This design comes from an exercise in tuning for small area on the open sky130 flow, not from production work.
Where RTL was checked, it was by simulation tests only, not by an equivalence proof against the original.
Some runs may be left out. An edit can pass the tests and still lose a function that they never use.
Only the layout flow was run in runs 4 to 8; the RTL was not checked for function there.

File: flow/design.v
`timescale 1ns / 10ps
module FIR(
    input rst,
    input clk,
    input en,
    input signed [16-1:0] din,
    output  reg signed [16-1:0] dout
    );
    integer  i;
    parameter signed tap0 =16'hFF9F;
    parameter signed tap1 =16'h00A4 ;
    parameter signed tap2 =16'h02A5 ;
    parameter signed tap3 =16'h0338 ;
    parameter signed tap4 =16'h004C ;
    parameter signed tap5 =16'hFCB3 ;
    parameter signed tap6 =16'hFDF5 ;
    parameter signed tap7 =16'h03BD ;
    parameter signed tap8 =16'h056C ;
    parameter signed tap9 =16'hFD6A ;
    parameter signed tap10=16'hF50B ;
    parameter signed tap11=16'hFD47 ;
    parameter signed tap12=16'h188F ;
    parameter signed tap13=16'h3218 ;
    reg enable_id;
    reg [4:0] index ;
    reg signed [16-1:0]tap_coef[0:28-1];
    reg signed [16-1:0] buffer;    
    reg signed [16-1:0] d_input[0:28-1];
    reg signed [(2*16)-1:0] temp_output; 
    reg [20:0] counter_r;   
    reg signed  [(2*16)-1:0] D_in;
    always @(posedge clk or posedge rst) begin
       if(rst)begin
             buffer <= 0;
             enable_id<= 0;
       end
       else begin
          if(en)begin
             buffer <= din;
             enable_id<=1'd1;
          end
          else begin
             buffer <= buffer ;
             enable_id<=1'd0;
          end
       end
    end 
    always @(posedge clk or posedge rst ) begin
       if(rst)begin
	        counter_r <= 0;
	  end
	  else begin
            if(en && counter_r!=21'd2)begin   
              counter_r <=  counter_r+1;
	    end
            else begin
		counter_r<=counter_r;
	    end
	  end	
    end
    always @(posedge clk or posedge rst) begin
       if(rst)begin
		tap_coef[0]<=tap0;
          tap_coef[1]<=tap1;
          tap_coef[2]<=tap2;
          tap_coef[3]<=tap3;
          tap_coef[4]<=tap4;
          tap_coef[5]<=tap5;
          tap_coef[6]<=tap6;
          tap_coef[7]<=tap7;
          tap_coef[8]<=tap8;
          tap_coef[9]<=tap9;
          tap_coef[10]<=tap10;
          tap_coef[11]<=tap11;
          tap_coef[12]<=tap12;
          tap_coef[13]<=tap13;     
          tap_coef[14]<=tap13;
          tap_coef[15]<=tap12;
          tap_coef[16]<=tap11;
          tap_coef[17]<=tap10;
          tap_coef[18]<=tap9;
          tap_coef[19]<=tap8;
          tap_coef[20]<=tap7;
          tap_coef[21]<=tap6;
          tap_coef[22]<=tap5;
          tap_coef[23]<=tap4;
          tap_coef[24]<=tap3;
          tap_coef[25]<=tap2;
          tap_coef[26]<=tap1;
          tap_coef[27]<=tap0;
       end
       else begin
          tap_coef[0]<=tap_coef[0];
          tap_coef[1]<=tap_coef[1];
          tap_coef[2]<=tap_coef[2];
          tap_coef[3]<=tap_coef[3];
          tap_coef[4]<=tap_coef[4];
          tap_coef[5]<=tap_coef[5];
          tap_coef[6]<=tap_coef[6];
          tap_coef[7]<=tap_coef[7];
          tap_coef[8]<=tap_coef[8];
          tap_coef[9]<=tap_coef[9];
          tap_coef[10]<=tap_coef[10];
          tap_coef[11]<=tap_coef[11];
          tap_coef[12]<=tap_coef[12];
          tap_coef[13]<=tap_coef[13];     
          tap_coef[14]<=tap_coef[14];
          tap_coef[15]<=tap_coef[15];
          tap_coef[16]<=tap_coef[16];
          tap_coef[17]<=tap_coef[17];
          tap_coef[18]<=tap_coef[18];
          tap_coef[19]<=tap_coef[19];
          tap_coef[20]<=tap_coef[20];
          tap_coef[21]<=tap_coef[21];
          tap_coef[22]<=tap_coef[22];
          tap_coef[23]<=tap_coef[23];
          tap_coef[24]<=tap_coef[24];
          tap_coef[25]<=tap_coef[25];
          tap_coef[26]<=tap_coef[26];
          tap_coef[27]<=tap_coef[27];  
       end
    end
    always@(posedge clk or posedge rst)begin
        if(rst)begin
            for(i=0;i<28;i=i+1)
            begin
                d_input[i]<=16'h0000;
            end
        end
        else begin
	  if(counter_r==1 || index==5'd28)begin
		    d_input[0]<=buffer;
		    d_input[1]<=d_input[0];
		    d_input[2]<=d_input[1];
		    d_input[3]<=d_input[2];
		    d_input[4]<=d_input[3];
		    d_input[5]<=d_input[4];
		    d_input[6]<=d_input[5];
		    d_input[7]<=d_input[6];
		    d_input[8]<=d_input[7];
		    d_input[9]<=d_input[8];
		    d_input[10]<=d_input[9];
		    d_input[11]<=d_input[10];
		    d_input[12]<=d_input[11];
		    d_input[13]<=d_input[12];
		    d_input[14]<=d_input[13];
		    d_input[15]<=d_input[14];
		    d_input[16]<=d_input[15];
		    d_input[17]<=d_input[16];
		    d_input[18]<=d_input[17];
		    d_input[19]<=d_input[18];
		    d_input[20]<=d_input[19];
		    d_input[21]<=d_input[20];
		    d_input[22]<=d_input[21];
		    d_input[23]<=d_input[22];
		    d_input[24]<=d_input[23];
		    d_input[25]<=d_input[24];
		    d_input[26]<=d_input[25];
		    d_input[27]<=d_input[26];
	   end
	   else begin
		    d_input[0]<=d_input[0];
		    d_input[1]<=d_input[1];
		    d_input[2]<=d_input[2];
		    d_input[3]<=d_input[3];
		    d_input[4]<=d_input[4];
		    d_input[5]<=d_input[5];
		    d_input[6]<=d_input[6];
		    d_input[7]<=d_input[7];
		    d_input[8]<=d_input[8];
		    d_input[9]<=d_input[9];
		    d_input[10]<=d_input[10];
		    d_input[11]<=d_input[11];
		    d_input[12]<=d_input[12];
		    d_input[13]<=d_input[13];
		    d_input[14]<=d_input[14];
		    d_input[15]<=d_input[15];
		    d_input[16]<=d_input[16];
		    d_input[17]<=d_input[17];
		    d_input[18]<=d_input[18];
		    d_input[19]<=d_input[19];
		    d_input[20]<=d_input[20];
		    d_input[21]<=d_input[21];
		    d_input[22]<=d_input[22];
		    d_input[23]<=d_input[23];
		    d_input[24]<=d_input[24];
		    d_input[25]<=d_input[25];
		    d_input[26]<=d_input[26];
		    d_input[27]<=d_input[27];
           end
        end
    end
   always@(posedge clk or posedge rst)begin
        if(rst)begin
            index<=5'd0;          
        end
        else begin
           if(index==5'd28)begin
               index<=0;
           end
           else if (enable_id)begin
               index<=index+1;
           end
           else begin
               index<=5'd0;
           end
        end
    end
    always@(posedge clk or posedge rst)begin
        if(rst)begin
            temp_output<=32'd0;
        end
        else begin
           if(index==5'd0)begin
               temp_output<=32'd0;
           end
           else if (enable_id )begin
			if( index!=32'd28)begin
			   temp_output<=temp_output+ D_in;
			end
			else begin
                  temp_output<=temp_output+ D_in;
			end
           end
           else begin
               temp_output<=32'd0;
           end
        end
    end
    always@(posedge clk)begin
        if(!rst && index==5'd0)begin
            dout<={temp_output[31],temp_output[29:15]};
        end
    end
	always@(posedge clk or posedge rst)begin
        if(rst)begin
	       D_in<=32'd0;
        end
        else begin
            if (enable_id && index!=32'd28 )begin
	           D_in<=d_input[index]*tap_coef[index];
           end
           else begin
                D_in<=32'd0;
           end
        end
    end
endmodule
File: flow/run.sh
#!/bin/bash
# synth_recipe.tcl (not shown) runs the flow's synth.tcl, then flattens the netlist and writes it again
# the make line also repeats each setting of config.mk as NAME=value (left out here)
make -C /OpenROAD-flow-scripts/flow DESIGN_CONFIG=/design/flow/config.mk WORK_HOME=/design/flow/orfs CLKGATE_MAP_FILE= SYNTH_SCRIPT=/design/flow/synth_recipe.tcl finish
File: flow/config.mk
export PLATFORM = sky130hd
export DESIGN_NAME = FIR
export DESIGN_NICKNAME = FIR
export VERILOG_FILES = /design/flow/design.v
export SDC_FILE = /design/flow/constraint.sdc
export NUM_CORES = 4
export LEC_CHECK = 0
export CAP_MARGIN = 20
export CORE_MARGIN = 2
export CORE_UTILIZATION = 40
export SLEW_MARGIN = 20
File: flow/constraint.sdc
create_clock -name core_clock -period 12.0 [get_ports {clk}]
set_input_delay 2.4000 -clock core_clock [delete_from_list [all_inputs] [get_ports {clk}]]
set_output_delay 2.4000 -clock core_clock [all_outputs]
set_load 0.01 [all_outputs]
run_1/final_routing.png
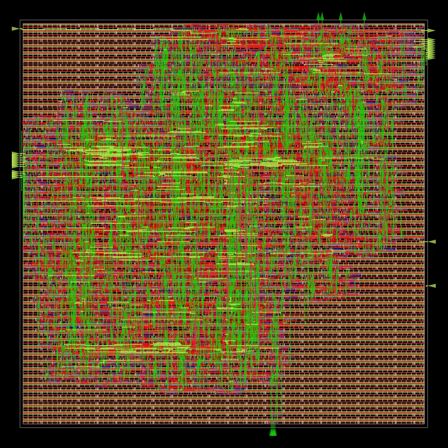
top sig layer: met4
drt total wl: 89,600 um

run_1/metal_stack.png
Two of the layers only.
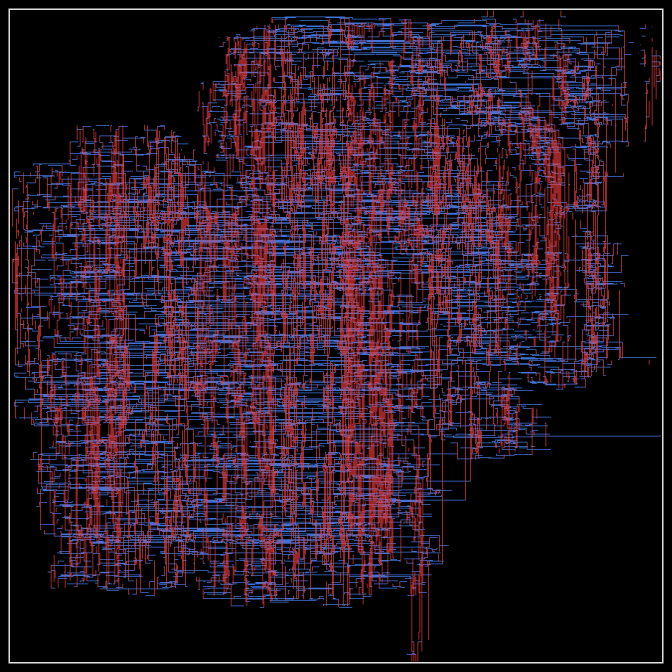
Key: met1 = blue [wire length 40.8 mm]; met2 = red [wire length 41.6 mm]

run_1/zoom.png
Window x 65 to 85, y 65 to 85 um. Cells in gray, sequential cells in the stronger gray; small squares are vias.
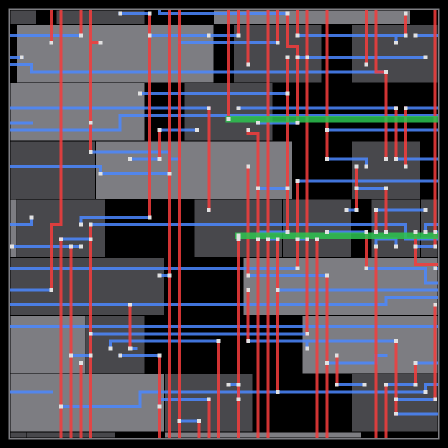
Key: met3 = green; met2 = red; met1 = blue
18 logic cells have their middle in the window. Sequential cells in the window: 6. Netlist names of flops here include `d_input` (6). Most frequent: mux2_2 (7), dfrtp_1 (6).

==> results by group, run 1 <==
Setup path
  • Worst Path Arrival: 10.76 ns
  • Crit path required time: roughly 12 ns
  • CP startpoint kind: register
  • Top cell by count, worst path: fa_1
  • FF-to-FF End: D_in[31]$_DFF_PP0_
  • R2r startpoint: index[4]$_DFF_PP0_
  • CP bufs+invs: 4
  • R2R cell count: 25
  • Setup crit end kind: register
  • R2r setup slk: 1.73 ns
  • WP depth: 25
  • Worst Path Class, Setup: register to register
  • CP top delay family: adder cells
  • CP max-delay cell: dfrtp_2
  • CP Capture Point: D_in[31]$_DFF_PP0_
  • CP max FO: 35
  • CP Launch Point: index[4]$_DFF_PP0_
  • Worst path max stage delay: just under 1 ns

Clock network
  • Max clock buf depth: 3
  • CTS tree: built
  • CTS Buf Count: approximately 60
  • Clock sinks: between 500 and 600
  • Worst-Skew Late Latency: ~0.64 ns
  • Root Driver: clkbuf_16
  • Htree depth: 2
  • Post_cts resized: 0
  • Reg clk slew, reported paths: around 0.070 ns
  • Postcts setup bufs: 0
  • Post-CTS Hold Fix Bufs: 0

Cells and area
  • Signal buf overhead: 1.82%
  • Inverters: 311
  • Nets: about 3,400
  • Clock buffer count: 80
  • Fillers: between 8,000 and 9,000
  • Share of layout cells above drive strength 1: ~22%
  • P&R area growth vs syn: 10.6%
  • Register area: 14,400 um^2
  • Multi-input gate area: 19,300 um^2
  • Fraction of area in multi-input gates: about half
  • Most common cell after layout, fill and taps aside: dfrtp_1
  • Post-route insts no fill: about 4,200
  • Non-clk bufs: 77
  • Seq area share: a little over a third
  • Top cell category: multi-input combinational cells
  • Final Cell Area: 39,300 um^2
  • Top reg by flops: d_input
  • Multi-input comb cells: about 2,000
  • Seq cells: 571
  • Max FFs per register: approximately 450
  • Top flop regs: d_input x448, D_in x32, temp_output x32
  • Commonest cells after routing, fill and taps aside: dfrtp_1 (553), mux2_2 (464), inv_1 (310)
  • Clock-cell share: under 10%
  • # diodes: 1
  • Final core utilization: 44.6%

Floorplan
  • N_taps: approximately 1,200
  • Rows: ~110
  • Top-Level Pins: 35
  • Die H: ~300 um
  • Die Area: between 90,000 and 100,000 um^2
  • Starting Density: between 40% and 50%
  • Die Wd: 302 um
  • CORE AREA: approximately 90,000 um^2

Yosys
  • Synth Register Bits: between 500 and 600
  • Post-synthesis sequential area ratio: around 40%
  • Syn nets: 3,396
  • Synth Area in XOR/XNOR: between 1.5 and 2%
  • Count leader, synth: dfrtp_1
  • Synth area leader: dfrtp_1
  • YS warnings: 3
  • Compound-Gate Fraction of Synth Area: 8.99%
  • Largest family of logic cells by synthesized area: adder cells
  • Synth Cell Area: around 36,000 um^2
  • Area contributors post-synth: dfrtp_1 (39%), fa_1 (15%), mux2_2 (15%), ha_1 (4.2%), inv_1 (3.3%)
  • Synth Flop Type: dfrtp_1
  • Post-synth EDFFs: 16
  • Fraction of post-synthesis cell area in the top cell type by area: between 30% and 40%
  • Mux share of post-synthesis cell area: around 15%
  • Synth Instances: 2,994
  • Post-Synth Adder-Cell Area: 19.1%
  • Post-synth cell types: 86
  • Avg Inst Size Synth: between 10 and 15 um^2
  • Post-Synth Simple-Gate Area: a little under a tenth
  • Post-synth top cells: dfrtp_1 (555), mux2_2 (464), inv_1 (311), fa_1 (263), nor2_1 (169)
  • Ys async rst share: around 97%

Global routing
  • Met2 Use GR: between 30 and 40%
  • Met3 usage: between 2 and 2.5%
  • Grt ovf: 0
  • Total GRT Usage: about a fifth
  • Pin count of the biggest net entering global routing: about 190
  • GR peak layer: met2
  • Vias in the first global route: 23,900
  • First-pass GRT wire length: 142,000 um
  • Initial antenna violation count: 0
  • Met1 Use GR: between 20% and 30%

Detailed routing
  • Drt initial violations: 1,905
  • Post-route ant nets: 0
  • Metal-1 WL: 40,800 um
  • DR vias: between 20,000 and 25,000
  • DR WL met2: approximately 42,000 um
  • Vias/cell: about 5.5
  • Residual DRC: 0
  • DR WL/cell: between 20 and 25 um
  • 1st-pass router iterations: 8
  • WL met3: between 5000 and 6000 um

Timing
  • Worst hold slack: 0.451 ns
  • Tmin final: around 10 ns
  • Count of final max-slew check failures: 0
  • Least-Margin Pin Slew: 1.29 ns
  • Final Hold Fails: 0
  • PnR worst setup slack: around 1.7 ns
  • Setup violators final: 0
  • Final Cycle Share: a little under nine tenths
  • Rel. slew slack: between 10% and 20%
  • Max frequency: about 100 MHz
  • RSZ-0062 raised after global routing: false
  • Setup TNS Final: 0 ns
  • Clk_skew: around 0.024 ns

Outcome
  • Status: finished clean

Worst hold path
  • Hold EP: dout[13]$_DFFE_PP_
  • Worst Hold Path Cells: 0
  • Worst hold path type: register to register
  • Hold Startpoint: temp_output[28]$_DFF_PP0_

Flow run
  • Max Cap Viol: 0

Placed design
  • Port Buffer Count: 34
  • Post-Place Worst Slack: about 1.8 ns
  • Routability congestion estimate: approximately 0.81
  • Detailed placement HPWL: between 50,000 and 60,000 um
  • DP Area: 37,000 um^2
  • Placed Cells: between 4,000 and 5,000
==> run 1 -> run 2 <==
==> flow/design.v (replaced) <==
module FIR(
    input rst,
    input clk,
    input en,
    input signed [15:0] din,
    output reg signed [15:0] dout
    );
    reg        enable_id;
    reg [1:0]  counter_r;    
    reg [4:0]  index;        
    reg [4:0]  ptap;         
    reg [4:0]  live;         
    reg        pend;         
    reg [15:0] buffer;
    reg [15:0] ring [0:27];
    reg [31:0] acc;
    wire shift = (counter_r == 2'd1) || (index == 5'd28);
    wire wr    = (shift && ptap == 5'd27) || (pend && ptap == 5'd0);
    wire [15:0] dp = wr ? buffer : ring[1];
    wire signed [15:0] x  = (ptap < live) ? dp : 16'd0;
    wire [4:0] cidx = (ptap > 5'd13) ? (5'd27 - ptap) : ptap;
    reg signed [15:0] coef;
    always @(*) begin
        case (cidx)
            5'd0:  coef = 16'hFF9F;
            5'd1:  coef = 16'h00A4;
            5'd2:  coef = 16'h02A5;
            5'd3:  coef = 16'h0338;
            5'd4:  coef = 16'h004C;
            5'd5:  coef = 16'hFCB3;
            5'd6:  coef = 16'hFDF5;
            5'd7:  coef = 16'h03BD;
            5'd8:  coef = 16'h056C;
            5'd9:  coef = 16'hFD6A;
            5'd10: coef = 16'hF50B;
            5'd11: coef = 16'hFD47;
            5'd12: coef = 16'h188F;
            default: coef = 16'h3218;
        endcase
    end
    wire signed [31:0] prod = x * coef;
    integer i;
    always @(posedge clk) begin
        ring[0] <= dp;
        for (i = 1; i < 27; i = i + 1)
            ring[i] <= ring[i+1];
        ring[27] <= ring[0];
        if (en && (wr || (!pend && !shift)))
            buffer <= din;
    end
    always @(posedge clk or posedge rst) begin
        if (rst) begin
            enable_id <= 1'b0;
            counter_r <= 2'd0;
            index     <= 5'd0;
            ptap      <= 5'd27;
            live      <= 5'd0;
            pend      <= 1'b0;
            acc       <= 32'd0;
        end else begin
            enable_id <= en;
            if (en && counter_r != 2'd2)
                counter_r <= counter_r + 2'd1;
            if (index == 5'd28)
                index <= 5'd0;
            else if (enable_id)
                index <= index + 5'd1;
            else
                index <= 5'd0;
            if (counter_r == 2'd0)
                ptap <= 5'd27;
            else if (!shift)
                ptap <= (ptap == 5'd0) ? 5'd27 : ptap - 5'd1;
            if (shift && live != 5'd28)
                live <= live + 5'd1;
            if (shift)
                pend <= !wr;
            else if (wr)
                pend <= 1'b0;
            if (!enable_id)
                acc <= 32'd0;
            else if (index == 5'd0)
                acc <= prod;
            else if (index != 5'd28)
                acc <= acc + prod;
        end
    end
    always @(posedge clk) begin
        if (!rst && index == 5'd0)
            dout <= {acc[31], acc[29:15]};
    end
endmodule
run_2/metal_stack.png
Two of the layers only.
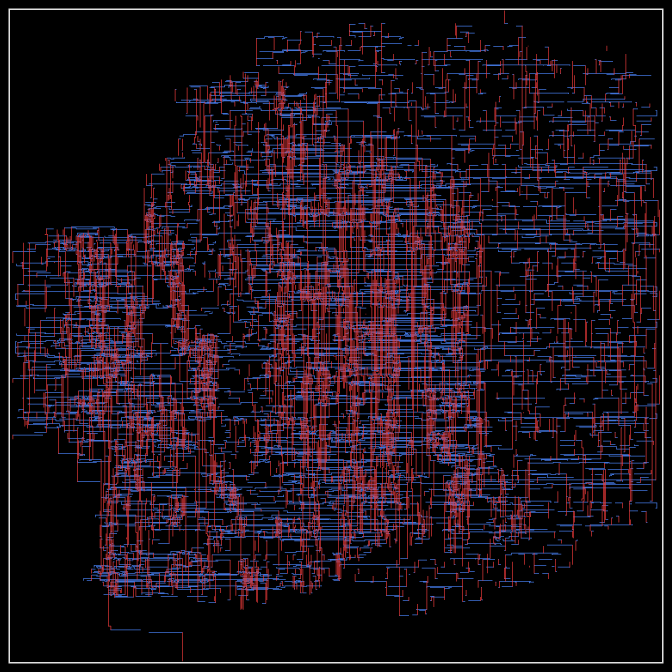
Key: met1 = blue [wire length 23.9 mm]; met2 = red [wire length 23.4 mm]

run_2/cell_classes.png
Bar = 100 um.
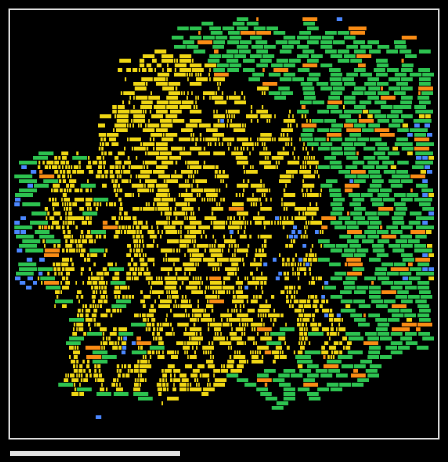
Key: all other logic = yellow [cells 1,624, share of their area 49%]; other buffers and delay cells = blue [cells 62, share of their area 2.1%]; clock drivers and dummy loads = orange [cells 89, share of their area 6.4%]; flip-flops = green [cells 531, share of their area 42%]

run_2/final_routing.png
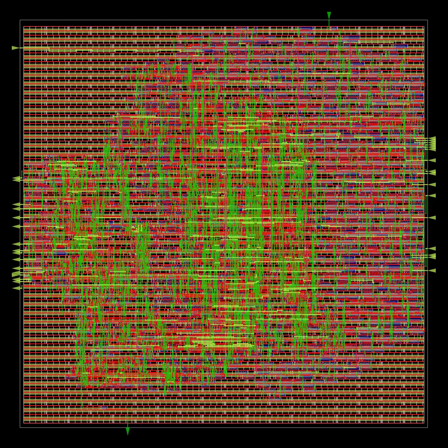
WL met3: 2980 um
Metal-1 WL: 23,900 um
drt total wl: 51,400 um

==> run 2 against run 1 <==
First-iteration DRC count is 61% lower. Critical path type unchanged. Critical path depth grew 17. Core utilization rose by 0.86 points. Final cell count is 26% lower. Register-to-register slack got worse by 0.89 ns. Via count fell by 35%. Maximum frequency fell by 8.0%. Sequential cell count down 40. Wire length is 43% lower. Highest routed layer unchanged. Global-route usage is 3.0 points lower.
==> results by group, run 2 <==
Outcome
  • Status: finished clean

Global routing
  • Met3 usage: between 3 and 4%
  • Grt ovf: 0
  • Met1 Use GR: roughly a quarter
  • Total GRT Usage: between 10% and 20%
  • First-pass GRT wire length: approximately 85,000 um
  • Vias in the first global route: 16,000
  • Initial antenna violation count: 1
  • Met2 Use GR: 27.2%
  • GR peak layer: met2
  • Pin count of the biggest net entering global routing: 52

Placed design
  • Post-Place Worst Slack: between 1 and 1.5 ns
  • Detailed placement HPWL: 39,000 um
  • Placed Cells: between 2,000 and 3,000
  • DP Area: ~26,000 um^2
  • Routability congestion estimate: a little over 0.9
  • Port Buffer Count: 34

Detailed routing
  • Top sig layer: met4
  • DR WL/cell: roughly 17 um
  • Drt initial violations: around 740
  • Vias/cell: slightly below 5
  • Post-route ant nets: 0
  • DR vias: approximately 15,000
  • DR WL met2: 23,400 um
  • 1st-pass router iterations: 6
  • Residual DRC: 0

Clock network
  • Max clock buf depth: 3
  • Htree depth: 2
  • CTS Buf Count: 49
  • Post-CTS Hold Fix Bufs: 0
  • Post_cts resized: 0
  • CTS tree: built
  • Clock sinks: 531
  • Worst-Skew Late Latency: around 0.6 ns
  • Postcts setup bufs: 0
  • Root Driver: clkbuf_16
  • Reg clk slew, reported paths: 0.06 ns

Yosys
  • Compound-Gate Fraction of Synth Area: under 10%
  • Syn nets: 2,628
  • Synth Area in XOR/XNOR: roughly 2.4%
  • Area contributors post-synth: dfxtp_1 (37%), fa_1 (22%), ha_1 (6.7%), inv_1 (5.0%), dfrtp_1 (4.8%)
  • Post-synthesis sequential area ratio: roughly 46%
  • Synth Cell Area: 24,500 um^2
  • Count leader, synth: dfxtp_1
  • Post-Synth Simple-Gate Area: 9.69%
  • YS warnings: 2
  • Synth area leader: dfxtp_1
  • Post-synth top cells: dfxtp_1 (448), inv_1 (326), fa_1 (264), nor2_1 (247), nand2_1 (187)
  • Ys async rst share: about a tenth
  • Post-synth EDFFs: 32
  • Post-Synth Adder-Cell Area: 28.3%
  • Post-synth cell types: 80
  • Fraction of post-synthesis cell area in the top cell type by area: between 30 and 40%
  • Avg Inst Size Synth: about 11 um^2
  • Largest family of logic cells by synthesized area: adder cells
  • Synth Flop Type: dfxtp_1
  • Synth Instances: around 2,200
  • Synth Register Bits: between 500 and 600

Cells and area
  • Register area: around 11,000 um^2
  • Fraction of area in multi-input gates: 43.0%
  • Post-route insts no fill: 3,088
  • P&R area growth vs syn: 12.1%
  • Final core utilization: between 40% and 50%
  • Share of layout cells above drive strength 1: around 6.5%
  • Multi-input comb cells: about 1,300
  • Multi-input gate area: 11,800 um^2
  • Max FFs per register: 448
  • Nets: between 2,000 and 3,000
  • Fillers: ~5,600
  • Clock-cell share: a little over 6%
  • Non-clk bufs: between 60 and 70
  • Top reg by flops: ring
  • Most common cell after layout, fill and taps aside: dfxtp_1
  • Top cell category: multi-input combinational cells
  • # diodes: 0
  • Signal buf overhead: under 10%
  • Top flop regs: ring x448, acc x32
  • Inverters: 328
  • Final Cell Area: 27,500 um^2
  • Commonest cells after routing, fill and taps aside: dfxtp_1 (448), inv_1 (325), fa_1 (264)
  • Seq cells: around 530
  • Seq area share: between 40% and 50%
  • Clock buffer count: 58

Setup path
  • WP depth: 42
  • CP Launch Point: ptap[2]$_DFFE_PP0P_
  • Worst Path Class, Setup: register to register
  • Top cell by count, worst path: fa_1
  • FF-to-FF End: acc[31]$_DFFE_PP0P_
  • CP max-delay cell: dfrtp_1
  • CP Capture Point: acc[31]$_DFFE_PP0P_
  • CP startpoint kind: register
  • Worst Path Arrival: approximately 12 ns
  • CP max FO: 31
  • Setup crit end kind: register
  • R2r setup slk: roughly 0.84 ns
  • CP bufs+invs: 6
  • R2r startpoint: ptap[2]$_DFFE_PP0P_
  • Worst path max stage delay: between 0.9 and 1 ns
  • Crit path required time: between 10 and 15 ns
  • R2R cell count: 42
  • CP top delay family: adder cells

Timing
  • PnR worst setup slack: roughly 0.84 ns
  • Final Hold Fails: 0
  • Clk_skew: 0.0441 ns
  • Final Cycle Share: between 90% and 100%
  • Max frequency: ~90 MHz
  • Tmin final: 11.16 ns
  • Count of final max-slew check failures: 0
  • Worst hold slack: 0.286 ns
  • Setup violators final: 0
  • Least-Margin Pin Slew: between 1 and 1.5 ns
  • Setup TNS Final: 0 ns
  • RSZ-0062 raised after global routing: false
  • Rel. slew slack: about a third

Floorplan
  • Die Area: ~63,000 um^2
  • Top-Level Pins: 35
  • Starting Density: between 40% and 50%
  • Die H: about 250 um
  • Die Wd: 251 um
  • N_taps: 782
  • CORE AREA: approximately 60,000 um^2
  • Rows: 90

Worst hold path
  • Worst hold path type: register to register
  • Worst Hold Path Cells: 0
  • Hold Startpoint: ring[9][8]$_DFF_P_
  • Hold EP: ring[8][8]$_DFF_P_

Flow run
  • Max Cap Viol: 0
==> run 2 -> run 3 <==
--- a/flow/design.v
+++ b/flow/design.v
@@ -19,24 +19,46 @@
     wire [15:0] dp = wr ? buffer : ring[1];
-    wire signed [15:0] x  = (ptap < live) ? dp : 16'd0;
+    wire        use_p  = enable_id && index != 5'd28 && ptap < live;
+    wire [15:0] x      = use_p ? dp : 16'd0;
+    wire [31:0] acc_in = (enable_id && index != 5'd0) ? acc : 32'd0;
     wire [4:0] cidx = (ptap > 5'd13) ? (5'd27 - ptap) : ptap;
-    reg signed [15:0] coef;
+    reg [24:0] bc;
     always @(*) begin
         case (cidx)
-            5'd0:  coef = 16'hFF9F;
-            5'd1:  coef = 16'h00A4;
-            5'd2:  coef = 16'h02A5;
-            5'd3:  coef = 16'h0338;
-            5'd4:  coef = 16'h004C;
-            5'd5:  coef = 16'hFCB3;
-            5'd6:  coef = 16'hFDF5;
-            5'd7:  coef = 16'h03BD;
-            5'd8:  coef = 16'h056C;
-            5'd9:  coef = 16'hFD6A;
-            5'd10: coef = 16'hF50B;
-            5'd11: coef = 16'hFD47;
-            5'd12: coef = 16'h188F;
-            default: coef = 16'h3218;
+            5'd0: bc = 25'h0004911;
+            5'd1: bc = 25'h0000908;
+            5'd2: bc = 25'h0009294;
+            5'd3: bc = 25'h0015220;
+            5'd4: bc = 25'h0000428;
+            5'd5: bc = 25'h0091244;
+            5'd6: bc = 25'h0088234;
+            5'd7: bc = 25'h0014414;
+            5'd8: bc = 25'h0024a88;
+            5'd9: bc = 25'h008ca82;
+            5'd10: bc = 25'h1112024;
+            5'd11: bc = 25'h008d031;
+            5'd12: bc = 25'h0140851;
+            default: bc = 25'h0408080;
         endcase
     end
-    wire signed [31:0] prod = x * coef;
+    wire [18:0] x1 = {{3{x[15]}}, x};
+    wire [18:0] x2 = {{2{x[15]}}, x, 1'b0};
+    wire [18:0] x3 = x1 + x2;
+    wire [18:0] x4 = {x[15], x, 2'b0};
+    reg [31:0] sum;
+    reg [31:0] k;
+    reg [18:0] pp;
+    integer j;
+    always @(*) begin
+        sum = acc_in;
+        k = 32'd0;
+        for (j = 0; j < 5; j = j + 1) begin
+            pp = (bc[5*j] ? x1 : 19'd0) | (bc[5*j+1] ? x2 : 19'd0)
+               | (bc[5*j+2] ? x3 : 19'd0) | (bc[5*j+3] ? x4 : 19'd0);
+            pp = pp ^ {19{bc[5*j+4]}};
+            sum = sum + ({13'd0, ~pp[18], pp[17:0]} << (3*j))
+                      + ({31'd0, bc[5*j+4]} << (3*j));
+            k = k - (32'd1 << (18 + 3*j));
+        end
+        sum = sum + k;
+    end
     integer i;
@@ -49,2 +71,3 @@
             buffer <= din;
+        acc <= sum;
     end
@@ -58,3 +81,2 @@
             pend      <= 1'b0;
-            acc       <= 32'd0;
         end else begin
@@ -79,8 +101,2 @@
                 pend <= 1'b0;
-            if (!enable_id)
-                acc <= 32'd0;
-            else if (index == 5'd0)
-                acc <= prod;
-            else if (index != 5'd28)
-                acc <= acc + prod;
         end
==> run 3 against run 2 <==
First-iteration DRC count up 7.3%. Core utilization grew 0.79 points. Highest routed layer unchanged. Clock skew decreased by 0.018 ns. Largest cell class is now sequential cells. Register-to-register slack better by 1.4 ns. Clock-buffer cell count is 15 higher. Critical path depth fell by 10. Via count decreased by 20%.
==> results by group, run 3 <==
Floorplan
  • Die Wd: ~230 um
  • Starting Density: 40.6%
  • Top-Level Pins: 35
  • Die Area: about 51,000 um^2
  • N_taps: 664
  • Die H: 227 um

Yosys
  • Synth Flop Type: dfxtp_1
  • Post-synthesis sequential area ratio: between 50 and 60%
  • Post-Synth Adder-Cell Area: 15.3%
  • Synth Cell Area: 19,900 um^2
  • Mux share of post-synthesis cell area: less than 1%
  • Avg Inst Size Synth: about 12 um^2
  • Compound-Gate Fraction of Synth Area: roughly an eighth
  • Synth Area in XOR/XNOR: 5.16%
  • Post-synth cell types: approximately 90
  • Synth Instances: 1,662
  • Count leader, synth: dfxtp_1
  • Syn nets: between 1,500 and 2,000
  • Largest family of logic cells by synthesized area: adder cells
  • Post-synth EDFFs: 32

Placed design
  • Routability congestion estimate: between 0.9 and 1
  • DP Area: between 20,000 and 25,000 um^2
  • Post-Place Worst Slack: about 2.4 ns
  • Placed Cells: ~2,300
  • Port Buffer Count: 34
  • Detailed placement HPWL: about 31,000 um

Setup path
  • CP bufs+invs: 4
  • R2R cell count: 32
  • CP Capture Point: acc[28]$_DFF_P_
  • Setup crit end kind: register
  • Worst Path Arrival: roughly 10 ns
  • CP max FO: 13
  • Worst path max stage delay: around 0.58 ns
  • WP depth: 32
  • CP top delay family: compound AO/OA/AOI/OAI gates
  • R2r setup slk: ~2.2 ns

Timing
  • Count of final max-slew check failures: 0
  • Tmin final: 9.80 ns
  • Rel. slew slack: approximately a quarter
  • Max frequency: just over 100 MHz
  • Final Hold Fails: 0
  • Setup violators final: 0
  • PnR worst setup slack: about 2.2 ns
  • Least-Margin Pin Slew: 1.09 ns
  • Final Cycle Share: between 80 and 90%
  • Clk_skew: between 0.02 and 0.03 ns
  • RSZ-0062 raised after global routing: false
  • Setup TNS Final: 0 ns

Worst hold path
  • Worst hold path type: register to register
  • Hold Startpoint: ring[3][3]$_DFF_P_

Cells and area
  • Seq cells: 531
  • Commonest cells after routing, fill and taps aside: dfxtp_1 (480), ha_1 (131), inv_1 (129)
  • Top flop regs: ring x448, acc x32
  • Post-route insts no fill: 2,414
  • P&R area growth vs syn: 14.0%
  • Final core utilization: between 40% and 50%
  • Seq area share: 48.8%
  • Top reg by flops: ring
  • Clock buffer count: 73
  • Signal buf overhead: under 10%
  • Top cell category: sequential cells
  • Multi-input comb cells: 929
  • Share of layout cells above drive strength 1: 9.09%
  • Register area: roughly 11,000 um^2
  • Non-clk bufs: 50
  • # diodes: 0
  • Clock-cell share: slightly below 8%
  • Max FFs per register: 448
  • Most common cell after layout, fill and taps aside: dfxtp_1
  • Multi-input gate area: 7970 um^2

Global routing
  • Met2 Use GR: between 20% and 30%
  • Vias in the first global route: about 12,000
  • Grt ovf: 0
  • Met1 Use GR: 24.3%
  • Pin count of the biggest net entering global routing: 33
  • First-pass GRT wire length: about 68,000 um

Clock network
  • Post-CTS Hold Fix Bufs: 0
  • Max clock buf depth: 3
  • Postcts setup bufs: 0
  • Htree depth: 2
  • Reg clk slew, reported paths: 0.06 ns
  • Clock sinks: 531

Detailed routing
  • Drt total wl: about 43,000 um
  • Metal-1 WL: 21,000 um
  • Top sig layer: met4
  • Post-route ant nets: 0
  • 1st-pass router iterations: 7
  • DR WL/cell: ~18 um
  • WL met3: around 2300 um
  • Drt initial violations: between 700 and 800
  • DR WL met2: ~18,000 um
  • DR vias: around 12,000

Outcome
  • Status: finished clean

Flow run
  • Max Cap Viol: 0
run_3/zoom.png
Window x 47 to 67, y 47 to 67 um. Cells in gray, sequential cells in the stronger gray; small squares are vias.
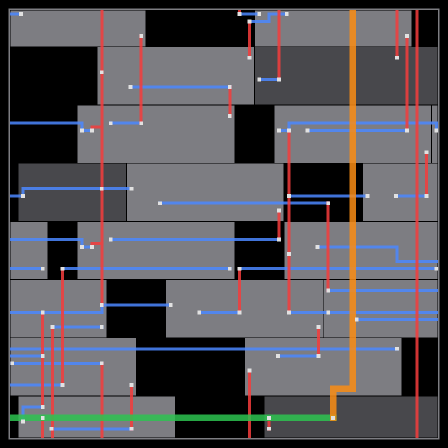
Key: met1 = blue; met4 = orange; met2 = red; met3 = green
Most frequent: dfxtp_1 (14), clkbuf_16 (2), clkbuf_8 (1). Sequential cells in the window: 14. Netlist names of flops here include `ring` (14). 17 logic cells have their middle in the window.

run_3/metal_stack.png
Two of the layers only.
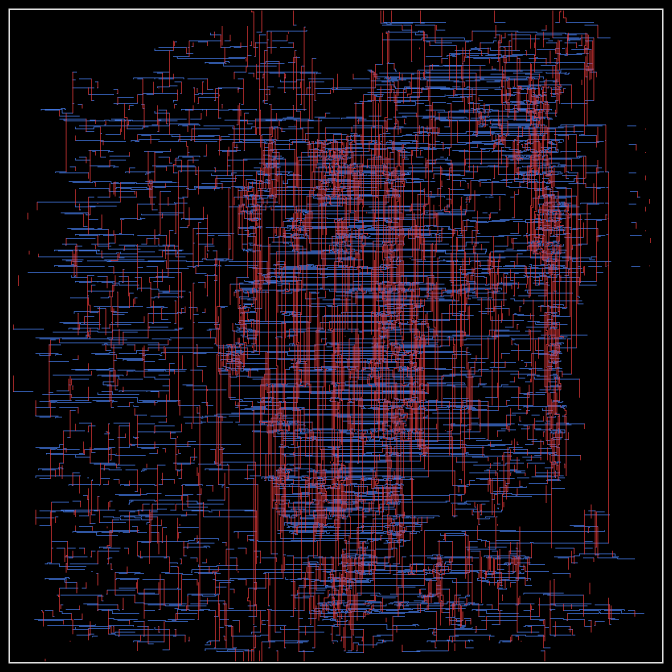
Key: met2 = red [wire length 18,500 um]; met1 = blue [wire length 21.0 mm]

run_3/cell_classes.png
Bar = 50 um.
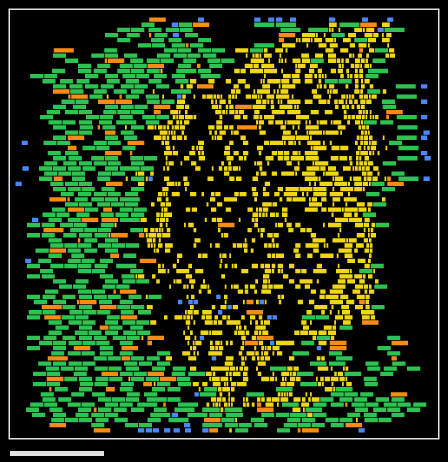
Key: all other logic = yellow [cells 1,073, share of their area 39%]; other buffers and delay cells = blue [cells 50, share of their area 2.1%]; flip-flops = green [cells 531, share of their area 51%]; clock drivers and dummy loads = orange [cells 96, share of their area 8.1%]

==> run 4: a larger rewrite; changed files in full <==
==> flow/design.v <==
module FIR(
    input rst,
    input clk,
    input en,
    input signed [15:0] din,
    output reg signed [15:0] dout
    );
    reg        enable_id;
    reg [1:0]  counter_r;    
    reg [4:0]  index;        
    reg [4:0]  ptap;         
    reg [4:0]  live;         
    reg        pend;         
    reg [15:0] buffer;
    reg [15:0] ring [0:27];
    reg [31:0] acc;
    wire shift = (counter_r == 2'd1) || (index == 5'd28);
    wire wr    = (shift && ptap == 5'd27) || (pend && ptap == 5'd0);
    wire [15:0] dp = wr ? buffer : ring[1];
    wire        use_p  = enable_id && index != 5'd28 && ptap < live;
    wire [15:0] x      = use_p ? dp : 16'd0;
    wire [31:0] acc_in = (enable_id && index != 5'd0) ? acc : 32'd0;
    wire [3:0] cidx = (ptap > 5'd13) ? (5'd27 - ptap) : ptap[3:0];
    reg [24:0] bc;
    always @(*) begin
        case (cidx)
            4'd0: bc = 25'h0004911;
            4'd1: bc = 25'h0000908;
            4'd2: bc = 25'h0009294;
            4'd3: bc = 25'h0015220;
            4'd4: bc = 25'h0000428;
            4'd5: bc = 25'h0091244;
            4'd6: bc = 25'h0088234;
            4'd7: bc = 25'h0014414;
            4'd8: bc = 25'h0024a88;
            4'd9: bc = 25'h008ca82;
            4'd10: bc = 25'h1112024;
            4'd11: bc = 25'h008d031;
            4'd12: bc = 25'h0140851;
            default: bc = 25'h0408080;
        endcase
    end
    wire [17:0] x1 = {{2{x[15]}}, x};
    wire [17:0] x2 = {x[15], x, 1'b0};
    wire [17:0] x3 = x1 + x2;
    wire [17:0] x4 = {x, 2'b0};
    wire [17:0] pp0 = ((bc[0] ? x1 : 18'd0) | (bc[1] ? x2 : 18'd0)
                      | (bc[2] ? x3 : 18'd0) | (bc[3] ? x4 : 18'd0)) ^ {18{bc[4]}};
    wire [17:0] pp1 = ((bc[5] ? x1 : 18'd0) | (bc[6] ? x2 : 18'd0)
                      | (bc[7] ? x3 : 18'd0) | (bc[8] ? x4 : 18'd0)) ^ {18{bc[9]}};
    wire [17:0] pp2 = ((bc[10] ? x1 : 18'd0) | (bc[11] ? x2 : 18'd0)
                      | (bc[12] ? x3 : 18'd0) | (bc[13] ? x4 : 18'd0)) ^ {18{bc[14]}};
    wire [17:0] pp3 = ((bc[15] ? x1 : 18'd0) | (bc[16] ? x2 : 18'd0)
                      | (bc[17] ? x3 : 18'd0) | (bc[18] ? x4 : 18'd0)) ^ {18{bc[19]}};
    wire [17:0] pp4 = ((bc[20] ? x1 : 18'd0) | (bc[21] ? x2 : 18'd0)
                      | (bc[22] ? x3 : 18'd0) | (bc[23] ? x4 : 18'd0)) ^ {18{bc[24]}};
    wire [31:0] sum;
    wire cs_1, cs_2, cs_3, cs_4, cs_5, cs_6, cs_7, cs_8, cs_9, cs_10, cs_11, cs_12, cs_13, cs_14, cs_15, cs_16, cs_17, cs_18, cs_19, cs_20, cs_21, cs_22, cs_23, cs_24, cs_25, cs_26, cs_27, cs_28, cs_29, cs_30, cs_31, cs_32, cs_33, cs_34, cs_35, cs_36, cs_37, cs_38, cs_39, cs_40, cs_41, cs_42, cs_43, cs_44, cs_45, cs_46, cs_47, cs_48, cs_49, cs_50, cs_51, cs_52, cs_53, cs_54, cs_55, cs_56, cs_57, cs_58, cs_59, cs_60, cs_61, cs_62, cs_63, cs_64, cs_65, cs_66, cs_67, cs_68, cs_69, cs_70, cs_71, cs_72, cs_73, cs_74, cs_75, cs_76, cs_77, cs_78, cs_79, cs_80, cs_81, cs_82, cs_83, cs_84, cs_85, cs_86, cs_87, cs_88, cs_89, cs_90, cs_91, cs_92, cs_93, cs_94, cs_95, cs_96, cs_97, cs_98, cs_99, cs_100, cs_101, cs_102, cs_103, cs_104, cs_105, cs_106, cs_107, cs_108, cs_109, cs_110, cs_111, cs_112, cs_113, cs_114, cs_115, cs_116, cs_117, cs_118, cs_119, cs_120, cs_121, cs_122, cs_123, cs_124, cs_125, cs_126, cs_127, cs_128, cs_129, cs_130, cs_131, cs_132, cs_133, cs_134, cs_135, cs_136, cs_137, cs_138, cs_139, cs_140, cs_141, cs_142, cs_143, cs_144, cs_145, cs_146, cs_147, cs_148, cs_149, cs_150, cs_151, cs_152, cs_153, cs_154, cs_155, cs_156, cs_157, cs_158, cs_159, cs_160, cs_161, cs_162, cs_163, cs_164, cs_165, cs_166, cs_167, cs_168, cs_169, cs_170, cs_171, cs_172, cs_173, cs_174, cs_175, cs_176, cs_177, cs_178, cs_179, cs_180, cs_181, cs_182, cs_183, cs_184, cs_185, cs_186, cs_187, cs_188, cs_189, cs_190, cs_191, cs_192, cs_193, cs_194, cs_195, cs_196, cs_197, cs_198, cs_199, cs_200;
    assign cs_1 = acc_in[0] ^ pp0[0] ^ bc[4];
    assign cs_2 = (acc_in[0] & pp0[0]) | (acc_in[0] & bc[4]) | (pp0[0] & bc[4]);
    assign cs_3 = acc_in[3] ^ pp0[3] ^ pp1[0];
    assign cs_4 = (acc_in[3] & pp0[3]) | (acc_in[3] & pp1[0]) | (pp0[3] & pp1[0]);
    assign cs_5 = acc_in[4] ^ pp0[4] ^ pp1[1];
    assign cs_6 = (acc_in[4] & pp0[4]) | (acc_in[4] & pp1[1]) | (pp0[4] & pp1[1]);
    assign cs_7 = acc_in[5] ^ pp0[5] ^ pp1[2];
    assign cs_8 = (acc_in[5] & pp0[5]) | (acc_in[5] & pp1[2]) | (pp0[5] & pp1[2]);
    assign cs_9 = acc_in[6] ^ pp0[6] ^ pp1[3];
    assign cs_10 = (acc_in[6] & pp0[6]) | (acc_in[6] & pp1[3]) | (pp0[6] & pp1[3]);
    assign cs_11 = acc_in[7] ^ pp0[7] ^ pp1[4];
    assign cs_12 = (acc_in[7] & pp0[7]) | (acc_in[7] & pp1[4]) | (pp0[7] & pp1[4]);
    assign cs_13 = acc_in[8] ^ pp0[8] ^ pp1[5];
    assign cs_14 = (acc_in[8] & pp0[8]) | (acc_in[8] & pp1[5]) | (pp0[8] & pp1[5]);
    assign cs_15 = acc_in[9] ^ pp0[9] ^ pp1[6];
    assign cs_16 = (acc_in[9] & pp0[9]) | (acc_in[9] & pp1[6]) | (pp0[9] & pp1[6]);
    assign cs_17 = pp2[3] ^ pp3[0] ^ bc[19];
    assign cs_18 = (pp2[3] & pp3[0]) | (pp2[3] & bc[19]) | (pp3[0] & bc[19]);
    assign cs_19 = acc_in[10] ^ pp0[10] ^ pp1[7];
    assign cs_20 = (acc_in[10] & pp0[10]) | (acc_in[10] & pp1[7]) | (pp0[10] & pp1[7]);
    assign cs_21 = acc_in[11] ^ pp0[11] ^ pp1[8];
    assign cs_22 = (acc_in[11] & pp0[11]) | (acc_in[11] & pp1[8]) | (pp0[11] & pp1[8]);
    assign cs_23 = acc_in[12] ^ pp0[12] ^ pp1[9];
    assign cs_24 = (acc_in[12] & pp0[12]) | (acc_in[12] & pp1[9]) | (pp0[12] & pp1[9]);
    assign cs_25 = pp2[6] ^ pp3[3] ^ pp4[0];
    assign cs_26 = (pp2[6] & pp3[3]) | (pp2[6] & pp4[0]) | (pp3[3] & pp4[0]);
    assign cs_27 = acc_in[13] ^ pp0[13] ^ pp1[10];
    assign cs_28 = (acc_in[13] & pp0[13]) | (acc_in[13] & pp1[10]) | (pp0[13] & pp1[10]);
    assign cs_29 = pp2[7] ^ pp3[4] ^ pp4[1];
    assign cs_30 = (pp2[7] & pp3[4]) | (pp2[7] & pp4[1]) | (pp3[4] & pp4[1]);
    assign cs_31 = acc_in[14] ^ pp0[14] ^ pp1[11];
    assign cs_32 = (acc_in[14] & pp0[14]) | (acc_in[14] & pp1[11]) | (pp0[14] & pp1[11]);
    assign cs_33 = pp2[8] ^ pp3[5] ^ pp4[2];
    assign cs_34 = (pp2[8] & pp3[5]) | (pp2[8] & pp4[2]) | (pp3[5] & pp4[2]);
    assign cs_35 = acc_in[15] ^ pp0[15] ^ pp1[12];
    assign cs_36 = (acc_in[15] & pp0[15]) | (acc_in[15] & pp1[12]) | (pp0[15] & pp1[12]);
    assign cs_37 = pp2[9] ^ pp3[6] ^ pp4[3];
    assign cs_38 = (pp2[9] & pp3[6]) | (pp2[9] & pp4[3]) | (pp3[6] & pp4[3]);
    assign cs_39 = acc_in[16] ^ pp0[16] ^ pp1[13];
    assign cs_40 = (acc_in[16] & pp0[16]) | (acc_in[16] & pp1[13]) | (pp0[16] & pp1[13]);
    assign cs_41 = pp2[10] ^ pp3[7] ^ pp4[4];
    assign cs_42 = (pp2[10] & pp3[7]) | (pp2[10] & pp4[4]) | (pp3[7] & pp4[4]);
    assign cs_43 = acc_in[17] ^ ~pp0[17] ^ pp1[14];
    assign cs_44 = (acc_in[17] & ~pp0[17]) | (acc_in[17] & pp1[14]) | (~pp0[17] & pp1[14]);
    assign cs_45 = pp2[11] ^ pp3[8] ^ pp4[5];
    assign cs_46 = (pp2[11] & pp3[8]) | (pp2[11] & pp4[5]) | (pp3[8] & pp4[5]);
    assign cs_47 = acc_in[18] ^ pp1[15] ^ pp2[12];
    assign cs_48 = (acc_in[18] & pp1[15]) | (acc_in[18] & pp2[12]) | (pp1[15] & pp2[12]);
    assign cs_49 = pp3[9] ^ pp4[6] ^ 1'b1;
    assign cs_50 = (pp3[9] & pp4[6]) | (pp3[9] & 1'b1) | (pp4[6] & 1'b1);
    assign cs_51 = acc_in[19] ^ pp1[16] ^ pp2[13];
    assign cs_52 = (acc_in[19] & pp1[16]) | (acc_in[19] & pp2[13]) | (pp1[16] & pp2[13]);
    assign cs_53 = pp3[10] ^ pp4[7] ^ 1'b1;
    assign cs_54 = (pp3[10] & pp4[7]) | (pp3[10] & 1'b1) | (pp4[7] & 1'b1);
    assign cs_55 = acc_in[20] ^ ~pp1[17] ^ pp2[14];
    assign cs_56 = (acc_in[20] & ~pp1[17]) | (acc_in[20] & pp2[14]) | (~pp1[17] & pp2[14]);
    assign cs_57 = acc_in[21] ^ pp2[15] ^ pp3[12];
    assign cs_58 = (acc_in[21] & pp2[15]) | (acc_in[21] & pp3[12]) | (pp2[15] & pp3[12]);
    assign cs_59 = acc_in[22] ^ pp2[16] ^ pp3[13];
    assign cs_60 = (acc_in[22] & pp2[16]) | (acc_in[22] & pp3[13]) | (pp2[16] & pp3[13]);
    assign cs_61 = acc_in[23] ^ ~pp2[17] ^ pp3[14];
    assign cs_62 = (acc_in[23] & ~pp2[17]) | (acc_in[23] & pp3[14]) | (~pp2[17] & pp3[14]);
    assign cs_63 = acc_in[24] ^ pp3[15] ^ pp4[12];
    assign cs_64 = (acc_in[24] & pp3[15]) | (acc_in[24] & pp4[12]) | (pp3[15] & pp4[12]);
    assign cs_65 = acc_in[25] ^ pp3[16] ^ pp4[13];
    assign cs_66 = (acc_in[25] & pp3[16]) | (acc_in[25] & pp4[13]) | (pp3[16] & pp4[13]);
    assign cs_67 = acc_in[26] ^ ~pp3[17] ^ pp4[14];
    assign cs_68 = (acc_in[26] & ~pp3[17]) | (acc_in[26] & pp4[14]) | (~pp3[17] & pp4[14]);
    assign cs_69 = acc_in[27] ^ pp4[15] ^ 1'b1;
    assign cs_70 = (acc_in[27] & pp4[15]) | (acc_in[27] & 1'b1) | (pp4[15] & 1'b1);
    assign cs_71 = acc_in[28] ^ pp4[16] ^ 1'b1;
    assign cs_72 = (acc_in[28] & pp4[16]) | (acc_in[28] & 1'b1) | (pp4[16] & 1'b1);
    assign cs_73 = cs_2 ^ acc_in[1] ^ pp0[1];
    assign cs_74 = (cs_2 & acc_in[1]) | (cs_2 & pp0[1]) | (acc_in[1] & pp0[1]);
    assign cs_75 = cs_8 ^ cs_9 ^ pp2[0];
    assign cs_76 = (cs_8 & cs_9) | (cs_8 & pp2[0]) | (cs_9 & pp2[0]);
    assign cs_77 = cs_10 ^ cs_11 ^ pp2[1];
    assign cs_78 = (cs_10 & cs_11) | (cs_10 & pp2[1]) | (cs_11 & pp2[1]);
    assign cs_79 = cs_12 ^ cs_13 ^ pp2[2];
    assign cs_80 = (cs_12 & cs_13) | (cs_12 & pp2[2]) | (cs_13 & pp2[2]);
    assign cs_81 = cs_14 ^ cs_15 ^ cs_17;
    assign cs_82 = (cs_14 & cs_15) | (cs_14 & cs_17) | (cs_15 & cs_17);
    assign cs_83 = cs_16 ^ cs_18 ^ cs_19;
    assign cs_84 = (cs_16 & cs_18) | (cs_16 & cs_19) | (cs_18 & cs_19);
    assign cs_85 = cs_20 ^ cs_21 ^ pp2[5];
    assign cs_86 = (cs_20 & cs_21) | (cs_20 & pp2[5]) | (cs_21 & pp2[5]);
    assign cs_87 = cs_22 ^ cs_23 ^ cs_25;
    assign cs_88 = (cs_22 & cs_23) | (cs_22 & cs_25) | (cs_23 & cs_25);
    assign cs_89 = cs_24 ^ cs_26 ^ cs_27;
    assign cs_90 = (cs_24 & cs_26) | (cs_24 & cs_27) | (cs_26 & cs_27);
    assign cs_91 = cs_28 ^ cs_30 ^ cs_31;
    assign cs_92 = (cs_28 & cs_30) | (cs_28 & cs_31) | (cs_30 & cs_31);
    assign cs_93 = cs_32 ^ cs_34 ^ cs_35;
    assign cs_94 = (cs_32 & cs_34) | (cs_32 & cs_35) | (cs_34 & cs_35);
    assign cs_95 = cs_36 ^ cs_38 ^ cs_39;
    assign cs_96 = (cs_36 & cs_38) | (cs_36 & cs_39) | (cs_38 & cs_39);
    assign cs_97 = cs_40 ^ cs_42 ^ cs_43;
    assign cs_98 = (cs_40 & cs_42) | (cs_40 & cs_43) | (cs_42 & cs_43);
    assign cs_99 = cs_44 ^ cs_46 ^ cs_47;
    assign cs_100 = (cs_44 & cs_46) | (cs_44 & cs_47) | (cs_46 & cs_47);
    assign cs_101 = cs_48 ^ cs_50 ^ cs_51;
    assign cs_102 = (cs_48 & cs_50) | (cs_48 & cs_51) | (cs_50 & cs_51);
    assign cs_103 = cs_52 ^ cs_54 ^ cs_55;
    assign cs_104 = (cs_52 & cs_54) | (cs_52 & cs_55) | (cs_54 & cs_55);
    assign cs_105 = cs_56 ^ cs_57 ^ pp4[9];
    assign cs_106 = (cs_56 & cs_57) | (cs_56 & pp4[9]) | (cs_57 & pp4[9]);
    assign cs_107 = cs_58 ^ cs_59 ^ pp4[10];
    assign cs_108 = (cs_58 & cs_59) | (cs_58 & pp4[10]) | (cs_59 & pp4[10]);
    assign cs_109 = cs_60 ^ cs_61 ^ pp4[11];
    assign cs_110 = (cs_60 & cs_61) | (cs_60 & pp4[11]) | (cs_61 & pp4[11]);
    assign cs_111 = cs_62 ^ cs_63 ^ 1'b1;
    assign cs_112 = (cs_62 & cs_63) | (cs_62 & 1'b1) | (cs_63 & 1'b1);
    assign cs_113 = cs_64 ^ cs_65 ^ 1'b1;
    assign cs_114 = (cs_64 & cs_65) | (cs_64 & 1'b1) | (cs_65 & 1'b1);
    assign cs_115 = cs_72 ^ acc_in[29] ^ ~pp4[17];
    assign cs_116 = (cs_72 & acc_in[29]) | (cs_72 & ~pp4[17]) | (acc_in[29] & ~pp4[17]);
    assign cs_117 = cs_74 ^ acc_in[2] ^ pp0[2];
    assign cs_118 = (cs_74 & acc_in[2]) | (cs_74 & pp0[2]) | (acc_in[2] & pp0[2]);
    assign cs_119 = cs_82 ^ cs_83 ^ pp2[4];
    assign cs_120 = (cs_82 & cs_83) | (cs_82 & pp2[4]) | (cs_83 & pp2[4]);
    assign cs_121 = cs_84 ^ cs_85 ^ pp3[2];
    assign cs_122 = (cs_84 & cs_85) | (cs_84 & pp3[2]) | (cs_85 & pp3[2]);
    assign cs_123 = cs_86 ^ cs_87 ^ bc[24];
    assign cs_124 = (cs_86 & cs_87) | (cs_86 & bc[24]) | (cs_87 & bc[24]);
    assign cs_125 = cs_88 ^ cs_89 ^ cs_29;
    assign cs_126 = (cs_88 & cs_89) | (cs_88 & cs_29) | (cs_89 & cs_29);
    assign cs_127 = cs_90 ^ cs_91 ^ cs_33;
    assign cs_128 = (cs_90 & cs_91) | (cs_90 & cs_33) | (cs_91 & cs_33);
    assign cs_129 = cs_92 ^ cs_93 ^ cs_37;
    assign cs_130 = (cs_92 & cs_93) | (cs_92 & cs_37) | (cs_93 & cs_37);
    assign cs_131 = cs_94 ^ cs_95 ^ cs_41;
    assign cs_132 = (cs_94 & cs_95) | (cs_94 & cs_41) | (cs_95 & cs_41);
    assign cs_133 = cs_96 ^ cs_97 ^ cs_45;
    assign cs_134 = (cs_96 & cs_97) | (cs_96 & cs_45) | (cs_97 & cs_45);
    assign cs_135 = cs_98 ^ cs_99 ^ cs_49;
    assign cs_136 = (cs_98 & cs_99) | (cs_98 & cs_49) | (cs_99 & cs_49);
    assign cs_137 = cs_100 ^ cs_101 ^ cs_53;
    assign cs_138 = (cs_100 & cs_101) | (cs_100 & cs_53) | (cs_101 & cs_53);
    assign cs_139 = cs_102 ^ cs_103 ^ pp3[11];
    assign cs_140 = (cs_102 & cs_103) | (cs_102 & pp3[11]) | (cs_103 & pp3[11]);
    assign cs_141 = cs_104 ^ cs_105 ^ 1'b1;
    assign cs_142 = (cs_104 & cs_105) | (cs_104 & 1'b1) | (cs_105 & 1'b1);
    assign cs_143 = cs_106 ^ cs_107 ^ 1'b1;
    assign cs_144 = (cs_106 & cs_107) | (cs_106 & 1'b1) | (cs_107 & 1'b1);
    assign cs_145 = cs_114 ^ cs_66 ^ cs_67;
    assign cs_146 = (cs_114 & cs_66) | (cs_114 & cs_67) | (cs_66 & cs_67);
    assign cs_147 = cs_116 ^ acc_in[30] ^ 1'b1;
    assign cs_148 = (cs_116 & acc_in[30]) | (cs_116 & 1'b1) | (acc_in[30] & 1'b1);
    assign cs_149 = cs_118 ^ cs_3 ^ bc[9];
    assign cs_150 = (cs_118 & cs_3) | (cs_118 & bc[9]) | (cs_3 & bc[9]);
    assign cs_151 = cs_132 ^ cs_133 ^ 1'b1;
    assign cs_152 = (cs_132 & cs_133) | (cs_132 & 1'b1) | (cs_133 & 1'b1);
    assign cs_153 = cs_138 ^ cs_139 ^ pp4[8];
    assign cs_154 = (cs_138 & cs_139) | (cs_138 & pp4[8]) | (cs_139 & pp4[8]);
    assign cs_155 = cs_144 ^ cs_108 ^ cs_109;
    assign cs_156 = (cs_144 & cs_108) | (cs_144 & cs_109) | (cs_108 & cs_109);
    assign cs_157 = cs_146 ^ cs_68 ^ cs_69;
    assign cs_158 = (cs_146 & cs_68) | (cs_146 & cs_69) | (cs_68 & cs_69);
    assign cs_159 = cs_148 ^ acc_in[31] ^ 1'b1;
    assign cs_160 = (cs_148 & acc_in[31]) | (cs_148 & 1'b1) | (acc_in[31] & 1'b1);
    assign cs_161 = cs_150 ^ cs_4 ^ cs_5;
    assign cs_162 = (cs_150 & cs_4) | (cs_150 & cs_5) | (cs_4 & cs_5);
    assign cs_163 = cs_152 ^ cs_134 ^ cs_135;
    assign cs_164 = (cs_152 & cs_134) | (cs_152 & cs_135) | (cs_134 & cs_135);
    assign cs_165 = cs_154 ^ cs_140 ^ cs_141;
    assign cs_166 = (cs_154 & cs_140) | (cs_154 & cs_141) | (cs_140 & cs_141);
    assign cs_167 = cs_156 ^ cs_110 ^ cs_111;
    assign cs_168 = (cs_156 & cs_110) | (cs_156 & cs_111) | (cs_110 & cs_111);
    assign cs_169 = cs_158 ^ cs_70 ^ cs_71;
    assign cs_170 = (cs_158 & cs_70) | (cs_158 & cs_71) | (cs_70 & cs_71);
    assign cs_171 = cs_162 ^ cs_6 ^ cs_7;
    assign cs_172 = (cs_162 & cs_6) | (cs_162 & cs_7) | (cs_6 & cs_7);
    assign cs_173 = cs_164 ^ cs_136 ^ cs_137;
    assign cs_174 = (cs_164 & cs_136) | (cs_164 & cs_137) | (cs_136 & cs_137);
    assign cs_175 = cs_166 ^ cs_142 ^ cs_143;
    assign cs_176 = (cs_166 & cs_142) | (cs_166 & cs_143) | (cs_142 & cs_143);
    assign cs_177 = cs_168 ^ cs_112 ^ cs_113;
    assign cs_178 = (cs_168 & cs_112) | (cs_168 & cs_113) | (cs_112 & cs_113);
    assign cs_179 = cs_172 ^ cs_75 ^ bc[14];
    assign cs_180 = (cs_172 & cs_75) | (cs_172 & bc[14]) | (cs_75 & bc[14]);
    assign cs_181 = cs_180 ^ cs_76 ^ cs_77;
    assign cs_182 = (cs_180 & cs_76) | (cs_180 & cs_77) | (cs_76 & cs_77);
    assign cs_183 = cs_182 ^ cs_78 ^ cs_79;
    assign cs_184 = (cs_182 & cs_78) | (cs_182 & cs_79) | (cs_78 & cs_79);
    assign cs_185 = cs_184 ^ cs_80 ^ cs_81;
    assign cs_186 = (cs_184 & cs_80) | (cs_184 & cs_81) | (cs_80 & cs_81);
    assign cs_187 = cs_186 ^ cs_119 ^ pp3[1];
    assign cs_188 = (cs_186 & cs_119) | (cs_186 & pp3[1]) | (cs_119 & pp3[1]);
    assign cs_189 = cs_188 ^ cs_120 ^ cs_121;
    assign cs_190 = (cs_188 & cs_120) | (cs_188 & cs_121) | (cs_120 & cs_121);
    assign cs_191 = cs_190 ^ cs_122 ^ cs_123;
    assign cs_192 = (cs_190 & cs_122) | (cs_190 & cs_123) | (cs_122 & cs_123);
    assign cs_193 = cs_192 ^ cs_124 ^ cs_125;
    assign cs_194 = (cs_192 & cs_124) | (cs_192 & cs_125) | (cs_124 & cs_125);
    assign cs_195 = cs_194 ^ cs_126 ^ cs_127;
    assign cs_196 = (cs_194 & cs_126) | (cs_194 & cs_127) | (cs_126 & cs_127);
    assign cs_197 = cs_196 ^ cs_128 ^ cs_129;
    assign cs_198 = (cs_196 & cs_128) | (cs_196 & cs_129) | (cs_128 & cs_129);
    assign cs_199 = cs_198 ^ cs_130 ^ cs_131;
    assign cs_200 = (cs_198 & cs_130) | (cs_198 & cs_131) | (cs_130 & cs_131);
    wire [31:0] csa_a = {cs_159, cs_147, cs_170, cs_169, cs_157, cs_178, cs_177, cs_167, cs_176, cs_175, cs_165, cs_174, cs_173, cs_163, cs_200, cs_199, cs_197, cs_195, cs_193, cs_191, cs_189, cs_187, cs_185, cs_183, cs_181, cs_179, cs_171, cs_161, cs_149, cs_117, cs_73, cs_1};
    wire [31:0] csa_b = {1'b0, 1'b0, cs_115, 1'b0, 1'b0, cs_145, 1'b0, 1'b0, cs_155, 1'b0, 1'b0, cs_153, 1'b0, 1'b0, cs_151, 1'b0, 1'b0, 1'b0, 1'b0, 1'b0, 1'b0, 1'b0, 1'b0, 1'b0, 1'b0, 1'b0, 1'b0, 1'b0, 1'b0, 1'b0, 1'b0, 1'b0};
    assign sum = csa_a + csa_b;
    integer i;
    always @(posedge clk) begin
        ring[0] <= dp;
        for (i = 1; i < 27; i = i + 1)
            ring[i] <= ring[i+1];
        ring[27] <= ring[0];
        if (en && (wr || (!pend && !shift)))
            buffer <= din;
        acc <= sum;
    end
    always @(posedge clk or posedge rst) begin
        if (rst) begin
            enable_id <= 1'b0;
            counter_r <= 2'd0;
            index     <= 5'd0;
            ptap      <= 5'd27;
            live      <= 5'd0;
            pend      <= 1'b0;
        end else begin
            enable_id <= en;
            if (en && counter_r != 2'd2)
                counter_r <= counter_r + 2'd1;
            if (index == 5'd28)
                index <= 5'd0;
            else if (enable_id)
                index <= index + 5'd1;
            else
                index <= 5'd0;
            if (counter_r == 2'd0)
                ptap <= 5'd27;
            else if (!shift)
                ptap <= (ptap == 5'd0) ? 5'd27 : ptap - 5'd1;
            if (shift && live != 5'd28)
                live <= live + 5'd1;
            if (shift)
                pend <= !wr;
            else if (wr)
                pend <= 1'b0;
        end
    end
    always @(posedge clk) begin
        if (!rst && index == 5'd0)
            dout <= {acc[31], acc[29:15]};
    end
endmodule
==> flow/config.mk <==
export PLATFORM = sky130hd
export DESIGN_NAME = FIR
export DESIGN_NICKNAME = FIR
export VERILOG_FILES = /design/flow/design.v
export SDC_FILE = /design/flow/constraint.sdc
export NUM_CORES = 4
export LEC_CHECK = 0
export CAP_MARGIN = 20
export CORE_MARGIN = 2
export CORE_UTILIZATION = 50
export CTS_BUF_LIST = sky130_fd_sc_hd__clkbuf_4 sky130_fd_sc_hd__clkbuf_8
export CTS_CLUSTER_DIAMETER = 60
export CTS_CLUSTER_SIZE = 20
export HOLD_SLACK_MARGIN = 0
export SLEW_MARGIN = 20
==> run 4 against run 3 <==
Non-clock buffer count grew 65. Hold slack better by 0.0093 ns. Critical path type unchanged. Critical endpoint is now acc[31]$_DFF_P_. Sequential share of layout area grew 4.1 points. Critical path depth grew 8. Maximum frequency shrank 15%. Largest cell class unchanged. Cell area fell by 7.7%. Still clean.
==> results by group, run 4 <==
Setup path
  • Worst Path Arrival: 11.98 ns
  • CP bufs+invs: 5
  • Crit path required time: about 13 ns
  • CP Launch Point: ptap[3]$_DFFE_PP1P_
  • CP startpoint kind: register
  • FF-to-FF End: acc[31]$_DFF_P_
  • Setup crit end kind: register
  • R2r startpoint: ptap[3]$_DFFE_PP1P_
  • R2R cell count: 40
  • Worst Path Class, Setup: register to register
  • CP max-delay cell: fa_1
  • CP top delay family: adder cells
  • Top cell by count, worst path: fa_1
  • WP depth: 40
  • Worst path max stage delay: 0.49 ns

Cells and area
  • Final Cell Area: around 21,000 um^2
  • # diodes: 1
  • P&R area growth vs syn: 11.4%
  • Post-route insts no fill: about 2,100
  • Signal buf overhead: 4.66%
  • Top cell category: sequential cells
  • Seq cells: between 500 and 600
  • Multi-input gate area: between 6000 and 7000 um^2
  • Fillers: 3,100
  • Inverters: between 100 and 150
  • Seq area share: roughly 53%
  • Multi-input comb cells: a little under 800
  • Clock-cell share: under 10%
  • Max FFs per register: 448
  • Commonest cells after routing, fill and taps aside: dfxtp_1 (480), inv_1 (137), fa_1 (85)
  • Top reg by flops: ring
  • Nets: between 1,500 and 2,000
  • Final core utilization: 56.8%
  • Most common cell after layout, fill and taps aside: dfxtp_1
  • Non-clk bufs: 115
  • Share of layout cells above drive strength 1: about 12%
  • Top flop regs: ring x448, acc x32

Clock network
  • Post_cts resized: 0
  • Worst-Skew Late Latency: ~0.6 ns
  • Reg clk slew, reported paths: between 0.1 and 0.15 ns
  • CTS tree: built
  • Clock sinks: 531
  • Max clock buf depth: 3
  • Postcts setup bufs: 0

Global routing
  • Grt ovf: 0
  • Met3 usage: about 4.3%
  • GR peak layer: met2
  • Met2 Use GR: a little over a third
  • Initial antenna violation count: 0
  • First-pass GRT wire length: between 60,000 and 70,000 um
  • Met1 Use GR: about a third
  • Pin count of the biggest net entering global routing: 37

Detailed routing
  • Drt initial violations: 1,066
  • DR WL met2: 18,800 um
  • 1st-pass router iterations: 6
  • Residual DRC: 0
  • Post-route ant nets: 0
  • DR vias: ~11,000

Worst hold path
  • Worst Hold Path Cells: 0
  • Worst hold path type: register to register
  • Hold EP: ring[27][4]$_DFF_P_
  • Hold Startpoint: ring[0][4]$_DFF_P_

Flow run
  • Max Cap Viol: 0

Timing
  • Worst hold slack: ~0.31 ns
  • Final Hold Fails: 0
  • Final Cycle Share: between 90% and 100%
  • PnR worst setup slack: about 0.52 ns
  • Count of final max-slew check failures: 0
  • Least-Margin Pin Slew: about 0.9 ns
  • Max frequency: a little under 90 MHz
  • Tmin final: 11.48 ns

Yosys
  • Fraction of post-synthesis cell area in the top cell type by area: between 50% and 60%
  • Synth area leader: dfxtp_1
  • Synth Area in XOR/XNOR: a little over 5%
  • Synth Flop Type: dfxtp_1
  • Synth Cell Area: about 19,000 um^2
  • Post-synthesis sequential area ratio: approximately three fifths
  • Synth Register Bits: 531
  • Avg Inst Size Synth: 12.4 um^2
  • Post-synth EDFFs: 32
  • Synth Instances: between 1,500 and 2,000
  • Area contributors post-synth: dfxtp_1 (51%), fa_1 (9.4%), edfxtp_1 (5.1%), ha_1 (3.8%), xnor2_1 (3.2%)
  • Syn nets: 1,674
  • Ys async rst share: about 3.6%
  • Mux share of post-synthesis cell area: under 10%
  • Count leader, synth: dfxtp_1
  • Compound-Gate Fraction of Synth Area: between 10% and 20%

Outcome
  • Status: finished clean

Placed design
  • DP Area: around 20,000 um^2
  • Port Buffer Count: 34
  • Post-Place Worst Slack: slightly above 0.2 ns
  • Placed Cells: approximately 2,000
  • Detailed placement HPWL: ~31,000 um

Floorplan
  • Top-Level Pins: 35
  • Rows: 70
  • Starting Density: about half
  • N_taps: between 400 and 500
  • CORE AREA: between 30,000 and 40,000 um^2
  • Die H: between 150 and 200 um
run_4/final_routing.png
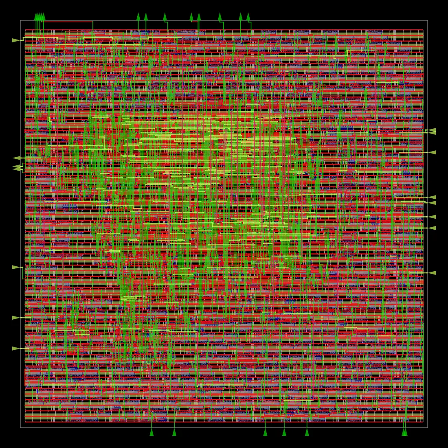
WL met3: 2950 um
Metal-1 WL: 19,200 um
drt total wl: 42,400 um
DR WL/cell: 20.2 um
Total GRT Usage: 22.6%

run_4/metal_stack.png
Two of the layers only.
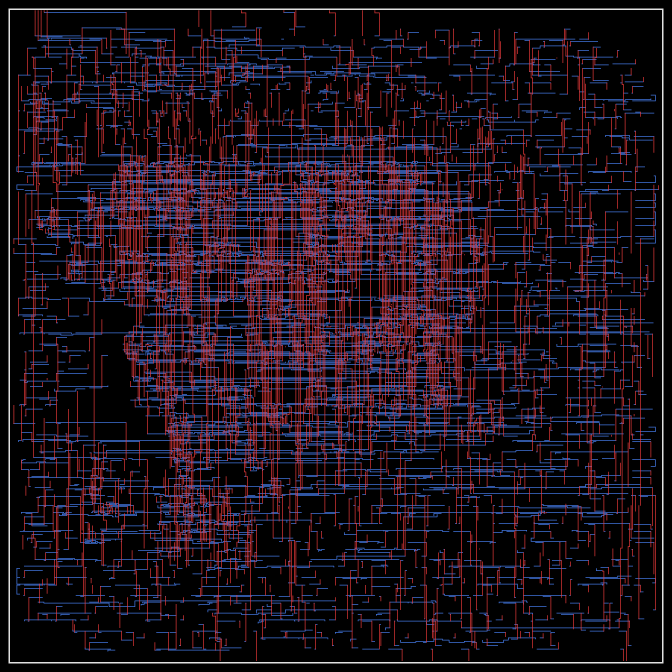
Key: met2 = red [wire length 18,800 um]; met1 = blue [wire length 19,200 um]

run_4/pins.png
Bar = 50 um. Pins as bars across the die edge, other pins in gray.
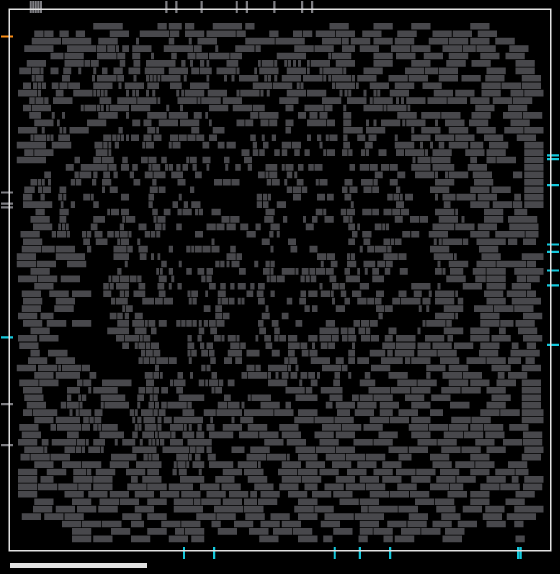
Key: `clk` = orange [pins 1, direction input, edge left]; `din` = cyan [pins 16, direction input, edge 8 right, 7 bottom, 1 left]

==> run 4 -> run 5 <==
--- a/flow/design.v
+++ b/flow/design.v
@@ -20,3 +20,3 @@
     wire        use_p  = enable_id && index != 5'd28 && ptap < live;
-    wire [15:0] x      = use_p ? dp : 16'd0;
+    wire [15:0] x      = dp;
     wire [31:0] acc_in = (enable_id && index != 5'd0) ? acc : 32'd0;
@@ -42,2 +42,3 @@
     end
+    wire [24:0] bcu = use_p ? bc : 25'd0;
     wire [17:0] x1 = {{2{x[15]}}, x};
@@ -46,16 +47,16 @@
     wire [17:0] x4 = {x, 2'b0};
-    wire [17:0] pp0 = ((bc[0] ? x1 : 18'd0) | (bc[1] ? x2 : 18'd0)
-                      | (bc[2] ? x3 : 18'd0) | (bc[3] ? x4 : 18'd0)) ^ {18{bc[4]}};
-    wire [17:0] pp1 = ((bc[5] ? x1 : 18'd0) | (bc[6] ? x2 : 18'd0)
-                      | (bc[7] ? x3 : 18'd0) | (bc[8] ? x4 : 18'd0)) ^ {18{bc[9]}};
-    wire [17:0] pp2 = ((bc[10] ? x1 : 18'd0) | (bc[11] ? x2 : 18'd0)
-                      | (bc[12] ? x3 : 18'd0) | (bc[13] ? x4 : 18'd0)) ^ {18{bc[14]}};
-    wire [17:0] pp3 = ((bc[15] ? x1 : 18'd0) | (bc[16] ? x2 : 18'd0)
-                      | (bc[17] ? x3 : 18'd0) | (bc[18] ? x4 : 18'd0)) ^ {18{bc[19]}};
-    wire [17:0] pp4 = ((bc[20] ? x1 : 18'd0) | (bc[21] ? x2 : 18'd0)
-                      | (bc[22] ? x3 : 18'd0) | (bc[23] ? x4 : 18'd0)) ^ {18{bc[24]}};
+    wire [17:0] pp0 = ((bcu[0] ? x1 : 18'd0) | (bcu[1] ? x2 : 18'd0)
+                      | (bcu[2] ? x3 : 18'd0) | (bcu[3] ? x4 : 18'd0)) ^ {18{bcu[4]}};
+    wire [17:0] pp1 = ((bcu[5] ? x1 : 18'd0) | (bcu[6] ? x2 : 18'd0)
+                      | (bcu[7] ? x3 : 18'd0) | (bcu[8] ? x4 : 18'd0)) ^ {18{bcu[9]}};
+    wire [17:0] pp2 = ((bcu[10] ? x1 : 18'd0) | (bcu[11] ? x2 : 18'd0)
+                      | (bcu[12] ? x3 : 18'd0) | (bcu[13] ? x4 : 18'd0)) ^ {18{bcu[14]}};
+    wire [17:0] pp3 = ((bcu[15] ? x1 : 18'd0) | (bcu[16] ? x2 : 18'd0)
+                      | (bcu[17] ? x3 : 18'd0) | (bcu[18] ? x4 : 18'd0)) ^ {18{bcu[19]}};
+    wire [17:0] pp4 = ((bcu[20] ? x1 : 18'd0) | (bcu[21] ? x2 : 18'd0)
+                      | (bcu[22] ? x3 : 18'd0) | (bcu[23] ? x4 : 18'd0)) ^ {18{bcu[24]}};
     wire [31:0] sum;
     wire cs_1, cs_2, cs_3, cs_4, cs_5, cs_6, cs_7, cs_8, cs_9, cs_10, cs_11, cs_12, cs_13, cs_14, cs_15, cs_16, cs_17, cs_18, cs_19, cs_20, cs_21, cs_22, cs_23, cs_24, cs_25, cs_26, cs_27, cs_28, cs_29, cs_30, cs_31, cs_32, cs_33, cs_34, cs_35, cs_36, cs_37, cs_38, cs_39, cs_40, cs_41, cs_42, cs_43, cs_44, cs_45, cs_46, cs_47, cs_48, cs_49, cs_50, cs_51, cs_52, cs_53, cs_54, cs_55, cs_56, cs_57, cs_58, cs_59, cs_60, cs_61, cs_62, cs_63, cs_64, cs_65, cs_66, cs_67, cs_68, cs_69, cs_70, cs_71, cs_72, cs_73, cs_74, cs_75, cs_76, cs_77, cs_78, cs_79, cs_80, cs_81, cs_82, cs_83, cs_84, cs_85, cs_86, cs_87, cs_88, cs_89, cs_90, cs_91, cs_92, cs_93, cs_94, cs_95, cs_96, cs_97, cs_98, cs_99, cs_100, cs_101, cs_102, cs_103, cs_104, cs_105, cs_106, cs_107, cs_108, cs_109, cs_110, cs_111, cs_112, cs_113, cs_114, cs_115, cs_116, cs_117, cs_118, cs_119, cs_120, cs_121, cs_122, cs_123, cs_124, cs_125, cs_126, cs_127, cs_128, cs_129, cs_130, cs_131, cs_132, cs_133, cs_134, cs_135, cs_136, cs_137, cs_138, cs_139, cs_140, cs_141, cs_142, cs_143, cs_144, cs_145, cs_146, cs_147, cs_148, cs_149, cs_150, cs_151, cs_152, cs_153, cs_154, cs_155, cs_156, cs_157, cs_158, cs_159, cs_160, cs_161, cs_162, cs_163, cs_164, cs_165, cs_166, cs_167, cs_168, cs_169, cs_170, cs_171, cs_172, cs_173, cs_174, cs_175, cs_176, cs_177, cs_178, cs_179, cs_180, cs_181, cs_182, cs_183, cs_184, cs_185, cs_186, cs_187, cs_188, cs_189, cs_190, cs_191, cs_192, cs_193, cs_194, cs_195, cs_196, cs_197, cs_198, cs_199, cs_200;
-    assign cs_1 = acc_in[0] ^ pp0[0] ^ bc[4];
-    assign cs_2 = (acc_in[0] & pp0[0]) | (acc_in[0] & bc[4]) | (pp0[0] & bc[4]);
+    assign cs_1 = acc_in[0] ^ pp0[0] ^ bcu[4];
+    assign cs_2 = (acc_in[0] & pp0[0]) | (acc_in[0] & bcu[4]) | (pp0[0] & bcu[4]);
     assign cs_3 = acc_in[3] ^ pp0[3] ^ pp1[0];
@@ -74,4 +75,4 @@
     assign cs_16 = (acc_in[9] & pp0[9]) | (acc_in[9] & pp1[6]) | (pp0[9] & pp1[6]);
-    assign cs_17 = pp2[3] ^ pp3[0] ^ bc[19];
-    assign cs_18 = (pp2[3] & pp3[0]) | (pp2[3] & bc[19]) | (pp3[0] & bc[19]);
+    assign cs_17 = pp2[3] ^ pp3[0] ^ bcu[19];
+    assign cs_18 = (pp2[3] & pp3[0]) | (pp2[3] & bcu[19]) | (pp3[0] & bcu[19]);
     assign cs_19 = acc_in[10] ^ pp0[10] ^ pp1[7];
@@ -180,4 +181,4 @@
     assign cs_122 = (cs_84 & cs_85) | (cs_84 & pp3[2]) | (cs_85 & pp3[2]);
-    assign cs_123 = cs_86 ^ cs_87 ^ bc[24];
-    assign cs_124 = (cs_86 & cs_87) | (cs_86 & bc[24]) | (cs_87 & bc[24]);
+    assign cs_123 = cs_86 ^ cs_87 ^ bcu[24];
+    assign cs_124 = (cs_86 & cs_87) | (cs_86 & bcu[24]) | (cs_87 & bcu[24]);
     assign cs_125 = cs_88 ^ cs_89 ^ cs_29;
@@ -206,4 +207,4 @@
     assign cs_148 = (cs_116 & acc_in[30]) | (cs_116 & 1'b1) | (acc_in[30] & 1'b1);
-    assign cs_149 = cs_118 ^ cs_3 ^ bc[9];
-    assign cs_150 = (cs_118 & cs_3) | (cs_118 & bc[9]) | (cs_3 & bc[9]);
+    assign cs_149 = cs_118 ^ cs_3 ^ bcu[9];
+    assign cs_150 = (cs_118 & cs_3) | (cs_118 & bcu[9]) | (cs_3 & bcu[9]);
     assign cs_151 = cs_132 ^ cs_133 ^ 1'b1;
@@ -236,4 +237,4 @@
     assign cs_178 = (cs_168 & cs_112) | (cs_168 & cs_113) | (cs_112 & cs_113);
-    assign cs_179 = cs_172 ^ cs_75 ^ bc[14];
-    assign cs_180 = (cs_172 & cs_75) | (cs_172 & bc[14]) | (cs_75 & bc[14]);
+    assign cs_179 = cs_172 ^ cs_75 ^ bcu[14];
+    assign cs_180 = (cs_172 & cs_75) | (cs_172 & bcu[14]) | (cs_75 & bcu[14]);
     assign cs_181 = cs_180 ^ cs_76 ^ cs_77;
run_5/cell_classes.png
Bar = 50 um.
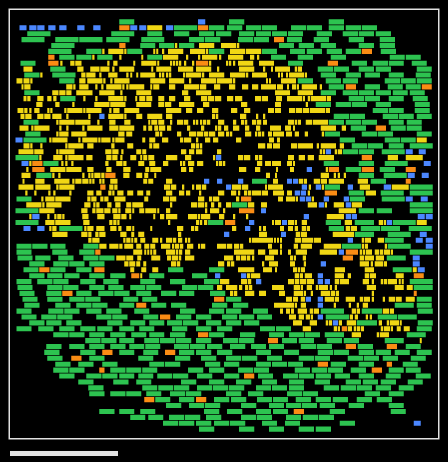
Key: other buffers and delay cells = blue [cells 79, share of their area 3.4%]; clock drivers and dummy loads = orange [cells 53, share of their area 3.5%]; all other logic = yellow [cells 892, share of their area 37%]; flip-flops = green [cells 531, share of their area 56%]

run_5/zoom.png
Window x 39 to 59, y 39 to 59 um. Cells in gray, sequential cells in the stronger gray; small squares are vias.
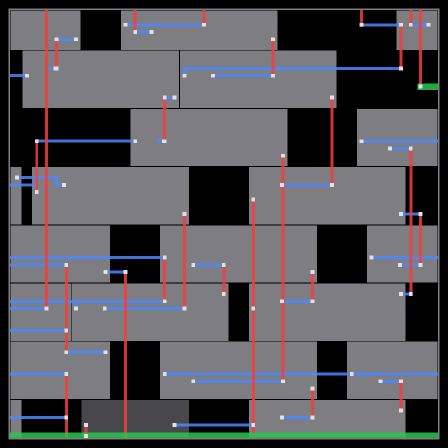
Key: met3 = green; met2 = red; met1 = blue
Netlist names of flops here include `ring` (15). Most frequent: dfxtp_1 (15), clkbuf_8 (1). Sequential cells in the window: 15. 16 logic cells have their middle in the window.

run_5/pins.png
Bar = 50 um. Pins as bars across the die edge, other pins in gray.
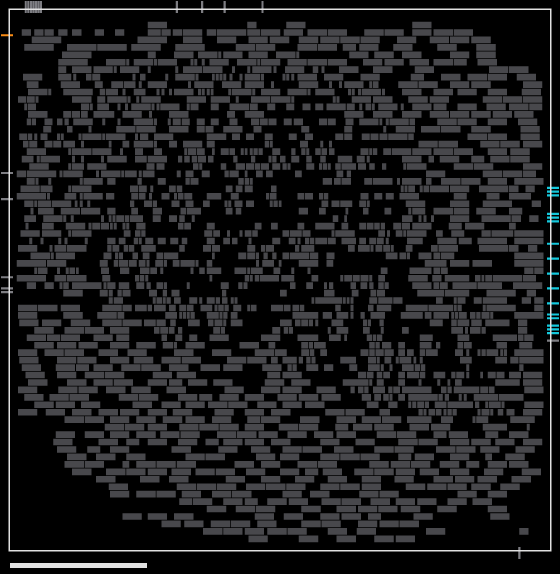
Key: `clk` = orange [pins 1, direction input, edge left]; `din` = cyan [pins 16, direction input, edge right]

==> run 5 against run 4 <==
First-iteration DRC count shrank 4.3%. Non-clock buffer count is 36 lower. Wire length fell by 13%. Hold slack lost 0.021 ns. Critical path type unchanged. Highest routed layer is now met5.
==> results by group, run 5 <==
Timing
  • Max frequency: 88.0 MHz
  • PnR worst setup slack: around 0.63 ns
  • Final Hold Fails: 0
  • Clk_skew: between 0.05 and 0.06 ns
  • Least-Margin Pin Slew: roughly 1.0 ns
  • Setup violators final: 0
  • Final Cycle Share: a little over nine tenths
  • Rel. slew slack: a little under a third
  • Setup TNS Final: 0 ns

Cells and area
  • Seq cells: 531
  • Multi-input comb cells: 738
  • Multi-input gate area: roughly 7000 um^2
  • Share of layout cells above drive strength 1: 12.0%
  • Most common cell after layout, fill and taps aside: dfxtp_1
  • Register area: approximately 11,000 um^2
  • P&R area growth vs syn: 9.33%
  • Top reg by flops: ring
  • Fraction of area in multi-input gates: roughly 33%
  • Nets: roughly 1,700
  • Top flop regs: ring x448, acc x32
  • Non-clk bufs: 79
  • Inverters: around 150
  • Clock-cell share: under 10%
  • Fillers: ~3,100
  • Top cell category: sequential cells
  • Commonest cells after routing, fill and taps aside: dfxtp_1 (480), inv_1 (137), fa_1 (88)

Detailed routing
  • DR vias: roughly 11,000
  • Post-route ant nets: 0
  • DR WL/cell: between 15 and 20 um
  • DR WL met2: about 17,000 um
  • Residual DRC: 0
  • 1st-pass router iterations: 7
  • Top sig layer: met5
  • WL met3: around 2400 um
  • Drt total wl: around 37,000 um

Yosys
  • Count leader, synth: dfxtp_1
  • Synth Cell Area: about 19,000 um^2
  • Area contributors post-synth: dfxtp_1 (51%), fa_1 (9.4%), edfxtp_1 (5.1%), ha_1 (3.8%), xnor2_1 (2.8%)
  • Synth area leader: dfxtp_1
  • Syn nets: about 1,600
  • Compound-Gate Fraction of Synth Area: a little over a tenth
  • Mux share of post-synthesis cell area: ~1.7%
  • Post-synth cell types: 89
  • Synth Area in XOR/XNOR: under 10%
  • Synth Instances: between 1,000 and 1,500
  • Post-synthesis sequential area ratio: approximately three fifths
  • Post-Synth Adder-Cell Area: between 10% and 20%
  • Synth Flop Type: dfxtp_1
  • YS warnings: 2
  • Post-synth top cells: dfxtp_1 (480), inv_1 (138), fa_1 (88), xnor2_1 (60), nor2_1 (59)
  • Largest family of logic cells by synthesized area: adder cells
  • Post-synth EDFFs: 32

Clock network
  • CTS tree: built
  • Postcts setup bufs: 0
  • Post-CTS Hold Fix Bufs: 0
  • Root Driver: clkbuf_8
  • Reg clk slew, reported paths: between 0.1 and 0.15 ns
  • Worst-Skew Late Latency: between 0.6 and 0.7 ns
  • CTS Buf Count: 37
  • Clock sinks: between 500 and 600

Floorplan
  • N_taps: around 470
  • Rows: 70
  • Die H: about 200 um
  • Top-Level Pins: 35

Global routing
  • Met3 usage: 3.91%
  • Total GRT Usage: 19.8%
  • Initial antenna violation count: 1
  • Grt ovf: 0
  • Pin count of the biggest net entering global routing: 33
  • First-pass GRT wire length: 58,600 um
  • Met2 Use GR: between 30% and 40%
  • Met1 Use GR: roughly 27%

Setup path
  • Top cell by count, worst path: fa_1
  • CP Launch Point: ptap[1]$_DFFE_PP1P_
  • CP max FO: 11
  • CP top delay family: adder cells
  • FF-to-FF End: acc[31]$_DFF_P_
  • CP startpoint kind: register
  • Worst Path Class, Setup: register to register
  • Crit path required time: between 10 and 15 ns
  • WP depth: 43
  • R2r startpoint: ptap[1]$_DFFE_PP1P_
  • R2R cell count: between 40 and 50

Placed design
  • DP Area: around 20,000 um^2
  • Placed Cells: slightly below 2,000
  • Routability congestion estimate: roughly 0.94
  • Port Buffer Count: 34

Outcome
  • Status: finished clean

Flow run
  • Max Cap Viol: 0

Worst hold path
  • Worst hold path type: register to register
  • Hold EP: ring[14][13]$_DFF_P_
  • Hold Startpoint: ring[15][13]$_DFF_P_
==> run 5 -> run 6 <==
--- a/flow/design.v
+++ b/flow/design.v
@@ -16,2 +16,3 @@
     reg [31:0] acc;
+    reg        cy;
     wire shift = (counter_r == 2'd1) || (index == 5'd28);
@@ -22,2 +23,3 @@
     wire [31:0] acc_in = (enable_id && index != 5'd0) ? acc : 32'd0;
+    wire        cy_in  = enable_id && index != 5'd0 && cy;
     wire [3:0] cidx = (ptap > 5'd13) ? (5'd27 - ptap) : ptap[3:0];
@@ -58,2 +60,3 @@
     wire [31:0] sum;
+    wire        sum_c;
     wire cs_1, cs_2, cs_3, cs_4, cs_5, cs_6, cs_7, cs_8, cs_9, cs_10, cs_11, cs_12, cs_13, cs_14, cs_15, cs_16, cs_17, cs_18, cs_19, cs_20, cs_21, cs_22, cs_23, cs_24, cs_25, cs_26, cs_27, cs_28, cs_29, cs_30, cs_31, cs_32, cs_33, cs_34, cs_35, cs_36, cs_37, cs_38, cs_39, cs_40, cs_41, cs_42, cs_43, cs_44, cs_45, cs_46, cs_47, cs_48, cs_49, cs_50, cs_51, cs_52, cs_53, cs_54, cs_55, cs_56, cs_57, cs_58, cs_59, cs_60, cs_61, cs_62, cs_63, cs_64, cs_65, cs_66, cs_67, cs_68, cs_69, cs_70, cs_71, cs_72, cs_73, cs_74, cs_75, cs_76, cs_77, cs_78, cs_79, cs_80, cs_81, cs_82, cs_83, cs_84, cs_85, cs_86, cs_87, cs_88, cs_89, cs_90, cs_91, cs_92, cs_93, cs_94, cs_95, cs_96, cs_97, cs_98, cs_99, cs_100, cs_101, cs_102, cs_103, cs_104, cs_105, cs_106, cs_107, cs_108, cs_109, cs_110, cs_111, cs_112, cs_113, cs_114, cs_115, cs_116, cs_117, cs_118, cs_119, cs_120, cs_121, cs_122, cs_123, cs_124, cs_125, cs_126, cs_127, cs_128, cs_129, cs_130, cs_131, cs_132, cs_133, cs_134, cs_135, cs_136, cs_137, cs_138, cs_139, cs_140, cs_141, cs_142, cs_143, cs_144, cs_145, cs_146, cs_147, cs_148, cs_149, cs_150, cs_151, cs_152, cs_153, cs_154, cs_155, cs_156, cs_157, cs_158, cs_159, cs_160, cs_161, cs_162, cs_163, cs_164, cs_165, cs_166, cs_167, cs_168, cs_169, cs_170, cs_171, cs_172, cs_173, cs_174, cs_175, cs_176, cs_177, cs_178, cs_179, cs_180, cs_181, cs_182, cs_183, cs_184, cs_185, cs_186, cs_187, cs_188, cs_189, cs_190, cs_191, cs_192, cs_193, cs_194, cs_195, cs_196, cs_197, cs_198, cs_199, cs_200;
@@ -97,6 +100,6 @@
     assign cs_38 = (pp2[9] & pp3[6]) | (pp2[9] & pp4[3]) | (pp3[6] & pp4[3]);
-    assign cs_39 = acc_in[16] ^ pp0[16] ^ pp1[13];
-    assign cs_40 = (acc_in[16] & pp0[16]) | (acc_in[16] & pp1[13]) | (pp0[16] & pp1[13]);
-    assign cs_41 = pp2[10] ^ pp3[7] ^ pp4[4];
-    assign cs_42 = (pp2[10] & pp3[7]) | (pp2[10] & pp4[4]) | (pp3[7] & pp4[4]);
+    assign cs_39 = acc_in[16] ^ cy_in ^ pp0[16];
+    assign cs_40 = (acc_in[16] & cy_in) | (acc_in[16] & pp0[16]) | (cy_in & pp0[16]);
+    assign cs_41 = pp1[13] ^ pp2[10] ^ pp3[7];
+    assign cs_42 = (pp1[13] & pp2[10]) | (pp1[13] & pp3[7]) | (pp2[10] & pp3[7]);
     assign cs_43 = acc_in[17] ^ ~pp0[17] ^ pp1[14];
@@ -209,55 +212,57 @@
     assign cs_150 = (cs_118 & cs_3) | (cs_118 & bcu[9]) | (cs_3 & bcu[9]);
-    assign cs_151 = cs_132 ^ cs_133 ^ 1'b1;
-    assign cs_152 = (cs_132 & cs_133) | (cs_132 & 1'b1) | (cs_133 & 1'b1);
-    assign cs_153 = cs_138 ^ cs_139 ^ pp4[8];
-    assign cs_154 = (cs_138 & cs_139) | (cs_138 & pp4[8]) | (cs_139 & pp4[8]);
-    assign cs_155 = cs_144 ^ cs_108 ^ cs_109;
-    assign cs_156 = (cs_144 & cs_108) | (cs_144 & cs_109) | (cs_108 & cs_109);
-    assign cs_157 = cs_146 ^ cs_68 ^ cs_69;
-    assign cs_158 = (cs_146 & cs_68) | (cs_146 & cs_69) | (cs_68 & cs_69);
-    assign cs_159 = cs_148 ^ acc_in[31] ^ 1'b1;
-    assign cs_160 = (cs_148 & acc_in[31]) | (cs_148 & 1'b1) | (acc_in[31] & 1'b1);
-    assign cs_161 = cs_150 ^ cs_4 ^ cs_5;
-    assign cs_162 = (cs_150 & cs_4) | (cs_150 & cs_5) | (cs_4 & cs_5);
-    assign cs_163 = cs_152 ^ cs_134 ^ cs_135;
-    assign cs_164 = (cs_152 & cs_134) | (cs_152 & cs_135) | (cs_134 & cs_135);
-    assign cs_165 = cs_154 ^ cs_140 ^ cs_141;
-    assign cs_166 = (cs_154 & cs_140) | (cs_154 & cs_141) | (cs_140 & cs_141);
-    assign cs_167 = cs_156 ^ cs_110 ^ cs_111;
-    assign cs_168 = (cs_156 & cs_110) | (cs_156 & cs_111) | (cs_110 & cs_111);
-    assign cs_169 = cs_158 ^ cs_70 ^ cs_71;
-    assign cs_170 = (cs_158 & cs_70) | (cs_158 & cs_71) | (cs_70 & cs_71);
-    assign cs_171 = cs_162 ^ cs_6 ^ cs_7;
-    assign cs_172 = (cs_162 & cs_6) | (cs_162 & cs_7) | (cs_6 & cs_7);
-    assign cs_173 = cs_164 ^ cs_136 ^ cs_137;
-    assign cs_174 = (cs_164 & cs_136) | (cs_164 & cs_137) | (cs_136 & cs_137);
-    assign cs_175 = cs_166 ^ cs_142 ^ cs_143;
-    assign cs_176 = (cs_166 & cs_142) | (cs_166 & cs_143) | (cs_142 & cs_143);
-    assign cs_177 = cs_168 ^ cs_112 ^ cs_113;
-    assign cs_178 = (cs_168 & cs_112) | (cs_168 & cs_113) | (cs_112 & cs_113);
-    assign cs_179 = cs_172 ^ cs_75 ^ bcu[14];
-    assign cs_180 = (cs_172 & cs_75) | (cs_172 & bcu[14]) | (cs_75 & bcu[14]);
-    assign cs_181 = cs_180 ^ cs_76 ^ cs_77;
-    assign cs_182 = (cs_180 & cs_76) | (cs_180 & cs_77) | (cs_76 & cs_77);
-    assign cs_183 = cs_182 ^ cs_78 ^ cs_79;
-    assign cs_184 = (cs_182 & cs_78) | (cs_182 & cs_79) | (cs_78 & cs_79);
-    assign cs_185 = cs_184 ^ cs_80 ^ cs_81;
-    assign cs_186 = (cs_184 & cs_80) | (cs_184 & cs_81) | (cs_80 & cs_81);
-    assign cs_187 = cs_186 ^ cs_119 ^ pp3[1];
-    assign cs_188 = (cs_186 & cs_119) | (cs_186 & pp3[1]) | (cs_119 & pp3[1]);
-    assign cs_189 = cs_188 ^ cs_120 ^ cs_121;
-    assign cs_190 = (cs_188 & cs_120) | (cs_188 & cs_121) | (cs_120 & cs_121);
-    assign cs_191 = cs_190 ^ cs_122 ^ cs_123;
-    assign cs_192 = (cs_190 & cs_122) | (cs_190 & cs_123) | (cs_122 & cs_123);
-    assign cs_193 = cs_192 ^ cs_124 ^ cs_125;
-    assign cs_194 = (cs_192 & cs_124) | (cs_192 & cs_125) | (cs_124 & cs_125);
-    assign cs_195 = cs_194 ^ cs_126 ^ cs_127;
-    assign cs_196 = (cs_194 & cs_126) | (cs_194 & cs_127) | (cs_126 & cs_127);
-    assign cs_197 = cs_196 ^ cs_128 ^ cs_129;
-    assign cs_198 = (cs_196 & cs_128) | (cs_196 & cs_129) | (cs_128 & cs_129);
-    assign cs_199 = cs_198 ^ cs_130 ^ cs_131;
-    assign cs_200 = (cs_198 & cs_130) | (cs_198 & cs_131) | (cs_130 & cs_131);
-    wire [31:0] csa_a = {cs_159, cs_147, cs_170, cs_169, cs_157, cs_178, cs_177, cs_167, cs_176, cs_175, cs_165, cs_174, cs_173, cs_163, cs_200, cs_199, cs_197, cs_195, cs_193, cs_191, cs_189, cs_187, cs_185, cs_183, cs_181, cs_179, cs_171, cs_161, cs_149, cs_117, cs_73, cs_1};
-    wire [31:0] csa_b = {1'b0, 1'b0, cs_115, 1'b0, 1'b0, cs_145, 1'b0, 1'b0, cs_155, 1'b0, 1'b0, cs_153, 1'b0, 1'b0, cs_151, 1'b0, 1'b0, 1'b0, 1'b0, 1'b0, 1'b0, 1'b0, 1'b0, 1'b0, 1'b0, 1'b0, 1'b0, 1'b0, 1'b0, 1'b0, 1'b0, 1'b0};
-    assign sum = csa_a + csa_b;
+    assign cs_151 = cs_130 ^ cs_131 ^ pp4[4];
+    assign cs_152 = (cs_130 & cs_131) | (cs_130 & pp4[4]) | (cs_131 & pp4[4]);
+    assign cs_153 = cs_132 ^ cs_133 ^ 1'b1;
+    assign cs_154 = (cs_132 & cs_133) | (cs_132 & 1'b1) | (cs_133 & 1'b1);
+    assign cs_155 = cs_138 ^ cs_139 ^ pp4[8];
+    assign cs_156 = (cs_138 & cs_139) | (cs_138 & pp4[8]) | (cs_139 & pp4[8]);
+    assign cs_157 = cs_144 ^ cs_108 ^ cs_109;
+    assign cs_158 = (cs_144 & cs_108) | (cs_144 & cs_109) | (cs_108 & cs_109);
+    assign cs_159 = cs_146 ^ cs_68 ^ cs_69;
+    assign cs_160 = (cs_146 & cs_68) | (cs_146 & cs_69) | (cs_68 & cs_69);
+    assign cs_161 = cs_148 ^ acc_in[31] ^ 1'b1;
+    assign cs_162 = (cs_148 & acc_in[31]) | (cs_148 & 1'b1) | (acc_in[31] & 1'b1);
+    assign cs_163 = cs_150 ^ cs_4 ^ cs_5;
+    assign cs_164 = (cs_150 & cs_4) | (cs_150 & cs_5) | (cs_4 & cs_5);
+    assign cs_165 = cs_154 ^ cs_134 ^ cs_135;
+    assign cs_166 = (cs_154 & cs_134) | (cs_154 & cs_135) | (cs_134 & cs_135);
+    assign cs_167 = cs_156 ^ cs_140 ^ cs_141;
+    assign cs_168 = (cs_156 & cs_140) | (cs_156 & cs_141) | (cs_140 & cs_141);
+    assign cs_169 = cs_158 ^ cs_110 ^ cs_111;
+    assign cs_170 = (cs_158 & cs_110) | (cs_158 & cs_111) | (cs_110 & cs_111);
+    assign cs_171 = cs_160 ^ cs_70 ^ cs_71;
+    assign cs_172 = (cs_160 & cs_70) | (cs_160 & cs_71) | (cs_70 & cs_71);
+    assign cs_173 = cs_164 ^ cs_6 ^ cs_7;
+    assign cs_174 = (cs_164 & cs_6) | (cs_164 & cs_7) | (cs_6 & cs_7);
+    assign cs_175 = cs_166 ^ cs_136 ^ cs_137;
+    assign cs_176 = (cs_166 & cs_136) | (cs_166 & cs_137) | (cs_136 & cs_137);
+    assign cs_177 = cs_168 ^ cs_142 ^ cs_143;
+    assign cs_178 = (cs_168 & cs_142) | (cs_168 & cs_143) | (cs_142 & cs_143);
+    assign cs_179 = cs_170 ^ cs_112 ^ cs_113;
+    assign cs_180 = (cs_170 & cs_112) | (cs_170 & cs_113) | (cs_112 & cs_113);
+    assign cs_181 = cs_174 ^ cs_75 ^ bcu[14];
+    assign cs_182 = (cs_174 & cs_75) | (cs_174 & bcu[14]) | (cs_75 & bcu[14]);
+    assign cs_183 = cs_182 ^ cs_76 ^ cs_77;
+    assign cs_184 = (cs_182 & cs_76) | (cs_182 & cs_77) | (cs_76 & cs_77);
+    assign cs_185 = cs_184 ^ cs_78 ^ cs_79;
+    assign cs_186 = (cs_184 & cs_78) | (cs_184 & cs_79) | (cs_78 & cs_79);
+    assign cs_187 = cs_186 ^ cs_80 ^ cs_81;
+    assign cs_188 = (cs_186 & cs_80) | (cs_186 & cs_81) | (cs_80 & cs_81);
+    assign cs_189 = cs_188 ^ cs_119 ^ pp3[1];
+    assign cs_190 = (cs_188 & cs_119) | (cs_188 & pp3[1]) | (cs_119 & pp3[1]);
+    assign cs_191 = cs_190 ^ cs_120 ^ cs_121;
+    assign cs_192 = (cs_190 & cs_120) | (cs_190 & cs_121) | (cs_120 & cs_121);
+    assign cs_193 = cs_192 ^ cs_122 ^ cs_123;
+    assign cs_194 = (cs_192 & cs_122) | (cs_192 & cs_123) | (cs_122 & cs_123);
+    assign cs_195 = cs_194 ^ cs_124 ^ cs_125;
+    assign cs_196 = (cs_194 & cs_124) | (cs_194 & cs_125) | (cs_124 & cs_125);
+    assign cs_197 = cs_196 ^ cs_126 ^ cs_127;
+    assign cs_198 = (cs_196 & cs_126) | (cs_196 & cs_127) | (cs_126 & cs_127);
+    assign cs_199 = cs_198 ^ cs_128 ^ cs_129;
+    assign cs_200 = (cs_198 & cs_128) | (cs_198 & cs_129) | (cs_128 & cs_129);
+    wire [31:0] csa_a = {cs_161, cs_147, cs_172, cs_171, cs_159, cs_180, cs_179, cs_169, cs_178, cs_177, cs_167, cs_176, cs_175, cs_165, cs_152, cs_200, cs_199, cs_197, cs_195, cs_193, cs_191, cs_189, cs_187, cs_185, cs_183, cs_181, cs_173, cs_163, cs_149, cs_117, cs_73, cs_1};
+    wire [31:0] csa_b = {1'b0, 1'b0, cs_115, 1'b0, 1'b0, cs_145, 1'b0, 1'b0, cs_157, 1'b0, 1'b0, cs_155, 1'b0, 1'b0, cs_153, cs_151, 1'b0, 1'b0, 1'b0, 1'b0, 1'b0, 1'b0, 1'b0, 1'b0, 1'b0, 1'b0, 1'b0, 1'b0, 1'b0, 1'b0, 1'b0, 1'b0};
+    wire [16:0] sum_lo = {1'b0, csa_a[15:0]} + {1'b0, csa_b[15:0]};
+    assign sum = {csa_a[31:16] + csa_b[31:16], sum_lo[15:0]};
+    assign sum_c = sum_lo[16];
     integer i;
@@ -271,2 +276,3 @@
         acc <= sum;
+        cy  <= sum_c;
     end
run_6/cell_classes.png
Bar = 50 um.
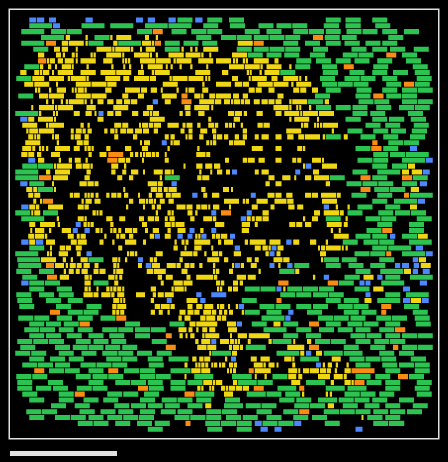
Key: flip-flops = green [cells 531, share of their area 55%]; all other logic = yellow [cells 938, share of their area 38%]; clock drivers and dummy loads = orange [cells 54, share of their area 3.4%]; other buffers and delay cells = blue [cells 90, share of their area 3.8%]

run_6/zoom.png
Window x 40 to 60, y 40 to 60 um. Cells in gray, sequential cells in the stronger gray; small squares are vias.
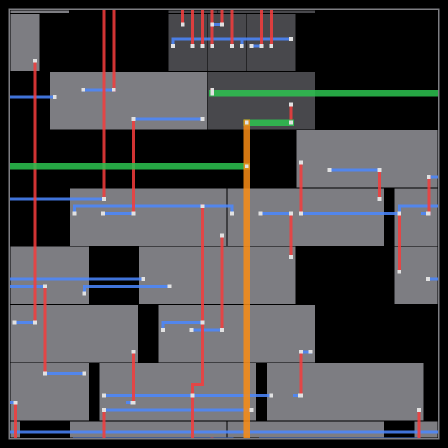
Key: met3 = green; met4 = orange; met1 = blue; met2 = red
Most frequent: dfxtp_1 (11). Sequential cells in the window: 11. Netlist names of flops here include `ring` (11). 15 logic cells have their middle in the window.

==> run 6 against run 5 <==
Register-to-register slack improved by 0.17 ns. Clock skew decreased by 0.0087 ns. Synthesized cell count increased by 4.4%. Critical path depth decreased by 5. Sequential cell count unchanged. Largest cell class unchanged. Highest routed layer is now met4.
==> results by group, run 6 <==
Setup path
  • Crit path required time: 12.56 ns
  • Worst path max stage delay: around 0.71 ns
  • R2R cell count: 38
  • CP Capture Point: acc[28]$_DFF_P_
  • R2r setup slk: around 0.80 ns
  • Setup crit end kind: register
  • CP Launch Point: ptap[0]$_DFFE_PP1P_
  • CP top delay family: adder cells
  • CP bufs+invs: 7

Timing
  • Setup TNS Final: 0 ns
  • Final Cycle Share: between 90% and 100%
  • Worst hold slack: between 0.2 and 0.3 ns
  • Final Hold Fails: 0
  • Max frequency: 89.3 MHz

Cells and area
  • # diodes: 0
  • Share of layout cells above drive strength 1: between 10 and 15%
  • Seq cells: approximately 530
  • Signal buf overhead: 3.71%
  • Clock buffer count: between 40 and 50
  • P&R area growth vs syn: 9.43%
  • Register area: 11,100 um^2
  • Top cell category: sequential cells
  • Fraction of area in multi-input gates: between 30% and 40%

Outcome
  • Status: finished clean

Detailed routing
  • Residual DRC: 0
  • 1st-pass router iterations: 7
  • DR WL/cell: ~20 um
  • DR vias: about 11,000
  • Metal-1 WL: just under 20,000 um

Global routing
  • Total GRT Usage: about 23%
  • Vias in the first global route: around 12,000
  • Met3 usage: under 10%
  • Met2 Use GR: between 30 and 40%
  • Grt ovf: 0
  • Initial antenna violation count: 1

Placed design
  • Post-Place Worst Slack: a little over 0.3 ns
  • DP Area: ~20,000 um^2
  • Port Buffer Count: 34

Yosys
  • Ys async rst share: 3.58%
  • Post-Synth Adder-Cell Area: between 10% and 20%
  • Synth Instances: about 1,500
  • Synth Flop Type: dfxtp_1
  • Largest family of logic cells by synthesized area: adder cells
  • Avg Inst Size Synth: roughly 12 um^2
  • Synth area leader: dfxtp_1
  • Mux share of post-synthesis cell area: 1.42%
  • Area contributors post-synth: dfxtp_1 (50%), fa_1 (9.3%), edfxtp_1 (5.0%), ha_1 (3.7%), xnor2_1 (3.2%)

Worst hold path
  • Hold EP: ring[9][3]$_DFF_P_
  • Worst hold path type: register to register

Floorplan
  • Rows: 71
  • Starting Density: between 50% and 60%

Clock network
  • Max clock buf depth: 3
  • Post_cts resized: 0
  • Reg clk slew, reported paths: between 0.1 and 0.15 ns
  • Root Driver: clkbuf_8
run_6/pins.png
Bar = 50 um. Pins as bars across the die edge, other pins in gray.
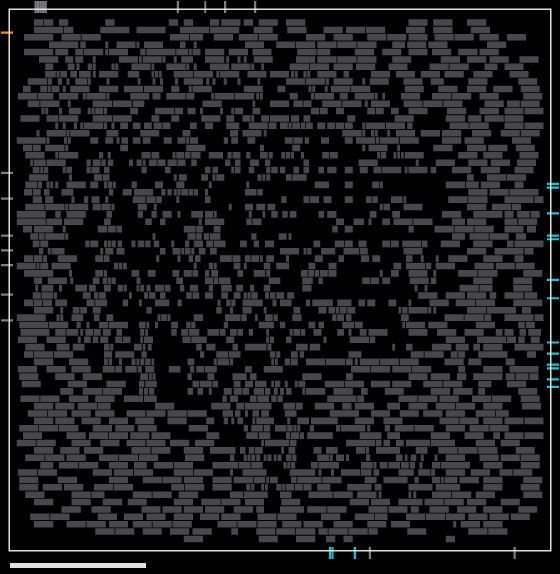
Key: `clk` = orange [pins 1, direction input, edge left]; `din` = cyan [pins 16, direction input, edge 13 right, 3 bottom]
All pins by edge: 13 right, 9 top, 8 left, 5 bottom.

==> run 6 -> run 7 <==
==> flow/flow/run.sh (new file) <==
#!/bin/bash
# Standard ORFS layout with two changes:
#  - after the standard synthesis, flow/polarity.py re-chooses the polarity of
#    the full adders to drop inverters (same function, same registers);
#  - ports are buffered with buf_1 cells.
set -euo pipefail
R=orfs/results/$FLOW_PLATFORM/FIR/base
bash standard.sh synth > synth.log 2>&1
python3 flow/polarity.py $R/1_2_yosys.v > polarity.log 2>&1
bash standard.sh BUFFER_PORTS_ARGS="-buffer_cell sky130_fd_sc_hd__buf_1" finish > layout.log 2>&1
==> flow/flow/polarity.py (new file) <==
#!/usr/bin/env python3
"""Re-choose the polarity of full adders in a mapped netlist to remove inverters.

A full adder is self-dual: FA(~a, ~b, ~c) = ~FA(a, b, c) on both outputs.  The
synthesised netlist has inverters between full adders; this script removes every
inverter, picks for each sky130 fa cell whether it computes on true or on
complemented values, and adds back one inverter per signal that still has a load
needing the other polarity.  The function of the netlist is unchanged.
usage: polarity.py netlist.v  (rewritten in place)
"""
import re, sys, random

path = sys.argv[1]
text = open(path).read()
OUTS = {'X', 'Y', 'Q', 'Q_N', 'SUM', 'COUT', 'HI', 'LO'}
inst_re = re.compile(r'^(\s*)(sky130_fd_sc_hd__\w+)\s+(\S+)\s*\((.*?)\);\n', re.S | re.M)
pin_re = re.compile(r'\.(\w+)\(([^()]*)\)')

insts = []
for m in inst_re.finditer(text):
    pins = [(p, n.strip()) for p, n in pin_re.findall(m.group(4))]
    insts.append(dict(span=m.span(), indent=m.group(1), type=m.group(2), name=m.group(3), pins=pins))

def fmt(n):
    return n + ' ' if n.startswith('\\') else n

def is_inv(t):
    return re.match(r'sky130_fd_sc_hd__(clk)?inv_\d+$', t) is not None
def is_fa(t):
    return re.match(r'sky130_fd_sc_hd__fa_\d+$', t) is not None
def is_const(n):
    return re.match(r"^\d+'[bh][01]$", n) is not None

driver = {}
for i, c in enumerate(insts):
    for p, n in c['pins']:
        if p in OUTS:
            driver[n] = (i, p)

# nets used outside instances (assigns, ports) keep their inverters
other = text
for c in reversed(insts):
    other = other[:c['span'][0]] + other[c['span'][1]:]
assign_nets = set()
for m in re.finditer(r'assign\s+(.*?);', other, re.S):
    for tok in re.findall(r'\\\S+|[A-Za-z_][\w$]*(?:\[\d+\])?', m.group(1)):
        assign_nets.add(tok)
outports = set()
for m in re.finditer(r'^\s*output\s+(?:\[(\d+):(\d+)\]\s*)?(\S+)\s*;', other, re.M):
    if m.group(1):
        for k in range(int(m.group(2)), int(m.group(1)) + 1):
            outports.add(f'{m.group(3)}[{k}]')
    else:
        outports.add(m.group(3))

# removable inverters: output net not an assign/port net
removable = set()
for i, c in enumerate(insts):
    if is_inv(c['type']):
        y = dict(c['pins'])['Y']
        if y not in assign_nets and y not in outports:
            removable.add(i)

def root(n):
    par = 0
    seen = 0
    while n in driver and driver[n][0] in removable:
        a = dict(insts[driver[n][0]]['pins'])['A']
        n = a; par ^= 1; seen += 1
        if seen > 100: raise SystemExit('inverter loop')
    return n, par

fa_ids = [i for i, c in enumerate(insts) if is_fa(c['type'])]
fa_index = {i: k for k, i in enumerate(fa_ids)}
# loads: (inst, pin, source, parity)
loads = {}
for i, c in enumerate(insts):
    if i in removable:
        continue
    for p, n in c['pins']:
        if p in OUTS or n == '':
            continue
        s, par = root(n)
        loads.setdefault(s, []).append((i, p, par))
src_fa = {}
for s in loads:
    if s in driver and driver[s][0] in fa_index:
        src_fa[s] = driver[s][0]

def need(s, L, pol):
    pd = pol.get(src_fa.get(s), 0)
    return L[2] ^ pol.get(L[0], 0) ^ pd

def cost_of(s, pol):
    if is_const(s):
        return 0
    return 1 if any(need(s, L, pol) for L in loads[s]) else 0

touch = {}
for s, Ls in loads.items():
    ids = set(L[0] for L in Ls if L[0] in fa_index)
    if s in src_fa:
        ids.add(src_fa[s])
    for i in ids:
        touch.setdefault(i, []).append(s)

def total(pol):
    return sum(cost_of(s, pol) for s in loads)

best = None
rng = random.Random(1)
for trial in range(20):
    pol = {i: (rng.random() < 0.5 if trial else 0) for i in fa_ids}
    improved = True
    while improved:
        improved = False
        order = fa_ids[:]
        rng.shuffle(order)
        for i in order:
            before = sum(cost_of(s, pol) for s in touch.get(i, []))
            pol[i] ^= 1
            after = sum(cost_of(s, pol) for s in touch.get(i, []))
            if after < before:
                improved = True
            else:
                pol[i] ^= 1
    t = total(pol)
    if best is None or t < best[0]:
        best = (t, dict(pol))
ninv_before = sum(1 for i in removable)
pol = best[1]

# rewrite
newpins = {}
new_insts = []
new_wires = []
invnet = {}
k = 0
for s, Ls in loads.items():
    for L in Ls:
        i, p, par = L
        if need(s, L, pol):
            if is_const(s):
                net = s[:-1] + ('0' if s[-1] == '1' else '1')
            else:
                if s not in invnet:
                    k += 1
                    invnet[s] = f'polinv_n{k}'
                    new_wires.append(invnet[s])
                    new_insts.append(f'  sky130_fd_sc_hd__inv_1 polinv_{k} (\n    .A({fmt(s)}),\n    .Y({invnet[s]})\n  );\n')
                net = invnet[s]
        else:
            net = s
        newpins[(i, p)] = net

out = []
pos = 0
for i, c in enumerate(insts):
    a, b = c['span']
    out.append(text[pos:a])
    pos = b
    if i in removable:
        continue
    pins = []
    for p, n in c['pins']:
        n2 = newpins.get((i, p), n)
        pins.append(f'    .{p}({fmt(n2)})')
    out.append(f"{c['indent']}{c['type']} {c['name']} (\n" + ',\n'.join(pins) + '\n  );\n')
tail = text[pos:]
m = tail.rfind('endmodule')
out.append(tail[:m] + ''.join(new_insts) + tail[m:])
res = ''.join(out)
decl = ''.join(f'  wire {w};\n' for w in new_wires)
res = re.sub(r'(\n\s*(?:wire|input|output)\b)', '\n' + decl.rstrip('\n') + r'\1', res, count=1) if decl else res
open(path, 'w').write(res)
print(f'polarity: inverters {ninv_before} removed, {k} added; fa flipped {sum(pol.values())} of {len(fa_ids)}')
==> flow/standard.sh (new file) <==
#!/bin/bash
# synth_recipe.tcl (not shown) runs the flow's synth.tcl, then flattens the netlist and writes it again
# the make line also repeats each setting of config.mk as NAME=value (left out here)
make -C /OpenROAD-flow-scripts/flow DESIGN_CONFIG=/design/flow/config.mk WORK_HOME=/design/flow/orfs CLKGATE_MAP_FILE= SYNTH_SCRIPT=/design/flow/synth_recipe.tcl "${@:-finish}"
removed: flow/run.sh
==> run 7 against run 6 <==
Still clean on timing, DRC and antenna. Wire length decreased by 3.6%. Clock-buffer cell count increased by 2. Clock skew fell by 0.013 ns. Synthesized cell count is 3.5% lower. Critical endpoint unchanged. Largest cell class unchanged. Highest routed layer unchanged.
==> results by group, run 7 <==
Detailed routing
  • WL met3: a little under 3000 um
  • Post-route ant nets: 0
  • DR WL/cell: about 20 um
  • Vias/cell: ~5.4
  • Metal-1 WL: between 15,000 and 20,000 um
  • DR WL met2: approximately 18,000 um
  • DR vias: about 11,000
  • 1st-pass router iterations: 6
  • Top sig layer: met4
  • Drt initial violations: between 900 and 1,000
  • Residual DRC: 0

Global routing
  • Pin count of the biggest net entering global routing: 35
  • First-pass GRT wire length: between 60,000 and 70,000 um
  • Met1 Use GR: between 30% and 40%
  • Initial antenna violation count: 0
  • Vias in the first global route: approximately 11,000
  • Grt ovf: 0
  • GR peak layer: met2
  • Met2 Use GR: between 30% and 40%
  • Met3 usage: under 10%

Cells and area
  • Multi-input gate area: roughly 7100 um^2
  • Clock buffer count: 47
  • Signal buf overhead: 3.29%
  • # diodes: 0
  • Top cell category: sequential cells
  • Fraction of area in multi-input gates: between 30 and 40%
  • Clock-cell share: under 10%
  • Inverters: 99
  • Commonest cells after routing, fill and taps aside: dfxtp_1 (480), inv_1 (99), fa_1 (88)
  • P&R area growth vs syn: 9.17%
  • Final core utilization: between 50% and 60%
  • Max FFs per register: around 450
  • Fillers: 3,173
  • Register area: about 11,000 um^2
  • Final Cell Area: 20,600 um^2
  • Top reg by flops: ring
  • Most common cell after layout, fill and taps aside: dfxtp_1
  • Multi-input comb cells: 786
  • Seq area share: a little over half
  • Nets: 1,725
  • Non-clk bufs: ~110
  • Share of layout cells above drive strength 1: about an eighth
  • Top flop regs: ring x448, acc x32
  • Seq cells: between 500 and 600
  • Post-route insts no fill: between 2,000 and 2,500

Setup path
  • R2r setup slk: 0.65 ns
  • Setup crit end kind: register
  • Crit path required time: 12.54 ns
  • Worst path max stage delay: 0.54 ns
  • CP max FO: 6
  • R2r startpoint: ptap[1]$_DFFE_PP1P_
  • Worst Path Class, Setup: register to register
  • CP Capture Point: acc[28]$_DFF_P_
  • CP max-delay cell: dfstp_2
  • CP bufs+invs: 4
  • CP top delay family: adder cells
  • WP depth: 36
  • Top cell by count, worst path: fa_1
  • CP Launch Point: ptap[1]$_DFFE_PP1P_
  • R2R cell count: 36
  • CP startpoint kind: register
  • FF-to-FF End: acc[28]$_DFF_P_
  • Worst Path Arrival: about 12 ns

Timing
  • Max frequency: 88.1 MHz
  • Rel. slew slack: 30.7%
  • Clk_skew: about 0.033 ns
  • Worst hold slack: roughly 0.32 ns
  • Final Hold Fails: 0
  • Final Cycle Share: a little over nine tenths
  • Setup violators final: 0
  • PnR worst setup slack: 0.645 ns
  • Tmin final: roughly 11 ns
  • Setup TNS Final: 0 ns
  • Count of final max-slew check failures: 0
  • Least-Margin Pin Slew: between 1 and 1.5 ns

Yosys
  • Avg Inst Size Synth: approximately 13 um^2
  • Synth Cell Area: ~19,000 um^2
  • YS warnings: 2
  • Syn nets: ~1,600
  • Synth Instances: 1,478

Floorplan
  • Die Area: between 30,000 and 40,000 um^2
  • Rows: between 70 and 80
  • Top-Level Pins: 35
  • CORE AREA: about 37,000 um^2
  • Die H: just under 200 um
  • Die Wd: a little under 200 um
  • N_taps: between 500 and 600
  • Starting Density: just over 50%

Placed design
  • Detailed placement HPWL: about 30,000 um
  • Placed Cells: between 2,000 and 2,500
  • DP Area: 19,800 um^2
  • Post-Place Worst Slack: 0.280 ns
  • Port Buffer Count: 34
  • Routability congestion estimate: between 0.9 and 1

Clock network
  • Root Driver: clkbuf_8
  • Post_cts resized: 0
  • Postcts setup bufs: 0
  • Htree depth: 2
  • Post-CTS Hold Fix Bufs: 0
  • Max clock buf depth: 3
  • Reg clk slew, reported paths: approximately 0.12 ns
  • Worst-Skew Late Latency: between 0.6 and 0.7 ns
  • Clock sinks: about 530
  • CTS tree: built
  • CTS Buf Count: 36

Worst hold path
  • Hold Startpoint: ring[9][14]$_DFF_P_
  • Worst Hold Path Cells: 0
  • Hold EP: ring[8][14]$_DFF_P_
  • Worst hold path type: register to register

Flow run
  • Max Cap Viol: 0

Outcome
  • Status: finished clean
run_7/final_routing.png
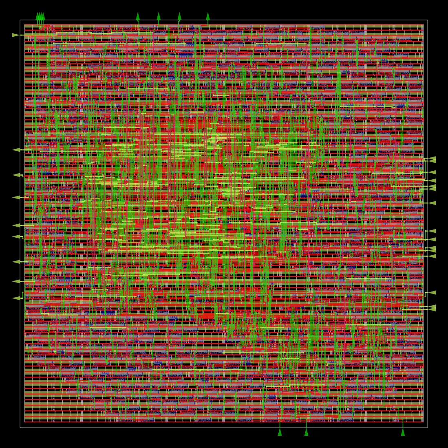
drt total wl: 41,900 um
Total GRT Usage: 22.1%

run_7/zoom.png
Window x 40 to 60, y 40 to 60 um. Cells in gray, sequential cells in the stronger gray; small squares are vias.
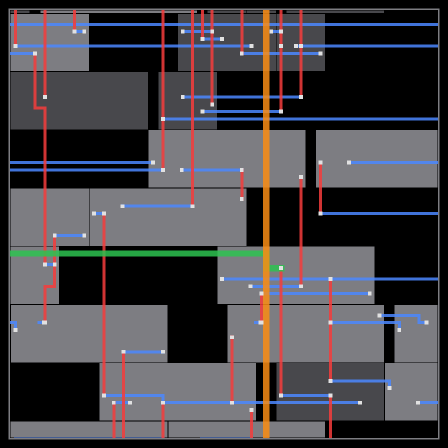
Key: met2 = red; met3 = green; met4 = orange; met1 = blue
Netlist names of flops here include `ring` (9). Sequential cells in the window: 9. 14 logic cells have their middle in the window. Most frequent: dfxtp_1 (9).

run_7/cell_classes.png
Bar = 50 um.
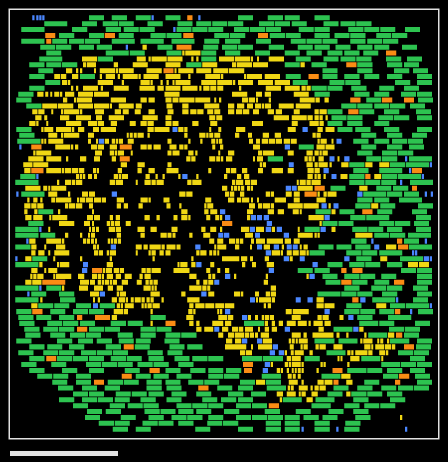
Key: flip-flops = green [cells 531, share of their area 55%]; other buffers and delay cells = blue [cells 107, share of their area 3.4%]; clock drivers and dummy loads = orange [cells 56, share of their area 3.7%]; all other logic = yellow [cells 885, share of their area 37%]

## Run 8: large edit since run 7, in outline
flow/design.v: 313 -> 307 lines; modules unchanged: 0
  FIR: edited, 313 -> 307 lines
==> flow/flow/run.sh (replaced) <==
#!/bin/bash
# Standard ORFS layout with three changes:
#  - after the standard synthesis, flow/polarity.py re-chooses the polarity of
#    the full adders to drop inverters (same function, same registers);
#  - ports are buffered with buf_1 cells;
#  - clock tree synthesis adds no dummy loads (the clock-tree settings are
#    otherwise those of config.mk).
set -euo pipefail
R=orfs/results/$FLOW_PLATFORM/FIR/base
bash standard.sh synth > synth.log 2>&1
python3 flow/polarity.py $R/1_2_yosys.v > polarity.log 2>&1
CTS="-sink_clustering_enable -repair_clock_nets -sink_clustering_size 20 -sink_clustering_max_diameter 60 -buf_list {sky130_fd_sc_hd__clkbuf_4 sky130_fd_sc_hd__clkbuf_8} -dont_use_dummy_load"
bash standard.sh BUFFER_PORTS_ARGS="-buffer_cell sky130_fd_sc_hd__buf_1" CTS_ARGS="$CTS" finish > layout.log 2>&1
==> run 8 against run 7 <==
Synthesized area shrank 1.9%. Critical path depth rose by 4. Wire length is 11% lower. Via count down 5.6%. Hold slack lost 0.053 ns. Critical endpoint is now acc[31]$_DFF_P_.
==> results by group, run 8 <==
Placed design
  • Routability congestion estimate: 0.941
  • Post-Place Worst Slack: -0.0760 ns
  • DP Area: between 15,000 and 20,000 um^2

Cells and area
  • Top flop regs: ring x448, acc x32
  • Non-clk bufs: roughly 100
  • Final core utilization: a little over half
  • Nets: between 1,500 and 2,000
  • Post-route insts no fill: between 1,500 and 2,000
  • Register area: between 10,000 and 15,000 um^2
  • Max FFs per register: roughly 450
  • Multi-input gate area: between 6000 and 7000 um^2
  • Signal buf overhead: between 3 and 4%
  • Inverters: just over 100
  • Multi-input comb cells: approximately 740
  • # diodes: 1
  • Share of layout cells above drive strength 1: 12.5%
  • Fillers: between 3,000 and 4,000
  • Final Cell Area: 20,000 um^2

Setup path
  • Setup crit end kind: register
  • R2r startpoint: ptap[0]$_DFFE_PP1P_
  • CP Launch Point: ptap[0]$_DFFE_PP1P_
  • R2R cell count: 40
  • Top cell by count, worst path: fa_1
  • FF-to-FF End: acc[31]$_DFF_P_
  • CP Capture Point: acc[31]$_DFF_P_
  • Worst path max stage delay: between 0.5 and 0.6 ns
  • CP bufs+invs: 4
  • CP top delay family: adder cells
  • CP startpoint kind: register
  • R2r setup slk: ~0.6 ns
  • Crit path required time: ~12 ns
  • WP depth: 40
  • CP max-delay cell: dfstp_2

Clock network
  • Worst-Skew Late Latency: 0.60 ns
  • Post_cts resized: 2
  • Reg clk slew, reported paths: approximately 0.11 ns
  • Max clock buf depth: 3
  • CTS tree: built
  • Post-CTS Hold Fix Bufs: 0
  • CTS Buf Count: 35
  • Htree depth: 2
  • Postcts setup bufs: 0

Timing
  • Final Hold Fails: 0
  • PnR worst setup slack: ~0.60 ns
  • Rel. slew slack: between 20% and 30%
  • RSZ-0062 raised after global routing: false
  • Final Cycle Share: 95.0%
  • Setup violators final: 0
  • Tmin final: 11.40 ns
  • Setup TNS Final: 0 ns
  • Worst hold slack: 0.271 ns
  • Count of final max-slew check failures: 0
  • Clk_skew: 0.0755 ns

Yosys
  • Syn nets: between 1,500 and 2,000
  • Avg Inst Size Synth: between 10 and 15 um^2

Detailed routing
  • DR WL met2: around 17,000 um
  • Top sig layer: met4
  • Post-route ant nets: 0

Global routing
  • First-pass GRT wire length: a little under 60,000 um
  • Grt ovf: 0
  • Met3 usage: roughly 4.2%
  • GR peak layer: met2
  • Met2 Use GR: roughly a third
  • Met1 Use GR: ~27%

Floorplan
  • N_taps: roughly 470
  • Die Area: between 30,000 and 40,000 um^2
  • Die H: about 200 um
  • Die Wd: just under 200 um
  • Rows: 70
  • Starting Density: 50.6%
  • CORE AREA: approximately 37,000 um^2

Worst hold path
  • Hold EP: ring[27][3]$_DFF_P_
  • Worst hold path type: register to register

Flow run
  • Max Cap Viol: 0

Outcome
  • Status: finished clean
run_8/metal_stack.png
Two of the layers only.
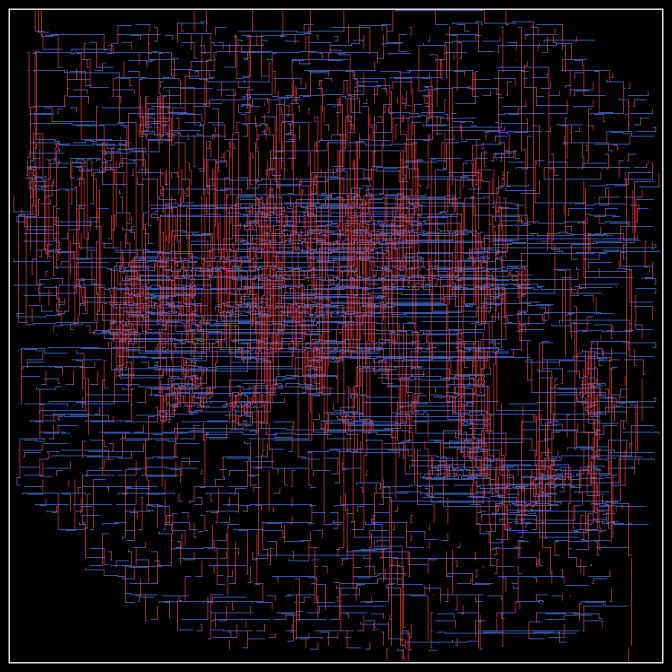
Key: met1 = blue [wire length 16,500 um]; met2 = red [wire length 17,000 um]

run_8/pins.png
Bar = 50 um. Pins as bars across the die edge, other pins in gray.
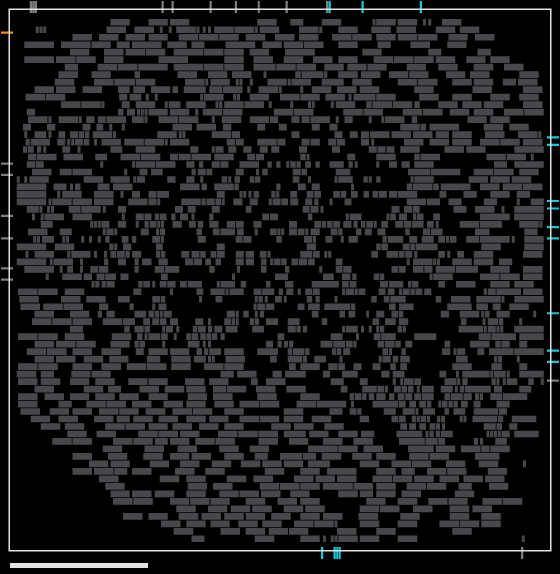
Key: `din` = cyan [pins 16, direction input, edge 9 right, 4 bottom, 3 top]; `clk` = orange [pins 1, direction input, edge left]
All pins by edge: 13 top, 10 right, 7 left, 5 bottom.

run_8/final_routing.png
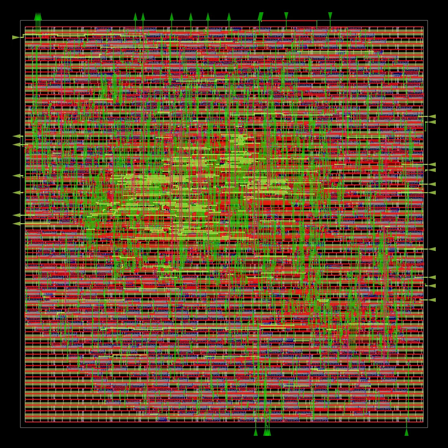
DR WL/cell: 18.8 um
WL met3: 2370 um
drt total wl: 37,100 um

==> static timing again, ports no longer ideal <==
How much do the figures lean on ideal ports? The routed layouts below were timed once more, with nothing changed but the port constraints. Step 1: set_driving_cell puts a clkbuf_16 on clk and a buf_2 on each other input, an assumption about the parent block. Step 2 times the ports against the registers' clock, not the clock port: input delays grow and output delays shrink by t, the midpoint of the rising clock arrivals with the driver on. a / b / c = no drivers / after step 1 / after step 2; a / b = the first two.
| run | t, ns | setup slack, ns | worst setup path at the end |
|---|---|---|---|
| run 1 | 0.691 | 1.727 / 1.727 / 1.727 | register to register |
| run 2 | 0.636 | 0.835 / 0.835 / 0.835 | register to register |
| run 3 | 0.644 | 2.200 / 2.200 / 2.200 | register to register |
| run 4 | 0.649 | 0.521 / 0.521 / 0.521 | register to register |
| run 5 | 0.667 | 0.632 / 0.632 / 0.632 | register to register |
| run 6 | 0.650 | 0.800 / 0.800 / 0.800 | register to register |
| run 7 | 0.649 | 0.645 / 0.645 / 0.645 | register to register |
| run 8 | 0.613 | 0.601 / 0.601 / 0.601 | register to register |
After both steps every run listed still meets setup and hold.
